From an optimization exercise on the open Yosys and OpenROAD flow, aimed at small area, a short achievable clock period and few clock cycles; shortcuts taken in it are not production practice. The RTL was checked by simulation tests, not by an equivalence proof against the original design. Some runs may be left out. An edit can pass the tests and still lose a function that they never use.

$ cat flow/config.mk
export PLATFORM = sky130hd
export DESIGN_NAME = LASER
export DESIGN_NICKNAME = LASER
export VERILOG_FILES = /design/flow/design.v
export SDC_FILE = /design/flow/constraint.sdc
export NUM_CORES = 4
export LEC_CHECK = 0
export CAP_MARGIN = 20
export CORE_MARGIN = 2
export CORE_UTILIZATION = 40
export SLEW_MARGIN = 20
$ cat flow/constraint.sdc
create_clock -name core_clock -period 8.0 [get_ports {CLK}]
set_input_delay 1.6000 -clock core_clock [delete_from_list [all_inputs] [get_ports {CLK}]]
set_output_delay 1.6000 -clock core_clock [all_outputs]
set_load 0.01 [all_outputs]
$ cat flow/design.v
module LASER (
input CLK,  
input RST,  
input [3:0] X,  
input [3:0] Y,  
output reg [3:0] C1X,  
output reg [3:0] C1Y,  
output reg [3:0] C2X,  
output reg [3:0] C2Y,  
output reg DONE);  
reg [3:0] mov_cir_x;
reg [3:0] mov_cir_y;
reg [3:0] ob_x [39:0];  
reg [3:0] ob_y [39:0];  
localparam INPUT = 3'd0,  
           SET_C2_UPDATE_C1 = 3'd1,  
           SET_C1_UPDATE_C2 = 3'd2,  
           OUTPUT = 3'd7; 
reg [2:0] state;
reg [5:0] cnt;
reg first_step;  
wire [3:0] coor_max_x;
wire [3:0] coor_max_y;
wire [3:0] coor_min_x;
assign coor_max_x = first_step ? 4'd15 : 4'd13;
assign coor_max_y = first_step ? 4'd15 : 4'd12;
assign coor_min_x = first_step ? 4'd0  : 4'd2;  
wire [3:0] cir_x, cir_y;
assign cir_x = mov_cir_x;
assign cir_y = mov_cir_y;
wire [5:0] idx0;
assign idx0 = {cnt[3:0], 2'b00};  
wire [5:0] idx1;
assign idx1 = {cnt[3:0], 2'b01};  
wire [5:0] idx2;
assign idx2 = {cnt[3:0], 2'b10};  
wire [5:0] idx3;
assign idx3 = {cnt[3:0], 2'b11};  
wire [3:0] abs_cir_minus_x0, abs_cir_minus_y0;  
wire [3:0] abs_cir_minus_x1, abs_cir_minus_y1;  
wire [3:0] abs_cir_minus_x2, abs_cir_minus_y2;  
wire [3:0] abs_cir_minus_x3, abs_cir_minus_y3;  
assign abs_cir_minus_x0 = (cir_x >= ob_x[idx0]) ? (cir_x - ob_x[idx0]) : (ob_x[idx0] - cir_x);
assign abs_cir_minus_y0 = (cir_y >= ob_y[idx0]) ? (cir_y - ob_y[idx0]) : (ob_y[idx0] - cir_y);
assign abs_cir_minus_x1 = (cir_x >= ob_x[idx1]) ? (cir_x - ob_x[idx1]) : (ob_x[idx1] - cir_x);
assign abs_cir_minus_y1 = (cir_y >= ob_y[idx1]) ? (cir_y - ob_y[idx1]) : (ob_y[idx1] - cir_y);
assign abs_cir_minus_x2 = (cir_x >= ob_x[idx2]) ? (cir_x - ob_x[idx2]) : (ob_x[idx2] - cir_x);
assign abs_cir_minus_y2 = (cir_y >= ob_y[idx2]) ? (cir_y - ob_y[idx2]) : (ob_y[idx2] - cir_y);
assign abs_cir_minus_x3 = (cir_x >= ob_x[idx3]) ? (cir_x - ob_x[idx3]) : (ob_x[idx3] - cir_x);
assign abs_cir_minus_y3 = (cir_y >= ob_y[idx3]) ? (cir_y - ob_y[idx3]) : (ob_y[idx3] - cir_y);
reg cir_cover0, cir_cover1, cir_cover2, cir_cover3;  
reg [39:0] current_every_cover ;  
reg [39:0] best_every_cover_C1 ;  
reg [39:0] best_every_cover_C2 ;  
wire is_c1_state, best_every_cover_idx0, best_every_cover_idx1, best_every_cover_idx2, best_every_cover_idx3;
assign is_c1_state = (state == SET_C2_UPDATE_C1);
assign best_every_cover_idx0 = is_c1_state ? best_every_cover_C2[idx0] : best_every_cover_C1[idx0];
assign best_every_cover_idx1 = is_c1_state ? best_every_cover_C2[idx1] : best_every_cover_C1[idx1];
assign best_every_cover_idx2 = is_c1_state ? best_every_cover_C2[idx2] : best_every_cover_C1[idx2];
assign best_every_cover_idx3 = is_c1_state ? best_every_cover_C2[idx3] : best_every_cover_C1[idx3];
wire cover_OR0, cover_OR1, cover_OR2, cover_OR3;
assign cover_OR0 = cir_cover0 | best_every_cover_idx0;
assign cover_OR1 = cir_cover1 | best_every_cover_idx1;
assign cover_OR2 = cir_cover2 | best_every_cover_idx2;
assign cover_OR3 = cir_cover3 | best_every_cover_idx3;
wire [1:0] sum_01, sum_23; 
wire [2:0] sum_cover;
assign sum_01 = cover_OR0 + cover_OR1;
assign sum_23 = cover_OR2 + cover_OR3;
assign sum_cover = sum_01 + sum_23;
reg [5:0] total_cover; 
reg [5:0] total_cover_current;  
wire is_better_or_eq;  
assign is_better_or_eq = (total_cover_current >= total_cover);
wire scan_done;
assign scan_done = (mov_cir_x == coor_max_x && mov_cir_y == coor_max_y);
wire x_end;
assign x_end = (mov_cir_x == coor_max_x);
reg [3:0] best_C1X, best_C1Y, best_C2X, best_C2Y;
always @(*) begin
    case (abs_cir_minus_x0)  
        0: cir_cover0 = (abs_cir_minus_y0 <= 5'd4);
        1, 2: cir_cover0 = (abs_cir_minus_y0 <= 5'd3);
        3: cir_cover0 = (abs_cir_minus_y0 <= 5'd2);
        4: cir_cover0 = (abs_cir_minus_y0 == 0);
        default: cir_cover0 = 0;
    endcase
    case (abs_cir_minus_x1) 
        0: cir_cover1 = (abs_cir_minus_y1 <= 5'd4);
        1, 2: cir_cover1 = (abs_cir_minus_y1 <= 5'd3);
        3: cir_cover1 = (abs_cir_minus_y1 <= 5'd2);
        4: cir_cover1 = (abs_cir_minus_y1 == 0);
        default: cir_cover1 = 0;
    endcase
    case (abs_cir_minus_x2) 
        0: cir_cover2 = (abs_cir_minus_y2 <= 5'd4);
        1, 2: cir_cover2 = (abs_cir_minus_y2 <= 5'd3);
        3: cir_cover2 = (abs_cir_minus_y2 <= 5'd2);
        4: cir_cover2 = (abs_cir_minus_y2 == 0);
        default: cir_cover2 = 0;
    endcase
    case (abs_cir_minus_x3) 
        0: cir_cover3 = (abs_cir_minus_y3 <= 5'd4);
        1, 2: cir_cover3 = (abs_cir_minus_y3 <= 5'd3);
        3: cir_cover3 = (abs_cir_minus_y3 <= 5'd2);
        4: cir_cover3 = (abs_cir_minus_y3 == 0);
        default: cir_cover3 = 0;
    endcase
end
always @(posedge CLK or posedge RST) begin
    if (RST) begin
        DONE <= 1'b0;
        C1X <= 1'b0;
        C1Y <= 1'b0;
        C2X <= 1'b0;
        C2Y <= 1'b0;
        cnt <= 0;
        first_step <= 1'b1;  
        mov_cir_x <= 0;
        mov_cir_y <= 0;
        best_C1X <= 4'd0; best_C1Y <= 4'd0;
        best_C2X <= 4'd0; best_C2Y <= 4'd0;
        current_every_cover <= 0;
        best_every_cover_C1 <= 0;
        best_every_cover_C2 <= 0;
        total_cover_current <= 0;
        total_cover <= 0;
        state <= INPUT;
    end else begin
        case (state)
            INPUT: begin  
                ob_x[cnt] <= X;
                ob_y[cnt] <= Y;
                cnt <= cnt + 1'd1;
                if (cnt == 6'd39) begin
                    cnt <= 0;
                    state <= SET_C2_UPDATE_C1;
                end
            end 
            SET_C2_UPDATE_C1: begin
                if (cnt == 6'd10) begin  
                    cnt <= 0;
                    total_cover_current <= 0;
                    if (scan_done) begin  
                        total_cover <= 0;
                        best_C1X <= C1X;
                        best_C1Y <= C1Y;
                        first_step <= 1'b0;
                        if (best_C1X == C1X && best_C1Y == C1Y) begin
                            state <= OUTPUT;
                        end else begin
                            state <= SET_C1_UPDATE_C2;
                            mov_cir_x <= 4'd2;  
                            mov_cir_y <= 4'd2;
                        end
                    end else begin
                        if (is_better_or_eq) begin 
                            total_cover <= total_cover_current;
                            best_every_cover_C1 <= current_every_cover;
                            C1X <= mov_cir_x;
                            C1Y <= mov_cir_y;
                        end
                        if (x_end) begin  
                            mov_cir_x <= coor_min_x;  
                            mov_cir_y <= mov_cir_y + 1'd1;
                        end else begin
                            mov_cir_x <= mov_cir_x + 1'd1;
                        end
                    end
                end else begin
                    current_every_cover[idx0] <= cir_cover0;
                    current_every_cover[idx1] <= cir_cover1;
                    current_every_cover[idx2] <= cir_cover2;
                    current_every_cover[idx3] <= cir_cover3;
                    total_cover_current <= total_cover_current + {3'b00, sum_cover};
                    cnt <= cnt + 1'd1;
                end
            end
            SET_C1_UPDATE_C2: begin
                if (cnt == 6'd10) begin  
                    cnt <= 0;
                    total_cover_current <= 0;
                    if (scan_done) begin  
                        total_cover <= 0;
                        best_C2X <= C2X;
                        best_C2Y <= C2Y;
                        if (best_C2X == C2X && best_C2Y == C2Y) begin
                            state <= OUTPUT;
                        end else begin
                            state <= SET_C2_UPDATE_C1;
                            mov_cir_x <= 4'd2;  
                            mov_cir_y <= 4'd2;
                        end
                    end else begin
                        if (is_better_or_eq) begin  
                            total_cover <= total_cover_current;
                            best_every_cover_C2 <= current_every_cover;
                            C2X <= mov_cir_x;
                            C2Y <= mov_cir_y;
                        end
                        if (x_end) begin  
                            mov_cir_x <= 4'd2;  
                            mov_cir_y <= mov_cir_y + 1'd1;
                        end else begin
                            mov_cir_x <= mov_cir_x + 1'd1;
                        end
                    end
                end else begin
                    current_every_cover[idx0] <= cir_cover0;
                    current_every_cover[idx1] <= cir_cover1;
                    current_every_cover[idx2] <= cir_cover2;
                    current_every_cover[idx3] <= cir_cover3;
                    total_cover_current <= total_cover_current + {3'b00, sum_cover}; 
                    cnt <= cnt + 1'd1;
                end
            end
            OUTPUT: begin
                if (DONE == 1'b1) begin
                    DONE <= 1'b0;
                    C1X <= 1'b0;
                    C1Y <= 1'b0;
                    C2X <= 1'b0;
                    C2Y <= 1'b0;
                    cnt <= 0;
                    first_step <= 1'b1;  
                    mov_cir_x <= 0;
                    mov_cir_y <= 0;
                    best_C1X <= 4'd0; best_C1Y <= 4'd0;
                    best_C2X <= 4'd0; best_C2Y <= 4'd0;
                    current_every_cover <= 0;
                    best_every_cover_C1 <= 0;
                    best_every_cover_C2 <= 0;
                    total_cover_current <= 0;
                    total_cover <= 0;
                    state <= INPUT;
                end else begin
                    DONE <= 1'b1;
                end
            end
            default: ;
        endcase
    end
end
endmodule
$ cat flow/run.sh
#!/bin/bash
# synth_recipe.tcl (not shown) runs the flow's synth.tcl, then flattens the netlist and writes it again
# the make line also repeats each setting of config.mk as NAME=value (left out here)
make -C /OpenROAD-flow-scripts/flow DESIGN_CONFIG=/design/flow/config.mk WORK_HOME=/design/flow/orfs CLKGATE_MAP_FILE= SYNTH_SCRIPT=/design/flow/synth_recipe.tcl finish
Fig. 1: run 1, PDN straps and rails
The bar under the picture is 50 microns long. Pins as bars on the die edge.
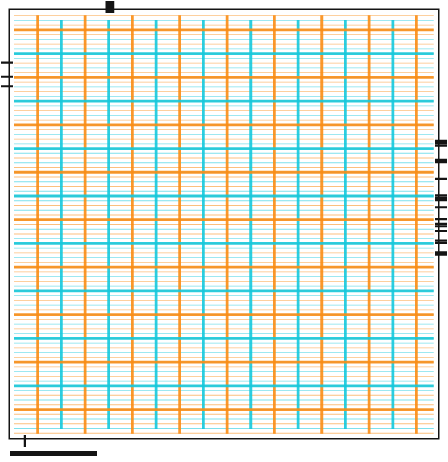
legend:
  VSS:
    colour: orange
  VDD:
    colour: cyan
met1 rails: 89
rows: 88
met5 straps: 17
signal pins: 27

Fig. 2: run 1, placed cells, one colour a class
The bar under the picture is 50 microns long. Fill, decap, tap and diode cells in grey.
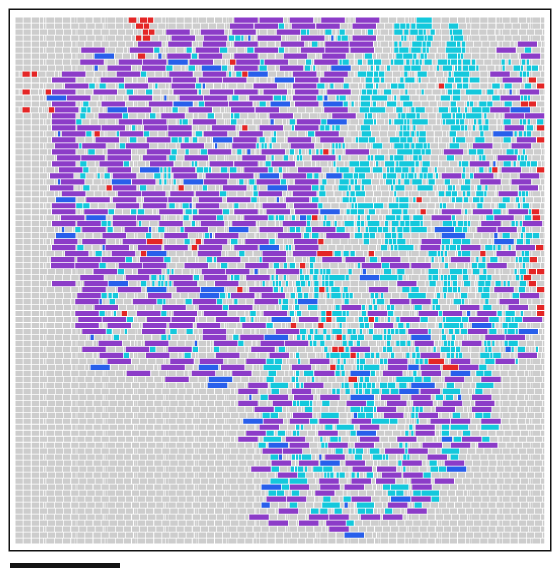
legend:
  clock drivers and dummy loads:
    colour: blue
    cells: 97
    share_of_their_area: 6.8%
  remaining logic cells:
    colour: cyan
    cells: 1,170
    share_of_their_area: 34%
  registers:
    colour: purple
    cells: 503
    share_of_their_area: 56%
  remaining buffers and delay cells:
    colour: red
    cells: 71
    share_of_their_area: 2.6%

==> flow_summary.ini, run 1 <==
[floorplanning]
fp-row-count = 88
die_height_microns = 245
die_outline_width_microns = 245

[placement]
place_hpwl_microns = 41800

[global_routing]
grt_pass1_vias = 15681
grt_start_max_net_pins = 105
grt_remaining_overflow = 0

[synthesis]
synth_top_cell_by_area = edfxtp_1
synth_area_per_cell_sq_um = 13.0
synth_area_sq_mm = 0.0233
synth_warnings = 3
synth_enable_flop_cells = 320
synth-seq-area-share = 0.609
synth_fa_ha_area_frac = 0.0622
number_of_cells_produced_by_synthesis = 1793

[critical_path]
critical_path_peak_fanout = 18
timing.critical_path.slowest_stage_cell = dfrtp_1
critPathRequiredTime_ps = 8510
worstPathArrival_ps = 8000
worst_path_top_cell_family_by_delay = compound AO/OA/AOI/OAI gates

[sta]
setup-violations-final = 0
final-max-slew-violation-count = 0
hold_viol = 0
clock-skew-final_ps = 63.5
fin_worst_hold_slack_ps = 476
worst_slew_pin_slew_ps = 1110
fmax_ghz = 0.133

[drt]
routed_wl_microns = 64200
route.antenna.remaining_nets = 0
detailedRoute.firstIterationViolations = 1617

[run_status]
status = finished clean

[clocking]
cts.reportedPaths.clkPinSlew_ps = 60
clk-insertion-delay-late_ps = 640
cts-htree-levels = 2

[cells_and_area]
fill_cells = 5113
regArea_sq_mm = 0.0142
layout_common_cells = 320 x edfxtp_1, 181 x dfrtp_1, 161 x nand2_1
Testbench counts for the RTL of run 1, summed over its fixed seeds: cycles 934,880.
Fig. 3: run 1, clock distribution
The bar under the picture is 50 microns long.
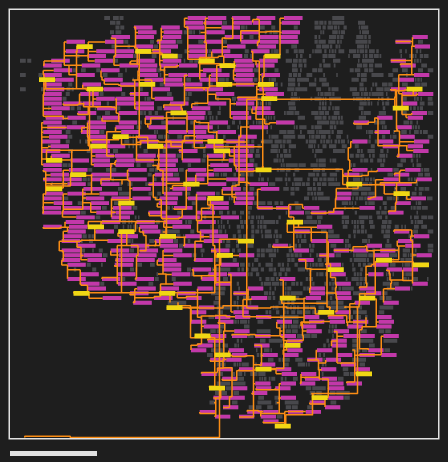
legend:
  clock wires:
    colour: orange
    length: 6,120 microns
  flip-flops:
    colour: magenta
    count: 503
  clock-net drivers:
    colour: yellow
    count: 52
flops lie: widely spread

run 1: through the flow:
stage,cells,utilization,setup slack (ps)
final,2606,0.453,502
after global routing,2606,0.453,22.9
after CTS,2605,0.453,604
after detailed placement,2508,0.423,641
after global placement,2507,0.423,802
after floorplan,1793,-,1430
run 1: state kept, by name, summed over array words and instances (netlist names), 6 cells and up:
signal / flops
cnt: 6
ob_y: 160
ob_x: 160
total_cover: 6
best_every_cover_C1: 40
total_cover_current: 6
current_every_cover: 40
best_every_cover_C2: 40
run 1: area by class of cell:
type	instances	area share
clock buffer	67	0.0528
clock inverter	30	0.0123
inverter	65	0.00954
multi-input combinational	1105	0.320
sequential	503	0.544
tap	765	0.0367
timing repair buffer	71	0.0250
run 1: cells by family (layout without fill, tap and decap cells):
family | Yosys count | count (layout)
fa+ha+maj | 105 | 105
compound gates | 544 | 544
mux | 41 | 41
xor+xnor | 28 | 28
buf+inv | 185 | 233
flops | 503 | 503
simple gates | 387 | 387
run 1: Yosys cell counts (5+ instances only):
cell type,instances
dfrtp_1,182
a32o_1,95
a31o_2,5
nand2b_1,9
nor2_1,69
o31ai_1,10
a21oi_1,41
nor2b_1,15
a22o_1,18
and2_1,15
nand2_1,162
o31ai_2,10
o32ai_1,7
inv_1,64
fa_1,19
mux4_2,20
a21o_1,6
nor3_1,12
nand3_1,39
clkbuf_1,61
nand4_1,17
a221oi_1,45
o21ai_1,44
a22oi_1,97
edfxtp_1,320
xnor2_1,7
xor2_1,21
o211ai_1,13
and3_1,12
nand3b_1,5
o21ai_0,70
buf_2,53
mux2i_1,16
a222oi_1,5
o22ai_1,11
a31oi_1,26
ha_1,82
run 1: layer usage:
metal | part of all wire | GRT usage
met2 | 0.48 | 0.350
met3 | 0.072 | 0.0387
met1 | 0.43 | 0.295
met4 | 0.023 | 0.0590
met5 | 0 | 0
run 1: worst paths after layout:
kind | startpoint | to | slack (ps) | cells past startpoint
setup / recovery | cnt[1] | total_cover_current[5] | 500 | 25
hold / removal | current_every_cover[29] | best_every_cover_C1[29] | 480 | 1
setup reg to reg | cnt[1] | total_cover_current[5] | 500 | 25
hold reg to reg | current_every_cover[29] | best_every_cover_C1[29] | 480 | 1
max in group asynchronous | RST | best_every_cover_C2[33] | 4980 | 3
min in group asynchronous | RST | DONE | 1660 | 2
==> run 2: a larger rewrite; changed files in full <==
==> flow/design.v <==
module LASER (
input CLK,
input RST,
input [3:0] X,
input [3:0] Y,
output reg [3:0] C1X,
output reg [3:0] C1Y,
output reg [3:0] C2X,
output reg [3:0] C2Y,
output reg DONE);
localparam LAT = 3;        
localparam TREECUT = 0;
localparam NPC = LAT - 2 - TREECUT;  
localparam ST_LOAD = 3'd0, ST_SCAN = 3'd1, ST_WAIT = 3'd2, ST_MASK = 3'd3, ST_DONE = 3'd4;
reg [2:0] state;
reg load;
reg [5:0] cnt;
reg first;             
reg ph;                
reg iss_v, iss_sof, iss_mask;
reg [3:0] iss_y;
reg [15:0] oxsel;      
reg [159:0] pxs, pys;
reg [39:0] msk;
wire [39:0] mnew;
always @(posedge CLK) begin
    pxs <= {pxs[155:0], load ? X : pxs[159:156]};
    pys <= {pys[155:0], load ? Y : pys[159:156]};
    if (load)
        msk <= 40'd0;
    else if (iss_mask)
        msk <= {mnew[38:0], mnew[39]};
    else
        msk <= {msk[38:0], msk[39]};
end
function [15:0] tge;
    input [3:0] v;
    reg [3:0] gt, eq, tl;
    integer h, l;
    begin
        eq[0] = ~v[3] & ~v[2]; eq[1] = ~v[3] & v[2]; eq[2] = v[3] & ~v[2]; eq[3] = v[3] & v[2];
        gt[0] = 1'b0; gt[1] = eq[0]; gt[2] = ~v[3]; gt[3] = ~(v[3] & v[2]);
        tl[0] = ~v[1] & ~v[0]; tl[1] = ~v[1]; tl[2] = ~(v[1] & v[0]); tl[3] = 1'b1;
        for (h = 0; h < 4; h = h + 1)
            for (l = 0; l < 4; l = l + 1)
                tge[h*4+l] = gt[h] | (eq[h] & tl[l]);
    end
endfunction
wire [15:0] ecov [0:39];    
genvar gi;
generate for (gi = 0; gi < 40; gi = gi + 1) begin : pt
    wire [3:0] px = pxs[gi*4 +: 4];
    wire [3:0] py = pys[gi*4 +: 4];
    wire [4:0] d = {1'b0, iss_y} - {1'b0, py};
    reg [2:0] w;
    reg ok;
    always @(*) begin
        ok = 1'b1;
        case (d)
            5'd0:                          w = 3'd4;
            5'd1, 5'd2, 5'd31, 5'd30:      w = 3'd3;
            5'd3, 5'd29:                   w = 3'd2;
            5'd4, 5'd28:                   w = 3'd0;
            default: begin                 w = 3'd0; ok = 1'b0; end
        endcase
    end
    wire [4:0] ls = {1'b0, px} - {2'b0, w};
    wire [4:0] hs = {1'b0, px} + {2'b0, w};
    wire [3:0] lo = ls[4] ? 4'd0 : ls[3:0];
    wire [3:0] hi = hs[4] ? 4'd15 : hs[3:0];
    wire [15:0] cov = {16{ok}} & tge(lo) & ~(tge(hi) << 1);
    assign ecov[gi] = cov | {16{msk[gi]}};
    assign mnew[gi] = |(cov & oxsel);
end endgenerate
wire [5:0] ccnt [0:15];
reg  [95:0] ccnt_r;
genvar gk;
generate for (gk = 0; gk < 16; gk = gk + 1) begin : col
    wire [39:0] bits;
    genvar gj;
    for (gj = 0; gj < 40; gj = gj + 1) begin : b
        assign bits[gj] = ecov[gj][gk];
    end
    laser_pc40 pc (.CLK(CLK), .b(bits), .s(ccnt[gk]));
    always @(posedge CLK) ccnt_r[6*gk +: 6] <= ccnt[gk];
end endgenerate
wire [7:0] tag0 = {iss_v, iss_sof, iss_v & (iss_y == (first ? 4'd15 : 4'd12)), first, iss_y};
reg  [8*LAT-1:0] tagp;      
always @(posedge CLK or posedge RST) begin
    if (RST)
        tagp <= {(8*LAT){1'b0}};
    else
        tagp <= {tagp[8*LAT-9:0], tag0};
end
wire [7:0] tagc = tagp[8*(NPC+1)-1 -: 8];      
wire [15:0] cvalid = tagc[4] ? ~((tagc[3:0] == 4'd15) ? 16'h8000 : 16'h0000)
                             : (16'h3ffc & ~((tagc[3:0] == 4'd12) ? 16'h2000 : 16'h0000));
function [10:0] pick;
    input [10:0] a, b;
    pick = (b[10:4] >= a[10:4]) ? b : a;
endfunction
wire [10:0] n1 [0:7];
wire [10:0] n2 [0:3];
reg  [43:0] n2_r;
wire [10:0] n3 [0:1];
wire [10:0] n4;
genvar gn;
generate
    for (gn = 0; gn < 8; gn = gn + 1) begin : lv1
        wire [3:0] ia = 2*gn;
        wire [3:0] ib = 2*gn+1;
        assign n1[gn] = pick({cvalid[2*gn], ccnt_r[12*gn +: 6], ia},
                             {cvalid[2*gn+1], ccnt_r[12*gn+6 +: 6], ib});
    end
    for (gn = 0; gn < 4; gn = gn + 1) begin : lv2
        assign n2[gn] = pick(n1[2*gn], n1[2*gn+1]);
    end
    if (TREECUT) begin : tc
        always @(posedge CLK) begin
            n2_r <= {n2[3], n2[2], n2[1], n2[0]};
        end
        assign n3[0] = pick(n2_r[10:0], n2_r[21:11]);
        assign n3[1] = pick(n2_r[32:22], n2_r[43:33]);
    end else begin : ntc
        assign n3[0] = pick(n2[0], n2[1]);
        assign n3[1] = pick(n2[2], n2[3]);
    end
endgenerate
assign n4 = pick(n3[0], n3[1]);
reg [5:0] g_cnt;
reg [3:0] g_x;
always @(posedge CLK) begin
    g_cnt <= n4[9:4];
    g_x <= n4[3:0];
end
wire [7:0] tg = tagp[8*LAT-1 -: 8];
reg [5:0] b_cnt;
reg [3:0] b_x, b_y;
wire take = tg[6] | (g_cnt >= b_cnt);
wire [3:0] f_x = take ? g_x : b_x;
wire [3:0] f_y = take ? tg[3:0] : b_y;
wire scan_end = tg[7] & tg[5];
always @(posedge CLK) begin
    if (tg[7] & take) begin
        b_cnt <= g_cnt;
        b_x <= g_x;
        b_y <= tg[3:0];
    end
end
always @(posedge CLK or posedge RST) begin
    if (RST) begin
        state <= ST_LOAD;
        load <= 1'b1;
        cnt <= 6'd0;
        first <= 1'b1;
        ph <= 1'b0;
        iss_v <= 1'b0;
        iss_sof <= 1'b0;
        iss_mask <= 1'b0;
        iss_y <= 4'd0;
        oxsel <= 16'd0;
        DONE <= 1'b0;
        C1X <= 4'd0; C1Y <= 4'd0;
        C2X <= 4'd0; C2Y <= 4'd0;
    end else begin
        iss_sof <= 1'b0;
        iss_mask <= 1'b0;
        case (state)
            ST_LOAD: begin
                C2X <= 4'd0; C2Y <= 4'd0;
                cnt <= cnt + 6'd1;
                if (cnt == 6'd39) begin
                    load <= 1'b0;
                    first <= 1'b1;
                    ph <= 1'b0;
                    iss_v <= 1'b1;
                    iss_sof <= 1'b1;
                    iss_y <= 4'd0;
                    state <= ST_SCAN;
                end
            end
            ST_SCAN: begin
                if (iss_y == (first ? 4'd15 : 4'd12)) begin
                    iss_v <= 1'b0;
                    state <= ST_WAIT;
                end else begin
                    iss_y <= iss_y + 4'd1;
                end
            end
            ST_WAIT: begin
                if (scan_end) begin
                    if (first) begin
                        C1X <= f_x; C1Y <= f_y;
                    end else if (ph) begin
                        C2X <= f_x; C2Y <= f_y;
                    end else begin
                        C1X <= f_x; C1Y <= f_y;
                    end
                    if (first ? ({f_x, f_y} == 8'd0)
                              : (ph ? ({f_x, f_y} == {C2X, C2Y}) : ({f_x, f_y} == {C1X, C1Y}))) begin
                        DONE <= 1'b1;
                        state <= ST_DONE;
                    end else begin
                        iss_mask <= 1'b1;
                        iss_y <= f_y;
                        oxsel <= 16'd1 << f_x;
                        ph <= ~ph;
                        first <= 1'b0;
                        state <= ST_MASK;
                    end
                end
            end
            ST_MASK: begin
                iss_v <= 1'b1;
                iss_sof <= 1'b1;
                iss_y <= 4'd2;
                state <= ST_SCAN;
            end
            default: begin  
                DONE <= 1'b0;
                load <= 1'b1;
                cnt <= 6'd0;
                state <= ST_LOAD;
            end
        endcase
    end
end
endmodule
module laser_pc40 (input CLK, input [39:0] b, output [5:0] s);
  wire l1_c0_s0 = b[0] ^ b[1] ^ b[2];
  wire l1_c0_c0 = (b[0] & b[1]) | (b[0] & b[2]) | (b[1] & b[2]);
  wire l1_c0_s1 = b[3] ^ b[4] ^ b[5];
  wire l1_c0_c1 = (b[3] & b[4]) | (b[3] & b[5]) | (b[4] & b[5]);
  wire l1_c0_s2 = b[6] ^ b[7] ^ b[8];
  wire l1_c0_c2 = (b[6] & b[7]) | (b[6] & b[8]) | (b[7] & b[8]);
  wire l1_c0_s3 = b[9] ^ b[10] ^ b[11];
  wire l1_c0_c3 = (b[9] & b[10]) | (b[9] & b[11]) | (b[10] & b[11]);
  wire l1_c0_s4 = b[12] ^ b[13] ^ b[14];
  wire l1_c0_c4 = (b[12] & b[13]) | (b[12] & b[14]) | (b[13] & b[14]);
  wire l1_c0_s5 = b[15] ^ b[16] ^ b[17];
  wire l1_c0_c5 = (b[15] & b[16]) | (b[15] & b[17]) | (b[16] & b[17]);
  wire l1_c0_s6 = b[18] ^ b[19] ^ b[20];
  wire l1_c0_c6 = (b[18] & b[19]) | (b[18] & b[20]) | (b[19] & b[20]);
  wire l1_c0_s7 = b[21] ^ b[22] ^ b[23];
  wire l1_c0_c7 = (b[21] & b[22]) | (b[21] & b[23]) | (b[22] & b[23]);
  wire l1_c0_s8 = b[24] ^ b[25] ^ b[26];
  wire l1_c0_c8 = (b[24] & b[25]) | (b[24] & b[26]) | (b[25] & b[26]);
  wire l1_c0_s9 = b[27] ^ b[28] ^ b[29];
  wire l1_c0_c9 = (b[27] & b[28]) | (b[27] & b[29]) | (b[28] & b[29]);
  wire l1_c0_s10 = b[30] ^ b[31] ^ b[32];
  wire l1_c0_c10 = (b[30] & b[31]) | (b[30] & b[32]) | (b[31] & b[32]);
  wire l1_c0_s11 = b[33] ^ b[34] ^ b[35];
  wire l1_c0_c11 = (b[33] & b[34]) | (b[33] & b[35]) | (b[34] & b[35]);
  wire l1_c0_s12 = b[36] ^ b[37] ^ b[38];
  wire l1_c0_c12 = (b[36] & b[37]) | (b[36] & b[38]) | (b[37] & b[38]);
  wire l2_c0_s0 = l1_c0_s0 ^ l1_c0_s1 ^ l1_c0_s2;
  wire l2_c0_c0 = (l1_c0_s0 & l1_c0_s1) | (l1_c0_s0 & l1_c0_s2) | (l1_c0_s1 & l1_c0_s2);
  wire l2_c0_s1 = l1_c0_s3 ^ l1_c0_s4 ^ l1_c0_s5;
  wire l2_c0_c1 = (l1_c0_s3 & l1_c0_s4) | (l1_c0_s3 & l1_c0_s5) | (l1_c0_s4 & l1_c0_s5);
  wire l2_c0_s2 = l1_c0_s6 ^ l1_c0_s7 ^ l1_c0_s8;
  wire l2_c0_c2 = (l1_c0_s6 & l1_c0_s7) | (l1_c0_s6 & l1_c0_s8) | (l1_c0_s7 & l1_c0_s8);
  wire l2_c0_s3 = l1_c0_s9 ^ l1_c0_s10 ^ l1_c0_s11;
  wire l2_c0_c3 = (l1_c0_s9 & l1_c0_s10) | (l1_c0_s9 & l1_c0_s11) | (l1_c0_s10 & l1_c0_s11);
  wire l2_c1_s0 = l1_c0_c0 ^ l1_c0_c1 ^ l1_c0_c2;
  wire l2_c1_c0 = (l1_c0_c0 & l1_c0_c1) | (l1_c0_c0 & l1_c0_c2) | (l1_c0_c1 & l1_c0_c2);
  wire l2_c1_s1 = l1_c0_c3 ^ l1_c0_c4 ^ l1_c0_c5;
  wire l2_c1_c1 = (l1_c0_c3 & l1_c0_c4) | (l1_c0_c3 & l1_c0_c5) | (l1_c0_c4 & l1_c0_c5);
  wire l2_c1_s2 = l1_c0_c6 ^ l1_c0_c7 ^ l1_c0_c8;
  wire l2_c1_c2 = (l1_c0_c6 & l1_c0_c7) | (l1_c0_c6 & l1_c0_c8) | (l1_c0_c7 & l1_c0_c8);
  wire l2_c1_s3 = l1_c0_c9 ^ l1_c0_c10 ^ l1_c0_c11;
  wire l2_c1_c3 = (l1_c0_c9 & l1_c0_c10) | (l1_c0_c9 & l1_c0_c11) | (l1_c0_c10 & l1_c0_c11);
  wire l3_c0_s0 = l2_c0_s0 ^ l2_c0_s1 ^ l2_c0_s2;
  wire l3_c0_c0 = (l2_c0_s0 & l2_c0_s1) | (l2_c0_s0 & l2_c0_s2) | (l2_c0_s1 & l2_c0_s2);
  wire l3_c0_s1 = l2_c0_s3 ^ l1_c0_s12 ^ b[39];
  wire l3_c0_c1 = (l2_c0_s3 & l1_c0_s12) | (l2_c0_s3 & b[39]) | (l1_c0_s12 & b[39]);
  wire l3_c1_s0 = l2_c0_c0 ^ l2_c0_c1 ^ l2_c0_c2;
  wire l3_c1_c0 = (l2_c0_c0 & l2_c0_c1) | (l2_c0_c0 & l2_c0_c2) | (l2_c0_c1 & l2_c0_c2);
  wire l3_c1_s1 = l2_c0_c3 ^ l2_c1_s0 ^ l2_c1_s1;
  wire l3_c1_c1 = (l2_c0_c3 & l2_c1_s0) | (l2_c0_c3 & l2_c1_s1) | (l2_c1_s0 & l2_c1_s1);
  wire l3_c1_s2 = l2_c1_s2 ^ l2_c1_s3 ^ l1_c0_c12;
  wire l3_c1_c2 = (l2_c1_s2 & l2_c1_s3) | (l2_c1_s2 & l1_c0_c12) | (l2_c1_s3 & l1_c0_c12);
  wire l3_c2_s0 = l2_c1_c0 ^ l2_c1_c1 ^ l2_c1_c2;
  wire l3_c2_c0 = (l2_c1_c0 & l2_c1_c1) | (l2_c1_c0 & l2_c1_c2) | (l2_c1_c1 & l2_c1_c2);
  reg q3_l3_c0_s0; always @(posedge CLK) q3_l3_c0_s0 <= l3_c0_s0;
  reg q3_l3_c0_s1; always @(posedge CLK) q3_l3_c0_s1 <= l3_c0_s1;
  reg q3_l3_c0_c0; always @(posedge CLK) q3_l3_c0_c0 <= l3_c0_c0;
  reg q3_l3_c0_c1; always @(posedge CLK) q3_l3_c0_c1 <= l3_c0_c1;
  reg q3_l3_c1_s0; always @(posedge CLK) q3_l3_c1_s0 <= l3_c1_s0;
  reg q3_l3_c1_s1; always @(posedge CLK) q3_l3_c1_s1 <= l3_c1_s1;
  reg q3_l3_c1_s2; always @(posedge CLK) q3_l3_c1_s2 <= l3_c1_s2;
  reg q3_l3_c1_c0; always @(posedge CLK) q3_l3_c1_c0 <= l3_c1_c0;
  reg q3_l3_c1_c1; always @(posedge CLK) q3_l3_c1_c1 <= l3_c1_c1;
  reg q3_l3_c1_c2; always @(posedge CLK) q3_l3_c1_c2 <= l3_c1_c2;
  reg q3_l3_c2_s0; always @(posedge CLK) q3_l3_c2_s0 <= l3_c2_s0;
  reg q3_l2_c1_c3; always @(posedge CLK) q3_l2_c1_c3 <= l2_c1_c3;
  reg q3_l3_c2_c0; always @(posedge CLK) q3_l3_c2_c0 <= l3_c2_c0;
  wire l4_c1_s0 = q3_l3_c0_c0 ^ q3_l3_c0_c1 ^ q3_l3_c1_s0;
  wire l4_c1_c0 = (q3_l3_c0_c0 & q3_l3_c0_c1) | (q3_l3_c0_c0 & q3_l3_c1_s0) | (q3_l3_c0_c1 & q3_l3_c1_s0);
  wire l4_c2_s0 = q3_l3_c1_c0 ^ q3_l3_c1_c1 ^ q3_l3_c1_c2;
  wire l4_c2_c0 = (q3_l3_c1_c0 & q3_l3_c1_c1) | (q3_l3_c1_c0 & q3_l3_c1_c2) | (q3_l3_c1_c1 & q3_l3_c1_c2);
  wire l5_c1_s0 = l4_c1_s0 ^ q3_l3_c1_s1 ^ q3_l3_c1_s2;
  wire l5_c1_c0 = (l4_c1_s0 & q3_l3_c1_s1) | (l4_c1_s0 & q3_l3_c1_s2) | (q3_l3_c1_s1 & q3_l3_c1_s2);
  wire l5_c2_s0 = l4_c1_c0 ^ l4_c2_s0 ^ q3_l3_c2_s0;
  wire l5_c2_c0 = (l4_c1_c0 & l4_c2_s0) | (l4_c1_c0 & q3_l3_c2_s0) | (l4_c2_s0 & q3_l3_c2_s0);
  wire l6_c2_s0 = l5_c1_c0 ^ l5_c2_s0 ^ q3_l2_c1_c3;
  wire l6_c2_c0 = (l5_c1_c0 & l5_c2_s0) | (l5_c1_c0 & q3_l2_c1_c3) | (l5_c2_s0 & q3_l2_c1_c3);
  wire l6_c3_s0 = l5_c2_c0 ^ l4_c2_c0 ^ q3_l3_c2_c0;
  wire l6_c3_c0 = (l5_c2_c0 & l4_c2_c0) | (l5_c2_c0 & q3_l3_c2_c0) | (l4_c2_c0 & q3_l3_c2_c0);
  wire [5:0] ra = {1'b0, l6_c3_c0, l6_c2_c0, l6_c2_s0, l5_c1_s0, q3_l3_c0_s0};
  wire [5:0] rb = {1'b0, 1'b0, l6_c3_s0, 1'b0, 1'b0, q3_l3_c0_s1};
  assign s = ra + rb;
endmodule
==> run 2 against run 1 <==
  * Sequential share of layout area is 34 points lower
  * First-iteration DRC count grew to 4.3 times the previous value
  * Non-clock buffer count up 48
  * Clock skew shrank 16 ps
  * Synthesized cell count grew to 4.7 times the previous value
==> flow_summary.ini, run 2 <==
[global_routing]
grt_pass1_wl_microns = 396000
grt_remaining_overflow = 0
gr-usage-all-layers = 0.295
number_of_antenna_violations_at_the_first_check_in_global_routing = 11
grt_pass1_vias = 60017
grt_start_max_net_pins = 76

[synthesis]
synth_top_cell_by_area = dfxtp_1
synth.cells.most_frequent = 1,153 x inv_1, 769 x nor2_1, 674 x dfxtp_1
synth-seq-area-share = 0.222
share_of_flip_flops_with_an_asynchronous_set_or_reset_after_synthesis = 0.0983
post-synth-top-area-fraction = 0.190
synth_enable_flop_cells = 14
synthTopCellsByArea = dfxtp_1 19%, fa_1 18%, ha_1 10%, inv_1 6.1%, nor2_1 4.1%
ys_seq_elements = 763
synth.most_common_cell = inv_1
synth_area_per_cell_sq_um = 8.50
synth-main-ff-cell = dfxtp_1
synth_warnings = 2
number_of_cells_produced_by_synthesis = 8369
yosysUniqueCellTypes = 89
synth_area_sq_mm = 0.0712

[clocking]
post_cts.repair.setup_buffers = 0
cts_inserted_buffers = 94
cts-htree-levels = 3
ctsRootBufferMaster = clkbuf_16
cts_hold_buf = 0
tritoncts = yes
cts.reportedPaths.clkPinSlew_ps = 60
clock_sinks = 763
maximum_clock_path_buffer_count = 3
clk-insertion-delay-late_ps = 750

[cells_and_area]
layout.cells.non_filler = 10761
fill_cells = 17481
reg.largest.list = pxs (160), pys (160), ccnt_r (96)
layout-drive-gt1-share = 0.0670
nets = 9575
layout_common_cells = 1,149 x inv_1, 769 x nor2_1, 674 x dfxtp_1
area_added_between_synthesis_and_finish_pct = 8.81
layout_commonest_cell = inv_1

[sta]
final.setup.tns_ps = 0
worst_slew_pin_slew_ps = 1140
slew_headroom = 0.242
final_critical_path_setup_slack_ps = 742
fmax_ghz = 0.138
clock-skew-final_ps = 47.6
post-route-period-util = 0.907
period_minus_slack_ps = 7260
hold_viol = 0
setup-violations-final = 0
final-max-slew-violation-count = 0
rsz0062_at_grt = no

[critical_path]
worstPathArrival_ps = 7880
critical_path_peak_fanout = 12
start_kind = flip-flop
criticalPathCategory = flip-flop to flip-flop
worstSetupEndpointType = flip-flop
critPathRequiredTime_ps = 8620

[floorplanning]
die_height_microns = 426
core-area_sq_mm = 0.176
die_outline_width_microns = 426
initial_utilization = 0.403
ioPinCount = 27
design.die.area_sq_mm = 0.181
fp-row-count = 154

[drt]
average_wire_per_cell_in_the_routed_design_microns = 25.3
detailedRoute.firstIterationViolations = 6932
routed_wl_microns = 272000
routed_via_density = 5.80
route.antenna.remaining_nets = 0
drt-pass1-iter-count = 8
detailroute.via_count = 62427
post-route-drc-count = 0

[placement]
gp_routability_congestion = 1.03
dpl_worst_slack_ps = 614
dpl.cell_count = 10580
placement.io_buffers = 26
place_hpwl_microns = 219000

[flow_run]
max_cap_viol_count = 0

[hold_path]
min-delay-path-class = flip-flop to flip-flop

[run_status]
status = finished clean
Testbench counts for the RTL of run 2, summed over its fixed seeds: cycles 13,432.
-- run 2: path summary, 6_finish.rpt --
path                       startpoint               endpoint  slack (ps)  cells past startpoint
setup / recovery             iss_y[0]  col[6].pc.q3_l3_c0_s0         740                     25
hold / removal               pys[120]               pys[124]         330                      0
setup reg to reg             iss_y[0]  col[6].pc.q3_l3_c0_s0         740                     25
hold reg to reg              pys[120]               pys[124]         330                      0
max in group asynchronous         RST               iss_y[1]        5830                      3
min in group asynchronous         RST                 C2X[1]        1460                      3
-- run 2: worst max-delay path, stage by stage (launching register included) --
cell and delay (ps):
dfrtp_1 470, inv_2 330, buf_4 360, ha_1 220, inv_1 50, fa_1 390
a21o_1 170, a21oi_1 280, nand2_1 90, or3_1 390, a21oi_1 440, ha_1 340
o21bai_1 250, nor4_1 70, a21oi_1 110, o21ai_0 90, buf_4 170, a21oi_1 390
nand2_1 260, nor3_1 450, or2_2 210, fa_1 480, inv_1 110, fa_1 460
inv_1 100, fa_1 410
-- run 2: cell families (layout without fill, tap and decap cells) --
| group | after synthesis | count (layout) | synth area share |
|---|---|---|---|
| AOI/OAI and AO/OA | 2236 | 2236 | 0.213 |
| xor gates and xnor gates | 175 | 175 | 0.0215 |
| adders and majority gates | 1230 | 1230 | 0.285 |
| buffers and inverters | 1403 | 1448 | 0.0741 |
| DFF | 763 | 763 | 0.222 |
| muxes | 103 | 103 | 0.0148 |
| other | 2 | 9 | 0.000106 |
| and+or+nand+nor | 2457 | 2457 | 0.170 |
-- run 2: area by class of cell --
type,count,area [sq um],area share
Sequential cell,763,15800,0.204
Clock buffer,133,2700,0.0349
Antenna cell,6,15.0,0.000194
Multi-Input combinational cell,6204,50100,0.647
Clock inverter,42,531,0.00685
Timing Repair Buffer,119,996,0.0129
Inverter,1154,4330,0.0559
Tap cell,2340,2930,0.0378
-- run 2: through the flow --
stage | hold WS [ps] | util | cell area, sq um
finish | 331 | 0.439 | 77400
global route | 348 | 0.439 | 77400
CTS | 335 | 0.439 | 77400
detailed placement | 336 | 0.420 | 74200
global placement | 333 | 0.420 | 74200
floorplan | 329 | - | 71200
-- run 2: metal layers --
layer | track usage | part of all wire | routed length [microns]
met1 | 0.405 | 0.43 | 117000
met2 | 0.445 | 0.43 | 116000
met3 | 0.0520 | 0.088 | 23800
met4 | 0.146 | 0.056 | 15100
met5 | 0 | 0.00014 | 38
-- run 2: what timing repair did --
item	4_1_cts	5_1_grt
resized for setup	0	4
endpoints found under the hold margin	0	0
endpoints found under the setup margin	0	10
Fig. 4: run 2, metal layers overlaid
The bar under the picture is 100 microns long. Only two layers are drawn.
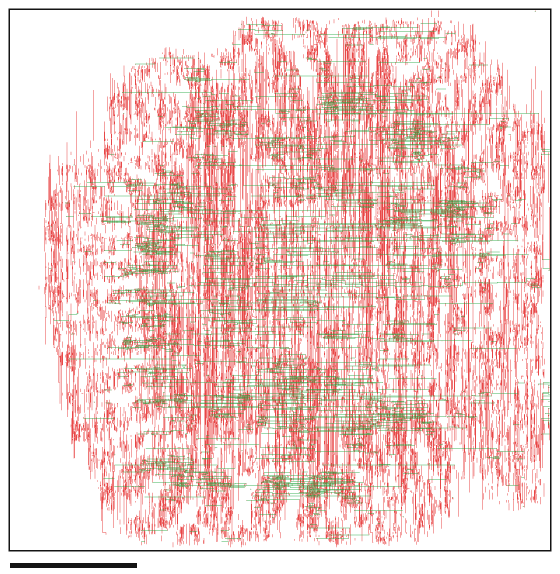
legend:
  M2:
    colour: red
    wire_length: 116 mm
  M3:
    colour: green
    wire_length: 23.8 mm

Fig. 5: run 2, track usage over the die
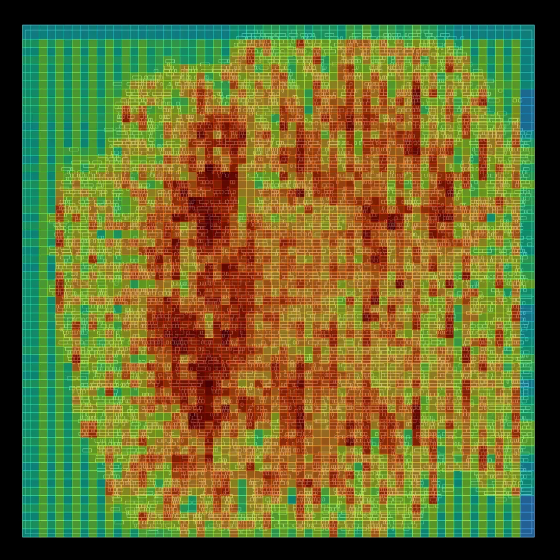
share of the core filled with cells in the final layout: 0.439
global routing met2 resource utilization: 0.445

==> run 3: changes to the inputs <==
--- a/flow/design.v
+++ b/flow/design.v
@@ -9,7 +9,7 @@
 output reg [3:0] C2Y,
 output reg DONE);
-localparam LAT = 3;        
-localparam TREECUT = 0;
-localparam NPC = LAT - 2 - TREECUT;  
+localparam NPC = 1;        
+localparam LAT = NPC + 4;      
+localparam TW = 9;             
 localparam ST_LOAD = 3'd0, ST_SCAN = 3'd1, ST_WAIT = 3'd2, ST_MASK = 3'd3, ST_DONE = 3'd4;
 reg [2:0] state;
@@ -21,13 +21,27 @@
 reg [3:0] iss_y;
 reg [15:0] oxsel;      
+wire [TW-1:0] tag0 = {iss_mask, iss_v, iss_sof, iss_v & (iss_y == (first ? 4'd15 : 4'd12)), first, iss_y};
+reg  [TW*LAT-1:0] tagp;      
+always @(posedge CLK or posedge RST) begin
+    if (RST)
+        tagp <= {(TW*LAT){1'b0}};
+    else
+        tagp <= {tagp[TW*LAT-TW-1:0], tag0};
+end
+wire [TW-1:0] tag1 = tagp[TW*1-1 -: TW];               
+wire [TW-1:0] tagc = tagp[TW*(NPC+2)-1 -: TW];         
+wire [TW-1:0] tg   = tagp[TW*LAT-1 -: TW];             
 reg [159:0] pxs, pys;
-reg [39:0] msk;
+reg [39:0] msk;        
+reg [119:0] cls;       
 wire [39:0] mnew;
+wire [119:0] clsn;
 always @(posedge CLK) begin
     pxs <= {pxs[155:0], load ? X : pxs[159:156]};
     pys <= {pys[155:0], load ? Y : pys[159:156]};
+    cls <= {clsn[116:0], clsn[119:117]};
     if (load)
         msk <= 40'd0;
-    else if (iss_mask)
+    else if (tag1[8])
         msk <= {mnew[38:0], mnew[39]};
     else
@@ -53,16 +67,18 @@
     wire [3:0] py = pys[gi*4 +: 4];
     wire [4:0] d = {1'b0, iss_y} - {1'b0, py};
-    reg [2:0] w;
-    reg ok;
+    reg [2:0] c;
     always @(*) begin
-        ok = 1'b1;
         case (d)
-            5'd0:                          w = 3'd4;
-            5'd1, 5'd2, 5'd31, 5'd30:      w = 3'd3;
-            5'd3, 5'd29:                   w = 3'd2;
-            5'd4, 5'd28:                   w = 3'd0;
-            default: begin                 w = 3'd0; ok = 1'b0; end
+            5'd0:                          c = 3'b111;
+            5'd1, 5'd2, 5'd31, 5'd30:      c = 3'b110;
+            5'd3, 5'd29:                   c = 3'b101;
+            5'd4, 5'd28:                   c = 3'b100;
+            default:                       c = 3'b000;
         endcase
     end
+    assign clsn[gi*3 +: 3] = c;
+    wire ok = cls[gi*3+2];
+    wire [1:0] wc = cls[gi*3 +: 2];
+    wire [2:0] w = (wc == 2'd0) ? 3'd0 : {1'b0, wc} + 3'd1;
     wire [4:0] ls = {1'b0, px} - {2'b0, w};
     wire [4:0] hs = {1'b0, px} + {2'b0, w};
@@ -85,57 +101,75 @@
     always @(posedge CLK) ccnt_r[6*gk +: 6] <= ccnt[gk];
 end endgenerate
-wire [7:0] tag0 = {iss_v, iss_sof, iss_v & (iss_y == (first ? 4'd15 : 4'd12)), first, iss_y};
-reg  [8*LAT-1:0] tagp;      
-always @(posedge CLK or posedge RST) begin
-    if (RST)
-        tagp <= {(8*LAT){1'b0}};
-    else
-        tagp <= {tagp[8*LAT-9:0], tag0};
-end
-wire [7:0] tagc = tagp[8*(NPC+1)-1 -: 8];      
 wire [15:0] cvalid = tagc[4] ? ~((tagc[3:0] == 4'd15) ? 16'h8000 : 16'h0000)
                              : (16'h3ffc & ~((tagc[3:0] == 4'd12) ? 16'h2000 : 16'h0000));
-function [10:0] pick;
-    input [10:0] a, b;
-    pick = (b[10:4] >= a[10:4]) ? b : a;
+function [15:0] colbit;
+    input [95:0] cc;
+    input [2:0] b;
+    integer k;
+    for (k = 0; k < 16; k = k + 1) colbit[k] = cc[6*k + b];
 endfunction
-wire [10:0] n1 [0:7];
-wire [10:0] n2 [0:3];
-reg  [43:0] n2_r;
-wire [10:0] n3 [0:1];
-wire [10:0] n4;
-genvar gn;
-generate
-    for (gn = 0; gn < 8; gn = gn + 1) begin : lv1
-        wire [3:0] ia = 2*gn;
-        wire [3:0] ib = 2*gn+1;
-        assign n1[gn] = pick({cvalid[2*gn], ccnt_r[12*gn +: 6], ia},
-                             {cvalid[2*gn+1], ccnt_r[12*gn+6 +: 6], ib});
-    end
-    for (gn = 0; gn < 4; gn = gn + 1) begin : lv2
-        assign n2[gn] = pick(n1[2*gn], n1[2*gn+1]);
-    end
-    if (TREECUT) begin : tc
-        always @(posedge CLK) begin
-            n2_r <= {n2[3], n2[2], n2[1], n2[0]};
-        end
-        assign n3[0] = pick(n2_r[10:0], n2_r[21:11]);
-        assign n3[1] = pick(n2_r[32:22], n2_r[43:33]);
-    end else begin : ntc
-        assign n3[0] = pick(n2[0], n2[1]);
-        assign n3[1] = pick(n2[2], n2[3]);
-    end
-endgenerate
-assign n4 = pick(n3[0], n3[1]);
+reg [15:0] e5, e4, e3;
+reg [2:0] mh;
+always @(*) begin
+    mh[2] = |(cvalid & colbit(ccnt_r, 5));
+    e5 = mh[2] ? (cvalid & colbit(ccnt_r, 5)) : cvalid;
+    mh[1] = |(e5 & colbit(ccnt_r, 4));
+    e4 = mh[1] ? (e5 & colbit(ccnt_r, 4)) : e5;
+    mh[0] = |(e4 & colbit(ccnt_r, 3));
+    e3 = mh[0] ? (e4 & colbit(ccnt_r, 3)) : e4;
+end
+reg [15:0] s3;
+reg [2:0] s3_mh;
+reg [47:0] s3_lo;      
+integer k3;
+always @(posedge CLK) begin
+    s3 <= e3;
+    s3_mh <= mh;
+    for (k3 = 0; k3 < 16; k3 = k3 + 1) s3_lo[3*k3 +: 3] <= ccnt_r[6*k3 +: 3];
+end
+function [15:0] lobit;
+    input [47:0] cc;
+    input [2:0] b;
+    integer k;
+    for (k = 0; k < 16; k = k + 1) lobit[k] = cc[3*k + b];
+endfunction
+reg [15:0] e2, e1, e0;
+reg [2:0] ml;
+always @(*) begin
+    ml[2] = |(s3 & lobit(s3_lo, 2));
+    e2 = ml[2] ? (s3 & lobit(s3_lo, 2)) : s3;
+    ml[1] = |(e2 & lobit(s3_lo, 1));
+    e1 = ml[1] ? (e2 & lobit(s3_lo, 1)) : e2;
+    ml[0] = |(e1 & lobit(s3_lo, 0));
+    e0 = ml[0] ? (e1 & lobit(s3_lo, 0)) : e1;
+end
+reg [3:0] pidx;
+integer kp;
+always @(*) begin
+    pidx = 4'd0;
+    for (kp = 0; kp < 16; kp = kp + 1) if (e0[kp]) pidx = kp;
+end
 reg [5:0] g_cnt;
 reg [3:0] g_x;
 always @(posedge CLK) begin
-    g_cnt <= n4[9:4];
-    g_x <= n4[3:0];
+    g_cnt <= {s3_mh, ml};
+    g_x <= pidx;
 end
-wire [7:0] tg = tagp[8*LAT-1 -: 8];
 reg [5:0] b_cnt;
 reg [3:0] b_x, b_y;
-wire take = tg[6] | (g_cnt >= b_cnt);
+function ge6;
+    input [5:0] a, b;
+    reg [5:0] gt, eq;
+    integer i;
+    reg r;
+    begin
+        gt = a & ~b;
+        eq = ~(a ^ b);
+        r = 1'b1;
+        for (i = 0; i < 6; i = i + 1) r = gt[i] | (eq[i] & r);
+        ge6 = r;
+    end
+endfunction
+wire take = tg[6] | ge6(g_cnt, b_cnt);
 wire [3:0] f_x = take ? g_x : b_x;
 wire [3:0] f_y = take ? tg[3:0] : b_y;
==> run 3 against run 2 <==
  * Still clean on timing, DRC and antenna
  * Global-route usage is 1.8 points lower
  * Via count is 1.7% lower
  * Register-to-register slack better by 2400 ps
  * Routed wire length down 3.9%
  * Hold slack got worse by 14 ps
  * Core utilization rose by 0.078 points
  * Maximum frequency rose by 49%
  * Sequential cell count increased by 203
  * Setup slack improved by 2400 ps
  * Critical endpoint unchanged
  * Highest routed layer unchanged
==> flow_summary.ini, run 3 <==
[sta]
final_critical_path_setup_slack_ps = 3140
post-route-period-util = 0.608
period_minus_slack_ps = 4860
fmax_ghz = 0.206
clock-skew-final_ps = 61.8
hold_viol = 0
worst_slew_pin_slew_ps = 1130
slew_headroom = 0.244
rsz0062_at_grt = no

[critical_path]
critical_path.cell_chain = inv_1 > ha_1 > ha_1 > a21oi_1 > nor2b_1 > o21ai_0 > inv_1 > a41oi_1 > nand2_1 > a21oi_1 > o221ai_1 > nand2b_1 > fa_1 > inv_1 > fa_1 > inv_1 > fa_1
most_numerous_cell_on_the_critical_path = inv_1
critical_path_peak_fanout = 7
worstSetupEndpointType = flip-flop
critPathRequiredTime_ps = 8670
criticalPathCategory = flip-flop to flip-flop
timing.critical_path.slowest_stage_cell = a41oi_1
worst_path_largest_cell_delay_ps = 510

[synthesis]
synth-seq-area-share = 0.271
yosysUniqueCellTypes = 82
synth.most_common_cell = inv_1
synth-main-ff-cell = dfxtp_1
synth_warnings = 2
synthTopCellsByArea = dfxtp_1 23%, fa_1 18%, ha_1 11%, inv_1 6.5%, nor2_1 3.8%

[global_routing]
grt_pass1_wl_microns = 387000
number_of_antenna_violations_at_the_first_check_in_global_routing = 16
grt_start_max_net_pins = 52

[clocking]
cts.reportedPaths.clkPinSlew_ps = 70
ctsRootBufferMaster = clkbuf_16
clk-insertion-delay-late_ps = 800
cts-htree-levels = 3
maximum_clock_path_buffer_count = 3
clock_sinks = 966
post_cts.repair.setup_buffers = 0

[floorplanning]
design.die.area_sq_mm = 0.187
die_height_microns = 433
ioPinCount = 27
fp-row-count = 157

[cells_and_area]
layout-drive-gt1-share = 0.0605
combined_area_of_the_multi_input_logic_cells_sq_mm = 0.0480
nets = 9718
layout_commonest_cell = inv_1
regArea_sq_mm = 0.0200
layout.cells.non_filler = 10969

[run_status]
status = finished clean

[drt]
routed_wl_microns = 262000
average_wire_per_cell_in_the_routed_design_microns = 23.8
post-route-drc-count = 0
routed_via_density = 5.59
detailroute.via_count = 61337

[hold_path]
min-delay-path-class = flip-flop to flip-flop

[placement]
place_hpwl_microns = 211000
gp_routability_congestion = 1.05

[flow_run]
max_cap_viol_count = 0
Testbench counts for the RTL of run 3, summed over its fixed seeds: cycles 14,472.
==> run 3: changes by cell type after synthesis, sizes merged, moves of 74 or more <==
cell and change:
nor2b -119, o21ai +77, inv +118, nand2 +130
dfxtp +187, ha +74
==> run 3: area by class of cell <==
type / count / share of cell area
Clock buffer: 135 / 0.0370
Tap cell: 2464 / 0.0384
Inverter: 1272 / 0.0594
Timing Repair Buffer: 76 / 0.00806
Antenna cell: 8 / 0.000249
Multi-Input combinational cell: 5981 / 0.597
Clock inverter: 67 / 0.0117
Sequential cell: 966 / 0.248
==> run 3: path summary, 6_finish.rpt <==
| check | to | slack [ps] | depth (start not counted) | from |
|---|---|---|---|---|
| min in group asynchronous | C1Y[3] | 1190 | 2 | RST |
| worst min register to register | s3_lo[25] | 320 | 0 | ccnt_r[49] |
| worst max register to register | col[6].pc.q3_l3_c0_s0 | 3140 | 17 | cls[33] |
| worst min-delay path | s3_lo[25] | 320 | 0 | ccnt_r[49] |
| worst max-delay path | col[6].pc.q3_l3_c0_s0 | 3140 | 17 | cls[33] |
| max in group asynchronous | oxsel[9] | 5700 | 3 | RST |
==> run 3: cell families (layout without fill, tap and decap cells) <==
| logic type | Yosys count | count (layout) | share of synthesized area |
|---|---|---|---|
| multiplexers | 23 | 23 | 0.00320 |
| adder cells (fa/ha/maj) | 1303 | 1303 | 0.288 |
| AO/OA/AOI/OAI | 2001 | 2001 | 0.178 |
| other | 0 | 8 | 0 |
| flip-flops | 966 | 966 | 0.271 |
| buffers and inverters | 1509 | 1550 | 0.0774 |
| AND/OR/NAND/NOR | 2431 | 2431 | 0.157 |
| XOR/XNOR | 223 | 223 | 0.0265 |
==> run 3: through the flow <==
stage / util / hold WS [ps] / instance area (sq um)
final: 0.439 / 316 / 80400
after global routing: 0.439 / 331 / 80400
after CTS: 0.439 / 319 / 80400
after detailed placement: 0.418 / 312 / 76400
after global placement: 0.418 / 311 / 76400
after floorplan: - / 310 / 73600
==> run 3: layer usage <==
layer / up-vias / track usage / part of all wire
li1: 28221 / - / -
met2: 2793 / 0.425 / 0.43
met4: 8 / 0.147 / 0.061
met3: 650 / 0.0634 / 0.092
met1: 29665 / 0.361 / 0.42
met5: - / 0 / 0.00017
Fig. 6: run 3, clock distribution
The bar under the picture is 100 microns long.
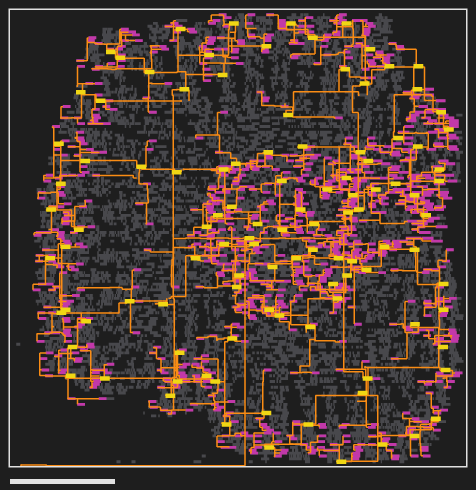
legend:
  flip-flops:
    colour: magenta
    count: 966
  clock wires:
    colour: orange
    length: 14,200 microns
  clock-net drivers:
    colour: yellow
    count: 108
flops lie: widely spread
routed clock nets: 109

Fig. 7: run 3, track usage over the die
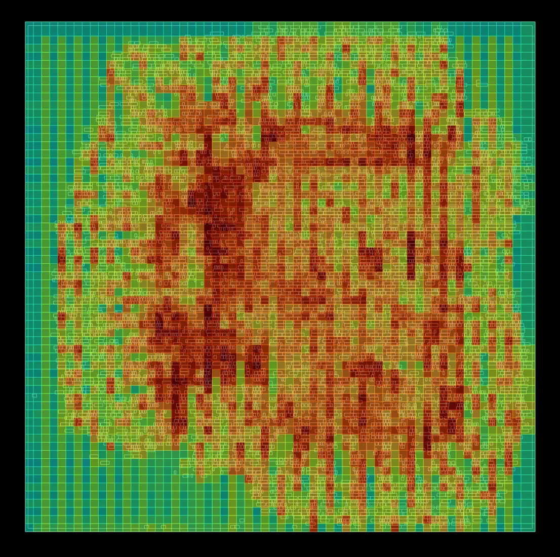
Most Used Layer, Global Route: met2
share of the core filled with cells in the final layout: 0.439
global routing met2 resource utilization: 0.425

==> run 4: changes to the inputs <==
--- a/flow/design.v
+++ b/flow/design.v
@@ -36,4 +36,5 @@
 reg [119:0] cls;       
 wire [39:0] mnew;
+wire [39:0] meff = tag1[8] ? mnew : msk;    
 wire [119:0] clsn;
 always @(posedge CLK) begin
@@ -43,8 +44,6 @@
     if (load)
         msk <= 40'd0;
-    else if (tag1[8])
-        msk <= {mnew[38:0], mnew[39]};
     else
-        msk <= {msk[38:0], msk[39]};
+        msk <= {meff[38:0], meff[39]};
 end
 function [15:0] tge;
@@ -77,14 +76,24 @@
         endcase
     end
-    assign clsn[gi*3 +: 3] = c;
+    assign clsn[gi*3 +: 3] = {c[2] & ~(meff[gi] & ~iss_mask), c[1:0]};
     wire ok = cls[gi*3+2];
     wire [1:0] wc = cls[gi*3 +: 2];
-    wire [2:0] w = (wc == 2'd0) ? 3'd0 : {1'b0, wc} + 3'd1;
-    wire [4:0] ls = {1'b0, px} - {2'b0, w};
-    wire [4:0] hs = {1'b0, px} + {2'b0, w};
-    wire [3:0] lo = ls[4] ? 4'd0 : ls[3:0];
-    wire [3:0] hi = hs[4] ? 4'd15 : hs[3:0];
-    wire [15:0] cov = {16{ok}} & tge(lo) & ~(tge(hi) << 1);
-    assign ecov[gi] = cov | {16{msk[gi]}};
+    wire [15:0] le = tge(px);                  
+    wire [23:0] lex = {8'hff, le};             
+    wire [23:0] gex = {~le[14:0], 9'h1ff};     
+    reg [15:0] cv;
+    integer k;
+    always @(*) begin
+        for (k = 0; k < 16; k = k + 1) begin
+            case (wc)
+                2'd0:    cv[k] = lex[k]   & gex[k+8];
+                2'd1:    cv[k] = lex[k+2] & gex[k+6];
+                2'd2:    cv[k] = lex[k+3] & gex[k+5];
+                default: cv[k] = lex[k+4] & gex[k+4];
+            endcase
+        end
+    end
+    wire [15:0] cov = cv & {16{ok}};
+    assign ecov[gi] = cov;
     assign mnew[gi] = |(cov & oxsel);
 end endgenerate
@@ -101,57 +110,59 @@
     always @(posedge CLK) ccnt_r[6*gk +: 6] <= ccnt[gk];
 end endgenerate
-wire [15:0] cvalid = tagc[4] ? ~((tagc[3:0] == 4'd15) ? 16'h8000 : 16'h0000)
-                             : (16'h3ffc & ~((tagc[3:0] == 4'd12) ? 16'h2000 : 16'h0000));
-function [15:0] colbit;
+wire [TW-1:0] tagb = tagp[TW*(NPC+1)-1 -: TW];         
+reg  [15:0] cvalid;
+always @(posedge CLK)
+    cvalid <= tagb[4] ? ~((tagb[3:0] == 4'd15) ? 16'h8000 : 16'h0000)
+                      : (16'h3ffc & ~((tagb[3:0] == 4'd12) ? 16'h2000 : 16'h0000));
+function [17:0] elim2;      
+    input [15:0] s;
+    input [31:0] v;
+    reg [15:0] h3, h2, h1;
+    reg a3, a2, a1;
+    integer k;
+    begin
+        for (k = 0; k < 16; k = k + 1) begin
+            h3[k] = s[k] & v[2*k+1] & v[2*k];
+            h2[k] = s[k] & v[2*k+1] & ~v[2*k];
+            h1[k] = s[k] & ~v[2*k+1] & v[2*k];
+        end
+        a3 = |h3; a2 = |h2; a1 = |h1;
+        if (a3)      elim2 = {2'd3, h3};
+        else if (a2) elim2 = {2'd2, h2};
+        else if (a1) elim2 = {2'd1, h1};
+        else         elim2 = {2'd0, s};
+    end
+endfunction
+function [31:0] bits2;      
     input [95:0] cc;
     input [2:0] b;
     integer k;
-    for (k = 0; k < 16; k = k + 1) colbit[k] = cc[6*k + b];
+    for (k = 0; k < 16; k = k + 1) bits2[2*k +: 2] = cc[6*k + b +: 2];
 endfunction
-reg [15:0] e5, e4, e3;
-reg [2:0] mh;
-always @(*) begin
-    mh[2] = |(cvalid & colbit(ccnt_r, 5));
-    e5 = mh[2] ? (cvalid & colbit(ccnt_r, 5)) : cvalid;
-    mh[1] = |(e5 & colbit(ccnt_r, 4));
-    e4 = mh[1] ? (e5 & colbit(ccnt_r, 4)) : e5;
-    mh[0] = |(e4 & colbit(ccnt_r, 3));
-    e3 = mh[0] ? (e4 & colbit(ccnt_r, 3)) : e4;
-end
+wire [17:0] el5 = elim2(cvalid, bits2(ccnt_r, 4));
+wire [17:0] el3 = elim2(el5[15:0], bits2(ccnt_r, 2));
 reg [15:0] s3;
-reg [2:0] s3_mh;
-reg [47:0] s3_lo;      
-integer k3;
+reg [3:0] s3_mh;
+reg [31:0] s3_lo;      
 always @(posedge CLK) begin
-    s3 <= e3;
-    s3_mh <= mh;
-    for (k3 = 0; k3 < 16; k3 = k3 + 1) s3_lo[3*k3 +: 3] <= ccnt_r[6*k3 +: 3];
-end
-function [15:0] lobit;
-    input [47:0] cc;
-    input [2:0] b;
-    integer k;
-    for (k = 0; k < 16; k = k + 1) lobit[k] = cc[3*k + b];
-endfunction
-reg [15:0] e2, e1, e0;
-reg [2:0] ml;
-always @(*) begin
-    ml[2] = |(s3 & lobit(s3_lo, 2));
-    e2 = ml[2] ? (s3 & lobit(s3_lo, 2)) : s3;
-    ml[1] = |(e2 & lobit(s3_lo, 1));
-    e1 = ml[1] ? (e2 & lobit(s3_lo, 1)) : e2;
-    ml[0] = |(e1 & lobit(s3_lo, 0));
-    e0 = ml[0] ? (e1 & lobit(s3_lo, 0)) : e1;
-end
-reg [3:0] pidx;
-integer kp;
-always @(*) begin
-    pidx = 4'd0;
-    for (kp = 0; kp < 16; kp = kp + 1) if (e0[kp]) pidx = kp;
-end
+    s3 <= el3[15:0];
+    s3_mh <= {el5[17:16], el3[17:16]};
+    s3_lo <= bits2(ccnt_r, 0);
+end
+wire [17:0] el1 = elim2(s3, s3_lo);
+wire [15:0] e0 = el1[15:0];
+wire [3:0] q4;
+assign q4[3] = |e0[15:8];
+wire [7:0] e0h = q4[3] ? e0[15:8] : e0[7:0];
+assign q4[2] = |e0h[7:4];
+wire [3:0] e0q = q4[2] ? e0h[7:4] : e0h[3:0];
+assign q4[1] = |e0q[3:2];
+wire [1:0] e0p = q4[1] ? e0q[3:2] : e0q[1:0];
+assign q4[0] = e0p[1];
+wire [3:0] pidx = q4;
 reg [5:0] g_cnt;
 reg [3:0] g_x;
 always @(posedge CLK) begin
-    g_cnt <= {s3_mh, ml};
+    g_cnt <= {s3_mh, el1[17:16]};
     g_x <= pidx;
 end
@@ -160,13 +171,15 @@
 function ge6;
     input [5:0] a, b;
-    reg [5:0] gt, eq;
+    reg [5:0] g, e;
+    reg [2:0] gg, ee;
     integer i;
-    reg r;
     begin
-        gt = a & ~b;
-        eq = ~(a ^ b);
-        r = 1'b1;
-        for (i = 0; i < 6; i = i + 1) r = gt[i] | (eq[i] & r);
-        ge6 = r;
+        g = a & ~b;
+        e = ~(a ^ b);
+        for (i = 0; i < 3; i = i + 1) begin
+            gg[i] = g[2*i+1] | (e[2*i+1] & g[2*i]);
+            ee[i] = e[2*i+1] & e[2*i];
+        end
+        ge6 = gg[2] | (ee[2] & (gg[1] | (ee[1] & (gg[0] | ee[0]))));
     end
 endfunction
@@ -182,4 +195,9 @@
     end
 end
+wire [7:0] prev = first ? 8'd0 : (ph ? {C2X, C2Y} : {C1X, C1Y});
+wire stop_g = ({g_x, tg[3:0]} == prev);
+wire stop_b = ({b_x, b_y} == prev);
+wire stop = take ? stop_g : stop_b;
+wire [15:0] oxsel_n = take ? (16'd1 << g_x) : (16'd1 << b_x);
 always @(posedge CLK or posedge RST) begin
     if (RST) begin
@@ -231,6 +249,5 @@
                         C1X <= f_x; C1Y <= f_y;
                     end
-                    if (first ? ({f_x, f_y} == 8'd0)
-                              : (ph ? ({f_x, f_y} == {C2X, C2Y}) : ({f_x, f_y} == {C1X, C1Y}))) begin
+                    if (stop) begin
                         DONE <= 1'b1;
                         state <= ST_DONE;
@@ -238,5 +255,5 @@
                         iss_mask <= 1'b1;
                         iss_y <= f_y;
-                        oxsel <= 16'd1 << f_x;
+                        oxsel <= oxsel_n;
                         ph <= ~ph;
                         first <= 1'b0;
--- a/flow/config.mk
+++ b/flow/config.mk
@@ -9,3 +9,4 @@
 export CORE_MARGIN = 2
 export CORE_UTILIZATION = 40
+export SETUP_SLACK_MARGIN = 4.5
 export SLEW_MARGIN = 20
==> run 4 against run 3 <==
  * Still clean on timing, DRC and antenna
  * Non-clock buffer count rose by 15
  * Hold slack improved by 9.7 ps
  * Critical path depth fell by 8
  * Clock skew is 12 ps lower
  * Setup slack improved by 1400 ps
  * Sequential share of layout area hardly changed
  * Synthesized cell count increased by 7.9%
  * Die area up 0.47%
  * Critical endpoint is now cls[2]
  * Highest routed layer unchanged
==> flow_summary.ini, run 4 <==
[floorplanning]
design.die.area_sq_mm = 0.188
die_height_microns = 434
initial_utilization = 0.403
core-area_sq_mm = 0.183
ioPinCount = 27
fp-row-count = 157
die_outline_width_microns = 434

[sta]
setup-violations-final = 0
slew_headroom = 0.221
worst_slew_pin_slew_ps = 1170
hold_viol = 0
final.setup.tns_ps = 0
rsz0062_at_grt = no
final-max-slew-violation-count = 0
post-route-period-util = 0.435

[synthesis]
synth_area_sq_mm = 0.0739
synth.most_common_cell = inv_1
share_of_flip_flops_with_an_asynchronous_set_or_reset_after_synthesis = 0.0944
synth_top_cell_by_area = dfxtp_1
post-synth-top-area-fraction = 0.230
synth_enable_flop_cells = 14
ys_seq_elements = 953
synth.cells.most_frequent = 964 x inv_1, 858 x o21ai_0, 849 x dfxtp_1
synth-main-ff-cell = dfxtp_1
synthTopCellsByArea = dfxtp_1 23%, fa_1 15%, ha_1 5.8%, o21ai_0 5.8%, inv_1 4.9%
number_of_cells_produced_by_synthesis = 9128
synth_area_per_cell_sq_um = 8.10
synth-seq-area-share = 0.266
synth_warnings = 2

[run_status]
status = finished clean

[drt]
detailroute.wirelength.met3_microns = 28900
routed_wl_microns = 282000
average_wire_per_cell_in_the_routed_design_microns = 25.0
met2_wirelength_microns = 120000
drt-pass1-iter-count = 10
route.antenna.remaining_nets = 0
post-route-drc-count = 0
top_layer_used = met5

[hold_path]
min-delay-path-class = flip-flop to flip-flop

[placement]
place_hpwl_microns = 215000
placement.cell_area_sq_mm = 0.0752
gp_routability_congestion = 1.05

[cells_and_area]
finish.instance_area_sq_mm = 0.0807
combined_area_of_the_multi_input_logic_cells_sq_mm = 0.0487
reg.largest.list = pxs (160), pys (160), cls (120)
regArea_sq_mm = 0.0201
fill_cells = 18099
area_added_between_synthesis_and_finish_pct = 9.17
layout-drive-gt1-share = 0.0784
nets = 9634
layout_commonest_cell = inv_1

[global_routing]
grt_remaining_overflow = 0
grt_pass1_vias = 63144
grt_start_max_net_pins = 91
grt_pass1_wl_microns = 413000
number_of_antenna_violations_at_the_first_check_in_global_routing = 18

[critical_path]
timing.critical_path.slowest_stage_cell = dfxtp_1
criticalPathCategory = flip-flop to flip-flop
critical_path.cell_chain = clkinvlp_4 > nand2_1 > nand2_1 > o311a_1 > o21a_1 > a221oi_1 > nand4_1 > o22ai_1 > o21a_1
worstPathArrival_ps = 4180
critical_path_peak_fanout = 22
worst_path_top_cell_family_by_delay = compound AO/OA/AOI/OAI gates
worst_path_largest_cell_delay_ps = 860
critPathBufInv = 1
worstSetupEndpointType = flip-flop

[clocking]
cts_inserted_buffers = 114
tritoncts = yes
cts.reportedPaths.clkPinSlew_ps = 60
cts-htree-levels = 3
clk-insertion-delay-late_ps = 800
clock_sinks = 953
Testbench counts for the RTL of run 4, summed over its fixed seeds: cycles 14,472.
[run 4: cells by family after synthesis]
group	share of synthesized area
buffers and inverters	0.0821
and+or+nand+nor	0.159
DFF	0.266
muxes	0.00887
xor gates and xnor gates	0.0166
adders and majority gates	0.222
AOI/OAI and AO/OA	0.246
[run 4: through the flow]
stage | std cells | hold WS [ps] | setup WS [ps] | util
final | 11290 | 326 | 4520 | 0.440
after global routing | 11283 | 330 | 4490 | 0.440
after CTS | 11264 | 326 | 4490 | 0.436
after detailed placement | 11041 | 312 | 3730 | 0.410
after global placement | 11041 | 310 | 3760 | 0.410
after floorplan | 9128 | 310 | 4750 | -
[run 4: worst reg2reg max path, cell delays in order (launching register included)]
cell and delay, ps:
dfxtp_1 860, clkinvlp_4 590, nand2_1 300, nand2_1 90, o311a_1 160, o21a_1 250, a221oi_1 320, nand4_1 110
o22ai_1 530, o21a_1 180
[run 4: worst paths after layout]
| path | startpoint | endpoint | slack (ps) | depth (start not counted) |
|---|---|---|---|---|
| min | ccnt_r[67] | s3_lo[23] | 330 | 0 |
| max | pxs[157] | cls[2] | 4520 | 9 |
| max in group asynchronous | RST | iss_y[1] | 5940 | 3 |
| min reg2reg | ccnt_r[67] | s3_lo[23] | 330 | 0 |
| max reg2reg | pxs[157] | cls[2] | 4520 | 9 |
| min in group asynchronous | RST | C1Y[0] | 1420 | 3 |
[run 4: timing repair]
item	CTS	global route
setup buffers	9	17
resized for setup	175	204
setup endpoints to repair	193	185
pin swaps	2	10
gates cloned	0	1
[run 4: cell type report]
cell class                 instances  area share
inverter                         980      0.0462
tap                             2464      0.0382
antenna                            8    0.000248
timing repair buffer              91      0.0102
clock buffer                     145      0.0396
clock inverter                    69      0.0135
multi-input combinational       6580       0.604
sequential                       953       0.248
[run 4: metal layers]
layer | GRT usage | vias to the layer above
li1 | - | 30828
met1 | 0.393 | 32574
met2 | 0.438 | 3777
met3 | 0.0677 | 790
met4 | 0.140 | 6
met5 | 0 | -
Fig. 8: run 4, PDN straps and rails
The bar under the picture is 100 microns long. Pins as bars on the die edge.
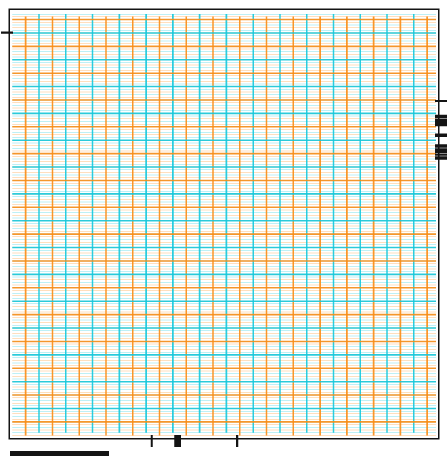
legend:
  VDD:
    colour: cyan
  VSS:
    colour: orange
met1 rails: 158
rows: 157
signal pins: 27

Fig. 9: run 4, placed cells, one colour a class
The bar under the picture is 100 microns long. Fill, decap, tap and diode cells in grey.
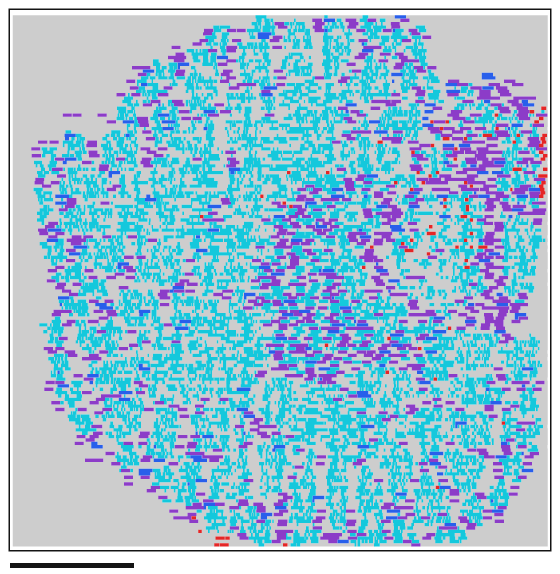
legend:
  remaining buffers and delay cells:
    colour: red
    cells: 91
    share_of_their_area: 1.1%
  clock drivers and dummy loads:
    colour: blue
    cells: 214
    share_of_their_area: 5.5%
  remaining logic cells:
    colour: cyan
    cells: 7,560
    share_of_their_area: 68%
  registers:
    colour: purple
    cells: 953
    share_of_their_area: 26%

==> run 5: changes to the inputs <==
--- a/flow/config.mk
+++ b/flow/config.mk
@@ -9,4 +9,4 @@
 export CORE_MARGIN = 2
 export CORE_UTILIZATION = 40
-export SETUP_SLACK_MARGIN = 4.5
+export SETUP_SLACK_MARGIN = 4.6
 export SLEW_MARGIN = 20
==> run 5 against run 4 <==
  * Still clean
  * Non-clock buffer count increased by 28
  * Sequential share of layout area shrank 0.072 points
  * Setup slack improved by 110 ps
  * Cell area increased by 0.79%
  * Sequential cell count stayed put
  * First-iteration DRC count increased by 1.4%
  * Synthesized cell count did not move
  * Largest cell class unchanged
  * Highest routed layer unchanged
==> flow_summary.ini, run 5 <==
[synthesis]
synth_area_sq_mm = 0.0739
synth-main-ff-cell = dfxtp_1
post-synth-top-area-fraction = 0.230
yosysUniqueCellTypes = 98
synth_top_cell_by_area = dfxtp_1
ys_seq_elements = 953
synthTopCellsByArea = dfxtp_1 23%, fa_1 15%, ha_1 5.8%, o21ai_0 5.8%, inv_1 4.9%
share_of_flip_flops_with_an_asynchronous_set_or_reset_after_synthesis = 0.0944
synth.cells.most_frequent = 964 x inv_1, 858 x o21ai_0, 849 x dfxtp_1
synth_warnings = 2
number_of_cells_produced_by_synthesis = 9128
synth.most_common_cell = inv_1

[critical_path]
worst_path_largest_cell_delay_ps = 670
timing.critical_path.slowest_stage_cell = fa_2
critical_path_peak_fanout = 21
r2r.worst_path.cells = 7
crit_path_end = col[9].pc.q3_l3_c0_s0
start_kind = flip-flop
reg2reg_from = cls[36]
critPathRequiredTime_ps = 8680
criticalPathCategory = flip-flop to flip-flop
worstReg2RegEnd = col[9].pc.q3_l3_c0_s0

[cells_and_area]
layout.cells.non_filler = 11324
area_added_between_synthesis_and_finish_pct = 10.0
reg.largest.list = pxs (160), pys (160), cls (120)
layout_commonest_cell = inv_1
layout-drive-gt1-share = 0.0919
nets = 9664

[clocking]
maximum_clock_path_buffer_count = 3
cts.reportedPaths.clkPinSlew_ps = 60
clock_sinks = 953
tritoncts = yes
clk-insertion-delay-late_ps = 810

[placement]
place_hpwl_microns = 215000

[sta]
slew_headroom = 0.223
hold_viol = 0
clock-skew-final_ps = 53.6
setup-violations-final = 0
period_minus_slack_ps = 3370
rsz0062_at_grt = yes
fmax_ghz = 0.296

[hold_path]
min-delay-path-class = flip-flop to flip-flop
hold_path_startpoint = ccnt_r[43]

[global_routing]
grt_start_max_net_pins = 91
grt_remaining_overflow = 0
grt_pass1_vias = 63264
gr-usage-all-layers = 0.292
grt_pass1_wl_microns = 413000

[drt]
route.antenna.remaining_nets = 0
post-route-drc-count = 0
routed_via_density = 6.03
drt-pass1-iter-count = 10
detailroute.via_count = 68327
routed_wl_microns = 283000

[floorplanning]
initial_utilization = 0.403
die_height_microns = 434
design.die.area_sq_mm = 0.188
ioPinCount = 27

[flow_run]
max_cap_viol_count = 0

[run_status]
status = finished clean
[run 5: cell counts after synthesis]
No cell type changed its count.
[run 5: final cells by class]
type,instances,area (sq um),area share
clock inverters,69,1090,0.0134
well taps,2464,3080,0.0379
clock buffers,145,3190,0.0392
multi-input cells,6582,49100,0.603
flip-flops and latches,953,20200,0.248
inverters,980,3730,0.0459
repair buffers,119,996,0.0122
diodes,12,30.0,0.000369
[run 5: cells by family (layout without fill, tap and decap cells)]
kind of cell,Yosys count,count (layout),synth area share
xor gates and xnor gates,140,140,0.0166
DFF,953,953,0.266
muxes,63,63,0.00887
adders and majority gates,992,992,0.222
buffers and inverters,1596,1313,0.0821
and+or+nand+nor,2512,2515,0.159
other,0,12,0
AOI/OAI and AO/OA,2872,2872,0.246
[run 5: through the flow]
| stage | utilization | setup WS, ps | hold WS [ps] | instance area (sq um) |
|---|---|---|---|---|
| final | 0.443 | 4630 | 325 | 81400 |
| after global routing | 0.443 | 4560 | 330 | 81300 |
| after CTS | 0.437 | 4540 | 326 | 80200 |
| after detailed placement | 0.410 | 3730 | 312 | 75200 |
| after global placement | 0.410 | 3760 | 310 | 75200 |
| after floorplan | - | 4750 | 310 | 74000 |
[run 5: metal layers]
layer,share of wire,GRT usage,up-vias,routed length (microns)
met4,0.056,0.141,4,15900
li1,-,-,30892,-
met5,0.000085,0,-,24
met2,0.43,0.439,3776,122000
met1,0.41,0.391,32868,117000
met3,0.10,0.0701,787,28600
[run 5: timing repair]
item,in CTS,in global routing
gates resized for setup,272,252
gates cloned,1,2
endpoints found under the setup margin,239,189
hold buffers,0,0
pin swaps,5,20
setup buffers,15,39
[run 5: worst min path at each step]
stage | end | slack, ps
after floorplan | g_cnt[2] | 310
after global placement | g_cnt[3] | 310
after detailed placement | s3_lo[27] | 310
after CTS | s3_lo[28] | 330
after global routing | g_cnt[3] | 330
final | s3_lo[15] | 330
[run 5: critical path, delay by kind of cell (launching register included)]
family	cells	cell delay, ps
adder cells (fa/ha/maj)	4	1920
flip-flops	1	540
AO/OA/AOI/OAI	2	530
AND/OR/NAND/NOR	1	270
Fig. 10: run 5, placed cells, one colour a class
The bar under the picture is 100 microns long. Fill, decap, tap and diode cells in grey.
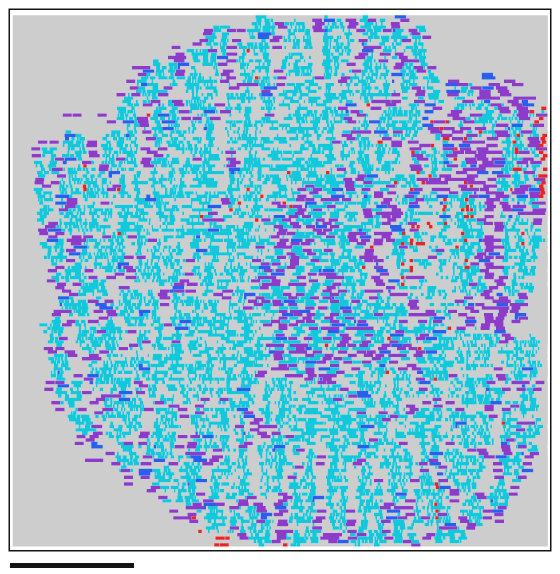
legend:
  registers:
    colour: purple
    cells: 953
    share_of_their_area: 26%
  clock drivers and dummy loads:
    colour: blue
    cells: 214
    share_of_their_area: 5.5%
  remaining logic cells:
    colour: cyan
    cells: 7,562
    share_of_their_area: 68%
  remaining buffers and delay cells:
    colour: red
    cells: 119
    share_of_their_area: 1.3%

Fig. 11: run 5, clock distribution
The bar under the picture is 100 microns long.
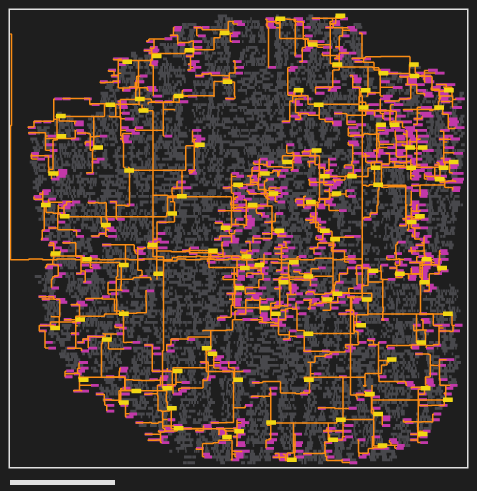
legend:
  clock wires:
    colour: orange
    length: 14,800 microns
  flip-flops:
    colour: magenta
    count: 953
  clock-net drivers:
    colour: yellow
    count: 114
flops lie: widely spread
routed clock nets: 115

==> run 6: changes to the inputs <==
--- a/flow/config.mk
+++ b/flow/config.mk
@@ -9,4 +9,4 @@
 export CORE_MARGIN = 2
 export CORE_UTILIZATION = 40
-export SETUP_SLACK_MARGIN = 4.6
+export SETUP_SLACK_MARGIN = 4.4
 export SLEW_MARGIN = 20
==> run 6 against run 5 <==
  * Still clean on timing, DRC and antenna
  * Maximum frequency shrank 7.7%
  * Count of clock-buffer cells in the layout unchanged
  * Hold slack lost 0.93 ps
  * Non-clock buffer count down 41
  * Register-to-register slack got worse by 280 ps
  * First-iteration DRC count increased by 1.2%
  * Final cell count is 0.42% lower
  * Critical path type unchanged
  * Critical endpoint is now col[13].pc.q3_l3_c0_s0
  * Highest routed layer unchanged
==> flow_summary.ini, run 6 <==
[synthesis]
yosysUniqueCellTypes = 98
synth_warnings = 2
synth_area_per_cell_sq_um = 8.10
synth_area_sq_mm = 0.0739
synthTopCellsByArea = dfxtp_1 23%, fa_1 15%, ha_1 5.8%, o21ai_0 5.8%, inv_1 4.9%
synth.most_common_cell = inv_1
share_of_flip_flops_with_an_asynchronous_set_or_reset_after_synthesis = 0.0944
synth_enable_flop_cells = 14
synth.cells.most_frequent = 964 x inv_1, 858 x o21ai_0, 849 x dfxtp_1
ys_seq_elements = 953
synth-seq-area-share = 0.266
synth-main-ff-cell = dfxtp_1

[clocking]
cts_inserted_buffers = 114
tritoncts = yes
ctsRootBufferMaster = clkbuf_16
maximum_clock_path_buffer_count = 3
clock_sinks = 953
cts-htree-levels = 3
clk-insertion-delay-late_ps = 810

[sta]
post-route-period-util = 0.457
rsz0062_at_grt = yes
fmax_ghz = 0.274
clock-skew-final_ps = 47.3
setup-violations-final = 0
worst_slew_pin_slew_ps = 1150
final_critical_path_setup_slack_ps = 4350
slew_headroom = 0.235
final-max-slew-violation-count = 0
hold_viol = 0
period_minus_slack_ps = 3650

[critical_path]
criticalPathCategory = flip-flop to flip-flop
worstSetupEndpointType = flip-flop
critical_path_peak_fanout = 18
reg2reg_from = cls[19]
worstPathArrival_ps = 4290
start_kind = flip-flop

[global_routing]
grt_pass1_vias = 63117
grt_remaining_overflow = 0
number_of_antenna_violations_at_the_first_check_in_global_routing = 18
grt_pass1_wl_microns = 412000

[cells_and_area]
layout_commonest_cell = inv_1
final_core_utilization = 0.437
layout-drive-gt1-share = 0.0696
layout_common_cells = 961 x inv_1, 850 x o21ai_0, 805 x nand2_1
reg.largest.list = pxs (160), pys (160), cls (120)
area_added_between_synthesis_and_finish_pct = 8.53

[floorplanning]
die_height_microns = 434
die_outline_width_microns = 434
design.die.area_sq_mm = 0.188
initial_utilization = 0.403
core-area_sq_mm = 0.183
ioPinCount = 27
fp-row-count = 157

[hold_path]
hold_path_startpoint = ccnt_r[84]
min-delay-path-class = flip-flop to flip-flop

[drt]
detailedRoute.firstIterationViolations = 9688
post-route-drc-count = 0
routed_wl_microns = 281000
drt-pass1-iter-count = 10
route.antenna.remaining_nets = 0
routed_via_density = 6.02

[placement]
dpl_worst_slack_ps = 3730
gp_routability_congestion = 1.05
place_hpwl_microns = 215000

[run_status]
status = finished clean

[flow_run]
max_cap_viol_count = 0
[run 6: cells by family after synthesis]
family,share of synthesized area
compound gates,0.246
mux,0.00887
simple gates,0.159
xor+xnor,0.0166
fa+ha+maj,0.222
buf+inv,0.0821
flops,0.266
[run 6: worst max-delay path: stages (launching register included)]
cell and delay, ps:
dfxtp_1 690, inv_1 210, o22ai_1 170, nand2_1 80, a31oi_1 490, fa_1 600, fa_1 760, fa_1 490
[run 6: worst paths after layout]
| check | end | slack (ps) | depth (start not counted) |
|---|---|---|---|
| setup reg to reg | col[13].pc.q3_l3_c0_s0 | 4350 | 7 |
| hold / removal | s3_lo[28] | 320 | 0 |
| min in group asynchronous | C1Y[1] | 1410 | 3 |
| setup / recovery | col[13].pc.q3_l3_c0_s0 | 4350 | 7 |
| hold reg to reg | s3_lo[28] | 320 | 0 |
| max in group asynchronous | iss_y[1] | 5950 | 3 |
[run 6: metal layers]
| metal | wire, microns | track usage | vias up |
|---|---|---|---|
| li1 | - | - | 30787 |
| met1 | 117000 | 0.392 | 32648 |
| met2 | 120000 | 0.437 | 3697 |
| met3 | 28100 | 0.0683 | 781 |
| met4 | 15900 | 0.141 | 6 |
| met5 | 100 | 0 | - |
[run 6: cell type report]
type | count | area, sq um
antenna | 9 | 22.5
fill | 18139 | 103000
multi-input combinational | 6579 | 48500
sequential | 953 | 20000
timing repair buffer | 78 | 667
tap | 2464 | 3080
inverter | 980 | 3720
clock buffer | 145 | 3190
clock inverter | 69 | 1090
[run 6: per-stage QoR]
stage                     hold WS, ps  instance area, sq um  std cells
after detailed placement          312                 75200      11041
after CTS                         326                 79800      11264
after global routing              330                 80200      11269
after floorplan                   310                 74000       9128
final                             324                 80300      11277
after global placement            310                 75200      11041
[run 6: what timing repair did]
action | 4_1_cts | 5_1_grt
setup endpoints to repair | 135 | 169
cloned | 0 | 0
setup buffers | 9 | 4
hold buffers | 0 | 0
hold endpoints to repair | 0 | 0
resized for setup | 91 | 180
pin swaps | 2 | 2
Fig. 12: run 6, track usage over the die
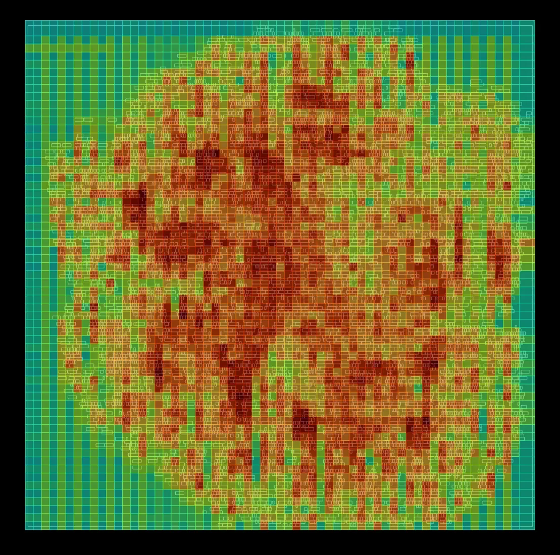
global-route usage over all layers: 0.291
average wire per cell in the routed design: 24.9 microns

Fig. 13: run 6, placed cells, one colour a class
The bar under the picture is 100 microns long. Fill, decap, tap and diode cells in grey.
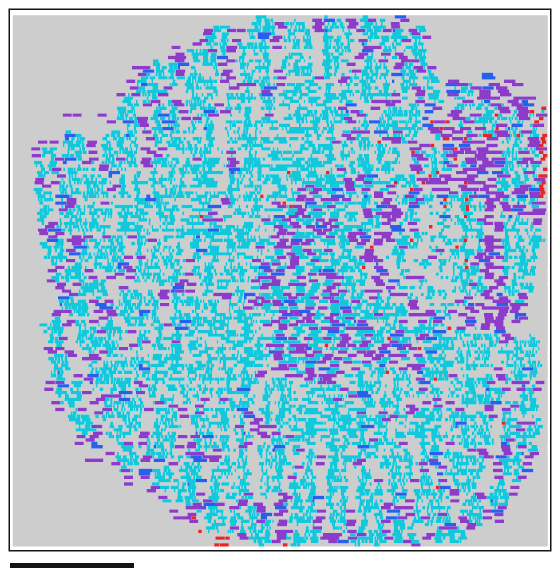
legend:
  remaining buffers and delay cells:
    colour: red
    cells: 78
    share_of_their_area: 0.86%
  remaining logic cells:
    colour: cyan
    cells: 7,559
    share_of_their_area: 68%
  registers:
    colour: purple
    cells: 953
    share_of_their_area: 26%
  clock drivers and dummy loads:
    colour: blue
    cells: 214
    share_of_their_area: 5.5%

==> run 7: changes to the inputs <==
--- a/flow/config.mk
+++ b/flow/config.mk
@@ -9,4 +9,4 @@
 export CORE_MARGIN = 2
 export CORE_UTILIZATION = 40
-export SETUP_SLACK_MARGIN = 4.4
+export SETUP_SLACK_MARGIN = 4.7
 export SLEW_MARGIN = 20
==> run 7 against run 6 <==
  * Still clean
  * Routed wire length increased by 1.2%
  * Core utilization increased by 1.2 points
  * Global-route usage increased by 0.12 points
  * Final cell count increased by 0.88%
  * Via count increased by 1.4%
  * Clock skew increased by 2.8 ps
  * Setup slack improved by 350 ps
  * Sequential share of layout area decreased by 0.20 points
  * Critical path depth unchanged
  * Critical path type unchanged
==> flow_summary.ini, run 7 <==
[run_status]
status = finished clean

[critical_path]
worstSetupEndpointType = flip-flop
start_kind = flip-flop
critPathRequiredTime_ps = 8660
critical_path_peak_fanout = 18

[synthesis]
synth_warnings = 2
synth-seq-area-share = 0.266
post-synth-top-area-fraction = 0.230
synth_top_cell_by_area = dfxtp_1
synth.cells.most_frequent = 964 x inv_1, 858 x o21ai_0, 849 x dfxtp_1
synth_area_sq_mm = 0.0739
synthTopCellsByArea = dfxtp_1 23%, fa_1 15%, ha_1 5.8%, o21ai_0 5.8%, inv_1 4.9%
synth_area_per_cell_sq_um = 8.10

[placement]
placement.io_buffers = 26
gp_routability_congestion = 1.05

[sta]
rsz0062_at_grt = yes
hold_viol = 0
clock-skew-final_ps = 50.1
final-max-slew-violation-count = 0
slew_headroom = 0.207
final.setup.tns_ps = 0
post-route-period-util = 0.413
setup-violations-final = 0

[cells_and_area]
layout-drive-gt1-share = 0.111
area_added_between_synthesis_and_finish_pct = 11.6
layout_commonest_cell = inv_1

[clocking]
clk-insertion-delay-late_ps = 800
cts_inserted_buffers = 114

[global_routing]
grt_start_max_net_pins = 91
grt_pass1_vias = 63547
gr-usage-all-layers = 0.292

[drt]
detailedRoute.firstIterationViolations = 9233
routed_via_density = 6.05
route.antenna.remaining_nets = 0
post-route-drc-count = 0

[floorplanning]
die_outline_width_microns = 434
die_height_microns = 434
core-area_sq_mm = 0.183

[flow_run]
max_cap_viol_count = 0

[hold_path]
min-delay-path-class = flip-flop to flip-flop
-- run 7: cell counts after synthesis --
Identical to the previous run, type by type.
-- run 7: metrics by stage --
stage                     setup WS [ps]  hold WS, ps  std cells  utilization
after floorplan                    4750          310       9128            -
after CTS                          4690          326      11289        0.440
after global placement             3760          310      11041        0.410
final                              4700          325      11376        0.450
after global routing               4570          330      11364        0.450
after detailed placement           3730          312      11041        0.410
-- run 7: worst max-delay path: cells and delay by family, from the launching register on --
family | cells | cell delay (ps)
flops | 1 | 520
compound gates | 2 | 600
fa+ha+maj | 4 | 1900
buf+inv | 1 | 160
-- run 7: kinds of logic after synthesis --
| group | share of synthesized area |
|---|---|
| fa+ha+maj | 0.222 |
| compound gates | 0.246 |
| xor+xnor | 0.0166 |
| buf+inv | 0.0821 |
| flops | 0.266 |
| mux | 0.00887 |
| simple gates | 0.159 |
-- run 7: area by class of cell --
| class | instances | area (sq um) | share of cell area |
|---|---|---|---|
| inverters | 980 | 3750 | 0.0455 |
| diodes | 13 | 32.5 | 0.000394 |
| clock inverters | 69 | 1090 | 0.0132 |
| well taps | 2464 | 3080 | 0.0374 |
| flip-flops and latches | 953 | 20300 | 0.247 |
| clock buffers | 145 | 3190 | 0.0387 |
| repair inverters | 1 | 5.00 | 0.0000607 |
| multi-input cells | 6580 | 49500 | 0.600 |
| repair buffers | 171 | 1460 | 0.0177 |
-- run 7: final timing paths --
kind	end	slack, ps	cells past startpoint	from
max	col[6].pc.q3_l3_c0_s0	4700	7	cls[19]
min	s3_lo[15]	330	0	ccnt_r[43]
max reg2reg	col[6].pc.q3_l3_c0_s0	4700	7	cls[19]
min reg2reg	s3_lo[15]	330	0	ccnt_r[43]
max in group asynchronous	iss_y[1]	5960	3	RST
min in group asynchronous	C1Y[3]	1420	3	RST
-- run 7: routing by layer --
metal | routed length [microns] | global-route usage
met4 | 16200 | 0.137
met2 | 122000 | 0.443
met3 | 28900 | 0.0710
met1 | 117000 | 0.391
met5 | 65 | 0
-- run 7: repair_timing --
action,CTS,global route
resized for setup,405,368
setup endpoints to repair,299,203
setup buffers,34,69
gates cloned,0,5
hold endpoints to repair,0,0
pin swaps,16,38
Fig. 14: run 7, placed cells, one colour a class
The bar under the picture is 100 microns long. Fill, decap, tap and diode cells in grey.
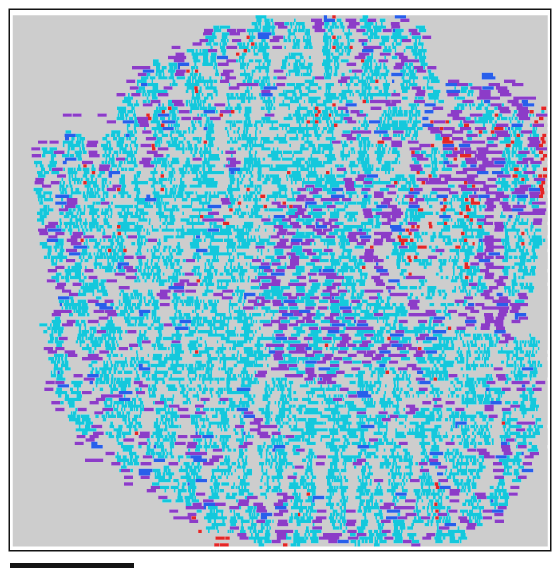
legend:
  remaining logic cells:
    colour: cyan
    cells: 7,561
    share_of_their_area: 67%
  remaining buffers and delay cells:
    colour: red
    cells: 171
    share_of_their_area: 1.8%
  clock drivers and dummy loads:
    colour: blue
    cells: 214
    share_of_their_area: 5.4%
  registers:
    colour: purple
    cells: 953
    share_of_their_area: 26%

Fig. 15: run 7, track usage over the die
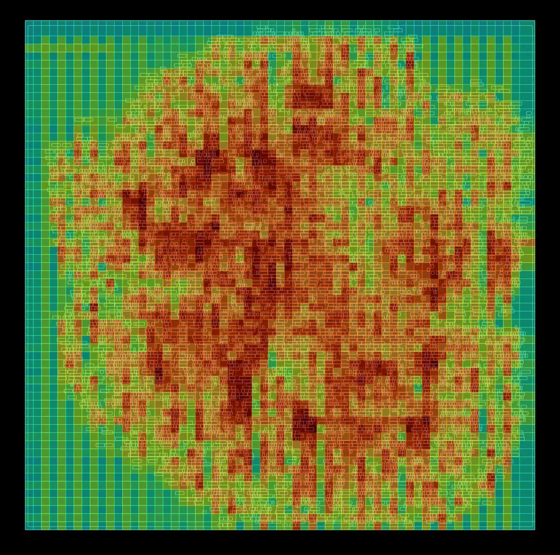
grt met1 use: 0.391
share of the core filled with cells in the final layout: 0.450

==> run 8: changes to the inputs <==
--- a/flow/design.v
+++ b/flow/design.v
@@ -36,5 +36,4 @@
 reg [119:0] cls;       
 wire [39:0] mnew;
-wire [39:0] meff = tag1[8] ? mnew : msk;    
 wire [119:0] clsn;
 always @(posedge CLK) begin
@@ -44,6 +43,8 @@
     if (load)
         msk <= 40'd0;
+    else if (tag1[8])
+        msk <= {mnew[38:0], mnew[39]};
     else
-        msk <= {meff[38:0], meff[39]};
+        msk <= {msk[38:0], msk[39]};
 end
 function [15:0] tge;
@@ -76,5 +77,5 @@
         endcase
     end
-    assign clsn[gi*3 +: 3] = {c[2] & ~(meff[gi] & ~iss_mask), c[1:0]};
+    assign clsn[gi*3 +: 3] = c;
     wire ok = cls[gi*3+2];
     wire [1:0] wc = cls[gi*3 +: 2];
@@ -95,5 +96,5 @@
     end
     wire [15:0] cov = cv & {16{ok}};
-    assign ecov[gi] = cov;
+    assign ecov[gi] = cov | {16{msk[gi]}};
     assign mnew[gi] = |(cov & oxsel);
 end endgenerate
@@ -321,43 +322,49 @@
   wire l2_c1_s3 = l1_c0_c9 ^ l1_c0_c10 ^ l1_c0_c11;
   wire l2_c1_c3 = (l1_c0_c9 & l1_c0_c10) | (l1_c0_c9 & l1_c0_c11) | (l1_c0_c10 & l1_c0_c11);
-  wire l3_c0_s0 = l2_c0_s0 ^ l2_c0_s1 ^ l2_c0_s2;
-  wire l3_c0_c0 = (l2_c0_s0 & l2_c0_s1) | (l2_c0_s0 & l2_c0_s2) | (l2_c0_s1 & l2_c0_s2);
-  wire l3_c0_s1 = l2_c0_s3 ^ l1_c0_s12 ^ b[39];
-  wire l3_c0_c1 = (l2_c0_s3 & l1_c0_s12) | (l2_c0_s3 & b[39]) | (l1_c0_s12 & b[39]);
-  wire l3_c1_s0 = l2_c0_c0 ^ l2_c0_c1 ^ l2_c0_c2;
-  wire l3_c1_c0 = (l2_c0_c0 & l2_c0_c1) | (l2_c0_c0 & l2_c0_c2) | (l2_c0_c1 & l2_c0_c2);
-  wire l3_c1_s1 = l2_c0_c3 ^ l2_c1_s0 ^ l2_c1_s1;
-  wire l3_c1_c1 = (l2_c0_c3 & l2_c1_s0) | (l2_c0_c3 & l2_c1_s1) | (l2_c1_s0 & l2_c1_s1);
-  wire l3_c1_s2 = l2_c1_s2 ^ l2_c1_s3 ^ l1_c0_c12;
-  wire l3_c1_c2 = (l2_c1_s2 & l2_c1_s3) | (l2_c1_s2 & l1_c0_c12) | (l2_c1_s3 & l1_c0_c12);
-  wire l3_c2_s0 = l2_c1_c0 ^ l2_c1_c1 ^ l2_c1_c2;
-  wire l3_c2_c0 = (l2_c1_c0 & l2_c1_c1) | (l2_c1_c0 & l2_c1_c2) | (l2_c1_c1 & l2_c1_c2);
-  reg q3_l3_c0_s0; always @(posedge CLK) q3_l3_c0_s0 <= l3_c0_s0;
-  reg q3_l3_c0_s1; always @(posedge CLK) q3_l3_c0_s1 <= l3_c0_s1;
-  reg q3_l3_c0_c0; always @(posedge CLK) q3_l3_c0_c0 <= l3_c0_c0;
-  reg q3_l3_c0_c1; always @(posedge CLK) q3_l3_c0_c1 <= l3_c0_c1;
-  reg q3_l3_c1_s0; always @(posedge CLK) q3_l3_c1_s0 <= l3_c1_s0;
-  reg q3_l3_c1_s1; always @(posedge CLK) q3_l3_c1_s1 <= l3_c1_s1;
-  reg q3_l3_c1_s2; always @(posedge CLK) q3_l3_c1_s2 <= l3_c1_s2;
-  reg q3_l3_c1_c0; always @(posedge CLK) q3_l3_c1_c0 <= l3_c1_c0;
-  reg q3_l3_c1_c1; always @(posedge CLK) q3_l3_c1_c1 <= l3_c1_c1;
-  reg q3_l3_c1_c2; always @(posedge CLK) q3_l3_c1_c2 <= l3_c1_c2;
-  reg q3_l3_c2_s0; always @(posedge CLK) q3_l3_c2_s0 <= l3_c2_s0;
-  reg q3_l2_c1_c3; always @(posedge CLK) q3_l2_c1_c3 <= l2_c1_c3;
-  reg q3_l3_c2_c0; always @(posedge CLK) q3_l3_c2_c0 <= l3_c2_c0;
-  wire l4_c1_s0 = q3_l3_c0_c0 ^ q3_l3_c0_c1 ^ q3_l3_c1_s0;
-  wire l4_c1_c0 = (q3_l3_c0_c0 & q3_l3_c0_c1) | (q3_l3_c0_c0 & q3_l3_c1_s0) | (q3_l3_c0_c1 & q3_l3_c1_s0);
-  wire l4_c2_s0 = q3_l3_c1_c0 ^ q3_l3_c1_c1 ^ q3_l3_c1_c2;
-  wire l4_c2_c0 = (q3_l3_c1_c0 & q3_l3_c1_c1) | (q3_l3_c1_c0 & q3_l3_c1_c2) | (q3_l3_c1_c1 & q3_l3_c1_c2);
-  wire l5_c1_s0 = l4_c1_s0 ^ q3_l3_c1_s1 ^ q3_l3_c1_s2;
-  wire l5_c1_c0 = (l4_c1_s0 & q3_l3_c1_s1) | (l4_c1_s0 & q3_l3_c1_s2) | (q3_l3_c1_s1 & q3_l3_c1_s2);
-  wire l5_c2_s0 = l4_c1_c0 ^ l4_c2_s0 ^ q3_l3_c2_s0;
-  wire l5_c2_c0 = (l4_c1_c0 & l4_c2_s0) | (l4_c1_c0 & q3_l3_c2_s0) | (l4_c2_s0 & q3_l3_c2_s0);
-  wire l6_c2_s0 = l5_c1_c0 ^ l5_c2_s0 ^ q3_l2_c1_c3;
-  wire l6_c2_c0 = (l5_c1_c0 & l5_c2_s0) | (l5_c1_c0 & q3_l2_c1_c3) | (l5_c2_s0 & q3_l2_c1_c3);
-  wire l6_c3_s0 = l5_c2_c0 ^ l4_c2_c0 ^ q3_l3_c2_c0;
-  wire l6_c3_c0 = (l5_c2_c0 & l4_c2_c0) | (l5_c2_c0 & q3_l3_c2_c0) | (l4_c2_c0 & q3_l3_c2_c0);
-  wire [5:0] ra = {1'b0, l6_c3_c0, l6_c2_c0, l6_c2_s0, l5_c1_s0, q3_l3_c0_s0};
-  wire [5:0] rb = {1'b0, 1'b0, l6_c3_s0, 1'b0, 1'b0, q3_l3_c0_s1};
+  reg q2_l2_c0_s0; always @(posedge CLK) q2_l2_c0_s0 <= l2_c0_s0;
+  reg q2_l2_c0_s1; always @(posedge CLK) q2_l2_c0_s1 <= l2_c0_s1;
+  reg q2_l2_c0_s2; always @(posedge CLK) q2_l2_c0_s2 <= l2_c0_s2;
+  reg q2_l2_c0_s3; always @(posedge CLK) q2_l2_c0_s3 <= l2_c0_s3;
+  reg q2_l1_c0_s12; always @(posedge CLK) q2_l1_c0_s12 <= l1_c0_s12;
+  reg q2_b_39; always @(posedge CLK) q2_b_39 <= b[39];
+  reg q2_l2_c0_c0; always @(posedge CLK) q2_l2_c0_c0 <= l2_c0_c0;
+  reg q2_l2_c0_c1; always @(posedge CLK) q2_l2_c0_c1 <= l2_c0_c1;
+  reg q2_l2_c0_c2; always @(posedge CLK) q2_l2_c0_c2 <= l2_c0_c2;
+  reg q2_l2_c0_c3; always @(posedge CLK) q2_l2_c0_c3 <= l2_c0_c3;
+  reg q2_l2_c1_s0; always @(posedge CLK) q2_l2_c1_s0 <= l2_c1_s0;
+  reg q2_l2_c1_s1; always @(posedge CLK) q2_l2_c1_s1 <= l2_c1_s1;
+  reg q2_l2_c1_s2; always @(posedge CLK) q2_l2_c1_s2 <= l2_c1_s2;
+  reg q2_l2_c1_s3; always @(posedge CLK) q2_l2_c1_s3 <= l2_c1_s3;
+  reg q2_l1_c0_c12; always @(posedge CLK) q2_l1_c0_c12 <= l1_c0_c12;
+  reg q2_l2_c1_c0; always @(posedge CLK) q2_l2_c1_c0 <= l2_c1_c0;
+  reg q2_l2_c1_c1; always @(posedge CLK) q2_l2_c1_c1 <= l2_c1_c1;
+  reg q2_l2_c1_c2; always @(posedge CLK) q2_l2_c1_c2 <= l2_c1_c2;
+  reg q2_l2_c1_c3; always @(posedge CLK) q2_l2_c1_c3 <= l2_c1_c3;
+  wire l3_c0_s0 = q2_l2_c0_s0 ^ q2_l2_c0_s1 ^ q2_l2_c0_s2;
+  wire l3_c0_c0 = (q2_l2_c0_s0 & q2_l2_c0_s1) | (q2_l2_c0_s0 & q2_l2_c0_s2) | (q2_l2_c0_s1 & q2_l2_c0_s2);
+  wire l3_c0_s1 = q2_l2_c0_s3 ^ q2_l1_c0_s12 ^ q2_b_39;
+  wire l3_c0_c1 = (q2_l2_c0_s3 & q2_l1_c0_s12) | (q2_l2_c0_s3 & q2_b_39) | (q2_l1_c0_s12 & q2_b_39);
+  wire l3_c1_s0 = q2_l2_c0_c0 ^ q2_l2_c0_c1 ^ q2_l2_c0_c2;
+  wire l3_c1_c0 = (q2_l2_c0_c0 & q2_l2_c0_c1) | (q2_l2_c0_c0 & q2_l2_c0_c2) | (q2_l2_c0_c1 & q2_l2_c0_c2);
+  wire l3_c1_s1 = q2_l2_c0_c3 ^ q2_l2_c1_s0 ^ q2_l2_c1_s1;
+  wire l3_c1_c1 = (q2_l2_c0_c3 & q2_l2_c1_s0) | (q2_l2_c0_c3 & q2_l2_c1_s1) | (q2_l2_c1_s0 & q2_l2_c1_s1);
+  wire l3_c1_s2 = q2_l2_c1_s2 ^ q2_l2_c1_s3 ^ q2_l1_c0_c12;
+  wire l3_c1_c2 = (q2_l2_c1_s2 & q2_l2_c1_s3) | (q2_l2_c1_s2 & q2_l1_c0_c12) | (q2_l2_c1_s3 & q2_l1_c0_c12);
+  wire l3_c2_s0 = q2_l2_c1_c0 ^ q2_l2_c1_c1 ^ q2_l2_c1_c2;
+  wire l3_c2_c0 = (q2_l2_c1_c0 & q2_l2_c1_c1) | (q2_l2_c1_c0 & q2_l2_c1_c2) | (q2_l2_c1_c1 & q2_l2_c1_c2);
+  wire l4_c1_s0 = l3_c0_c0 ^ l3_c0_c1 ^ l3_c1_s0;
+  wire l4_c1_c0 = (l3_c0_c0 & l3_c0_c1) | (l3_c0_c0 & l3_c1_s0) | (l3_c0_c1 & l3_c1_s0);
+  wire l4_c2_s0 = l3_c1_c0 ^ l3_c1_c1 ^ l3_c1_c2;
+  wire l4_c2_c0 = (l3_c1_c0 & l3_c1_c1) | (l3_c1_c0 & l3_c1_c2) | (l3_c1_c1 & l3_c1_c2);
+  wire l5_c1_s0 = l4_c1_s0 ^ l3_c1_s1 ^ l3_c1_s2;
+  wire l5_c1_c0 = (l4_c1_s0 & l3_c1_s1) | (l4_c1_s0 & l3_c1_s2) | (l3_c1_s1 & l3_c1_s2);
+  wire l5_c2_s0 = l4_c1_c0 ^ l4_c2_s0 ^ l3_c2_s0;
+  wire l5_c2_c0 = (l4_c1_c0 & l4_c2_s0) | (l4_c1_c0 & l3_c2_s0) | (l4_c2_s0 & l3_c2_s0);
+  wire l6_c2_s0 = l5_c1_c0 ^ l5_c2_s0 ^ q2_l2_c1_c3;
+  wire l6_c2_c0 = (l5_c1_c0 & l5_c2_s0) | (l5_c1_c0 & q2_l2_c1_c3) | (l5_c2_s0 & q2_l2_c1_c3);
+  wire l6_c3_s0 = l5_c2_c0 ^ l4_c2_c0 ^ l3_c2_c0;
+  wire l6_c3_c0 = (l5_c2_c0 & l4_c2_c0) | (l5_c2_c0 & l3_c2_c0) | (l4_c2_c0 & l3_c2_c0);
+  wire [5:0] ra = {1'b0, l6_c3_c0, l6_c2_c0, l6_c2_s0, l5_c1_s0, l3_c0_s0};
+  wire [5:0] rb = {1'b0, 1'b0, l6_c3_s0, 1'b0, 1'b0, l3_c0_s1};
   assign s = ra + rb;
 endmodule
--- a/flow/config.mk
+++ b/flow/config.mk
@@ -9,4 +9,4 @@
 export CORE_MARGIN = 2
 export CORE_UTILIZATION = 40
-export SETUP_SLACK_MARGIN = 4.7
+export SETUP_SLACK_MARGIN = 4.5
 export SLEW_MARGIN = 20
==> run 8 against run 7 <==
  * Synthesized area up 6.5%
  * Count of clock-buffer cells in the layout up 4
  * Still clean
==> flow_summary.ini, run 8 <==
[sta]
setup-violations-final = 0
rsz0062_at_grt = yes
fin_worst_hold_slack_ps = 327
hold_viol = 0
final.setup.tns_ps = 0
clock-skew-final_ps = 64.5
post-route-period-util = 0.430
period_minus_slack_ps = 3440
fmax_ghz = 0.290
slew_headroom = 0.164
final-max-slew-violation-count = 0
worst_slew_pin_slew_ps = 1250

[synthesis]
post-synth-top-area-fraction = 0.240
yosysUniqueCellTypes = 101
largest_family_of_logic_cells_by_synthesized_area = compound AO/OA/AOI/OAI gates
synth-seq-area-share = 0.274
share_of_synthesized_area_spent_on_multiplexers = 0.00469
yosys.area_share.xor_xnor = 0.0156
synth_fa_ha_area_frac = 0.205
synth_compound_gate_area_share = 0.248
synth.cells.most_frequent = 1,050 x o21ai_0, 1,021 x nand2_1, 945 x dfxtp_1
yosys.area_share.simple = 0.177
synthTopCellsByArea = dfxtp_1 24%, fa_1 14%, o21ai_0 6.7%, ha_1 5.3%, nand2_1 4.9%
synth_area_per_cell_sq_um = 8.00
synth-main-ff-cell = dfxtp_1
synth_top_cell_by_area = dfxtp_1
synth_area_sq_mm = 0.0787
ys_seq_elements = 1049
synth_enable_flop_cells = 14
number_of_cells_produced_by_synthesis = 9837
share_of_flip_flops_with_an_asynchronous_set_or_reset_after_synthesis = 0.0858
synth_warnings = 2
synth.most_common_cell = o21ai_0

[cells_and_area]
reg.largest.list = pxs (160), pys (160), cls (120)
layout_common_cells = 1,047 x o21ai_0, 1,020 x nand2_1, 899 x dfxtp_1
fill_cells = 19147
layout-drive-gt1-share = 0.0811
area_added_between_synthesis_and_finish_pct = 8.35
layout_commonest_cell = o21ai_0
nets = 10351
layout.cells.non_filler = 12181

[hold_path]
min-delay-path-class = flip-flop to flip-flop
hold_path_startpoint = ccnt_r[12]
worst_hold_path.num_cells = 0
hold-path-endpoint = s3_lo[4]

[clocking]
clk-insertion-delay-late_ps = 810
tritoncts = yes
cts_inserted_buffers = 119
ctsRootBufferMaster = clkbuf_16
cts.reportedPaths.clkPinSlew_ps = 70
maximum_clock_path_buffer_count = 3
clock_sinks = 1049
cts-htree-levels = 3

[placement]
place_hpwl_microns = 230000
placement.io_buffers = 26
dpl.cell_count = 11877
gp_routability_congestion = 1.11

[critical_path]
reg2reg_from = col[8].pc.q2_l2_c1_s1
criticalPathCategory = flip-flop to flip-flop
critical_path_peak_fanout = 3
worstSetupEndpointType = flip-flop
r2r.worst_path.cells = 9
regToRegSetupSlack_ps = 4560
start_kind = flip-flop
worstReg2RegEnd = ccnt_r[52]
critPathRequiredTime_ps = 8710
worstPathArrival_ps = 4160

[floorplanning]
initial_utilization = 0.403
core-area_sq_mm = 0.195
design.die.area_sq_mm = 0.200
fp-row-count = 162
die_outline_width_microns = 448
die_height_microns = 448
ioPinCount = 27

[global_routing]
grt_start_max_net_pins = 55
grt_pass1_vias = 67005
grt_remaining_overflow = 0
number_of_antenna_violations_at_the_first_check_in_global_routing = 15
grt_pass1_wl_microns = 443000

[run_status]
status = finished clean

[drt]
post-route-drc-count = 0
routed_via_density = 5.99
detailroute.via_count = 72985
route.antenna.remaining_nets = 0
detailedRoute.firstIterationViolations = 10612
routed_wl_microns = 303000
average_wire_per_cell_in_the_routed_design_microns = 24.9
drt-pass1-iter-count = 10

[flow_run]
max_cap_viol_count = 0
Testbench counts for the RTL of run 8, summed over its fixed seeds: cycles 14,472.
[run 8: worst max-delay path by stage]
stage | slack, ps | endpoint | from | depth (start not counted)
after floorplan | 4640 | cls[100] | iss_y[1] | 8
after CTS | 4500 | ph | b_cnt[0] | 14
after global routing | 4430 | s3[12] | ccnt_r[17] | 13
final | 4560 | ccnt_r[52] | col[8].pc.q2_l2_c1_s1 | 9
after global placement | 3670 | ph | b_cnt[0] | 14
after detailed placement | 3680 | ph | b_cnt[0] | 14
[run 8: logic make-up after synthesis]
logic type / Yosys count
AO/OA/AOI/OAI: 3079
multiplexers: 36
buffers and inverters: 1576
adder cells (fa/ha/maj): 963
XOR/XNOR: 140
flip-flops: 1049
AND/OR/NAND/NOR: 2994
[run 8: worst max-delay path, stage by stage, from the launching register on]
cell,delay [ps]
dfxtp_1,460
fa_1,500
fa_1,520
inv_1,50
fa_1,430
fa_1,570
inv_1,50
ha_1,390
a31oi_1,230
xor2_1,180
[run 8: area by class of cell]
| class | instances | area (sq um) | share of cell area |
|---|---|---|---|
| well taps | 2624 | 3280 | 0.0385 |
| diodes | 16 | 40.0 | 0.000469 |
| inverters | 915 | 3450 | 0.0404 |
| multi-input cells | 7216 | 51600 | 0.605 |
| flip-flops and latches | 1049 | 21700 | 0.254 |
| repair buffers | 136 | 1160 | 0.0136 |
| clock buffers | 149 | 3290 | 0.0386 |
| clock inverters | 76 | 766 | 0.00898 |
[run 8: metal layers]
layer,global-route usage,vias to the layer above,part of all wire
li1,-,33124,-
met4,0.154,4,0.060
met3,0.0618,723,0.10
met1,0.406,34918,0.42
met2,0.430,4216,0.42
met5,0,-,0.00011
[run 8: repair_timing]
action / 4_1_cts / 5_1_grt
gates cloned: 1 / 5
gates resized for setup: 44 / 103
setup endpoints to repair: 85 / 147
buffers inserted: 29 / 28
pin swaps: 9 / 25
endpoints found under the hold margin: 0 / 0
hold buffers: 0 / 0
[run 8: metrics by stage]
| stage | cell area [sq um] | worst slack (ps) | utilization |
|---|---|---|---|
| floorplan | 78700 | 4640 | - |
| global placement | 80200 | 3670 | 0.411 |
| detailed placement | 80200 | 3680 | 0.411 |
| CTS | 84600 | 4500 | 0.434 |
| global route | 85300 | 4430 | 0.437 |
| finish | 85300 | 4560 | 0.437 |
Fig. 16: run 8, placed cells, one colour a class
The bar under the picture is 100 microns long. Fill, decap, tap and diode cells in grey.
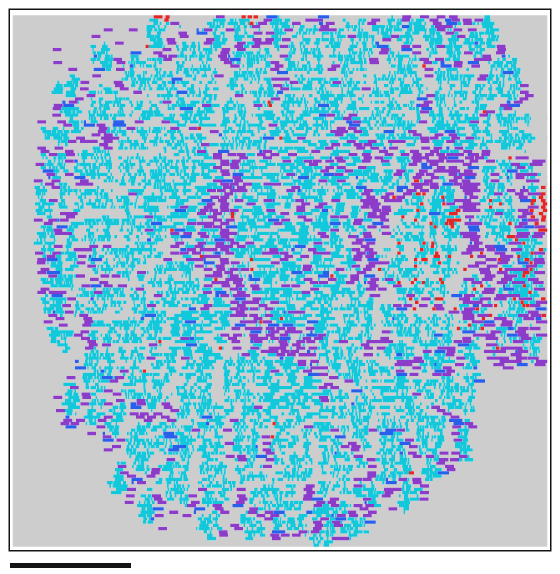
legend:
  remaining logic cells:
    colour: cyan
    cells: 8,131
    share_of_their_area: 67%
  registers:
    colour: purple
    cells: 1,049
    share_of_their_area: 26%
  remaining buffers and delay cells:
    colour: red
    cells: 136
    share_of_their_area: 1.4%
  clock drivers and dummy loads:
    colour: blue
    cells: 225
    share_of_their_area: 5.0%

Fig. 17: run 8, track usage over the die
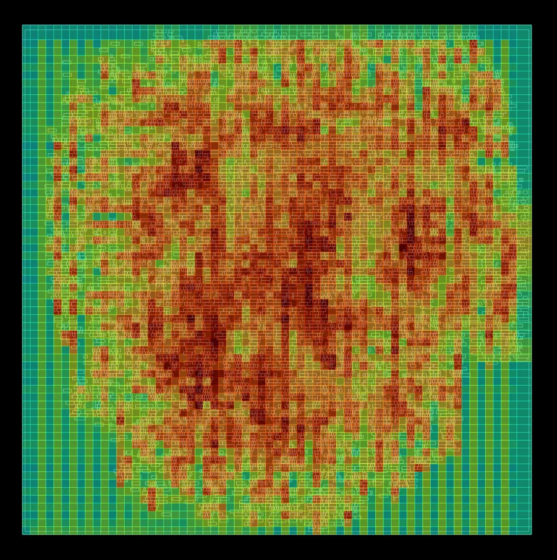
global-route usage over all layers: 0.294
share of the core filled with cells in the final layout: 0.437
global routing met2 resource utilization: 0.430
grt met1 use: 0.406


==> layout pictures side by side <==
Clock distribution.
The bar under the picture is 100 microns long.
Plate I
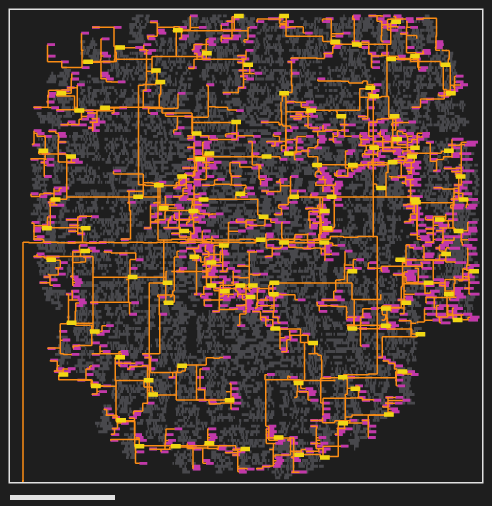
Plate II
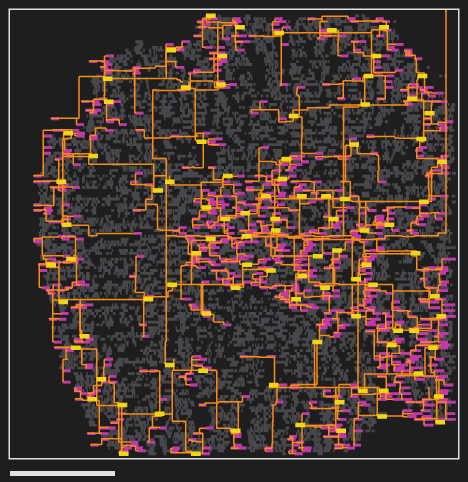
Plate III
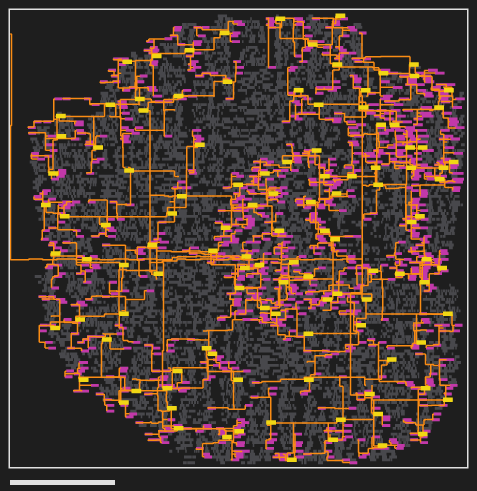
Of these, fewest sequential cells: Plate II
| from | picture |
|---|---|
| run 4 | Plate III |
| run 2 | Plate II |
| run 8 | Plate I |

Key to Plate I:
legend:
  flip-flops:
    colour: magenta
    count: 1,049
  clock wires:
    colour: orange
    length: 15,600 microns
  clock-net drivers:
    colour: yellow
    count: 119
routed clock nets: 120
flops lie: widely spread


## Gallery

Metal layers overlaid.
The bar under the picture is 100 microns long. Only two layers are drawn.
panel A
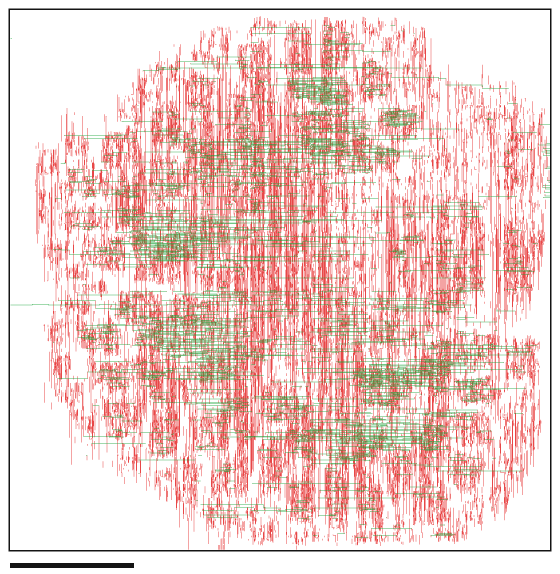
panel B
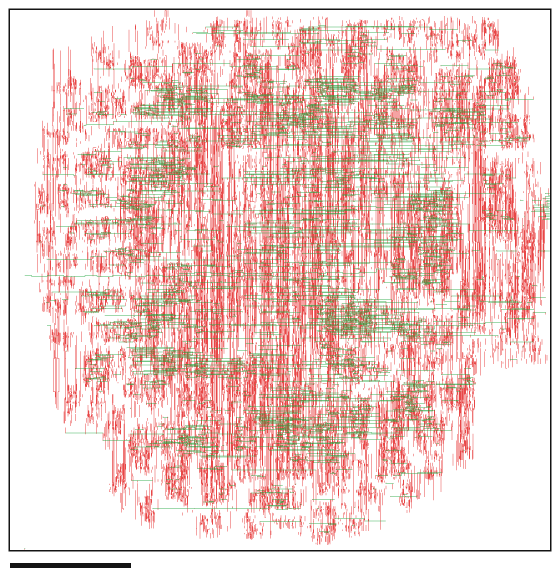
run 8: panel B
run 4: panel A

Key to panel B:
legend:
  M3:
    colour: green
    wire_length: 30.9 mm
  M2:
    colour: red
    wire_length: 127 mm

[separate check: timing with driven ports]
The results above use ideal ports. As a check the final layouts listed here were re-extracted and re-timed, cells and wires unchanged.
Step 1 (the two cells are an assumption about what drives the block):
set clk [get_ports {CLK}]
set_driving_cell -lib_cell sky130_fd_sc_hd__clkbuf_16 $clk
set_driving_cell -lib_cell sky130_fd_sc_hd__buf_2 [delete_from_list [all_inputs] $clk]
Step 2 also shifts input and output timing later by t, the mid clock arrival at the registers, as if the neighbouring blocks saw the same clock.
Slacks: no drivers / after step 1 / after step 2; pairs: no drivers / after step 1.
run	shift t [ns]	setup slack, ns	worst slew at a driven data input, ns
run 1	0.662	0.502 / 0.502 / 0.502	0.04
run 2	0.828	0.742 / 0.742 / 0.742	0.05
run 3	0.851	3.138 / 3.138 / 3.138	0.07
run 4	0.858	4.517 / 4.517 / 4.517	0.04
run 5	0.864	4.627 / 4.587 / 4.627	0.04
run 6	0.865	4.347 / 4.347 / 4.347	0.04
run 7	0.863	4.696 / 4.696 / 4.696	0.04
run 8	0.870	4.557 / 4.474 / 4.557	0.03
After both steps setup and hold are still met in every run listed.
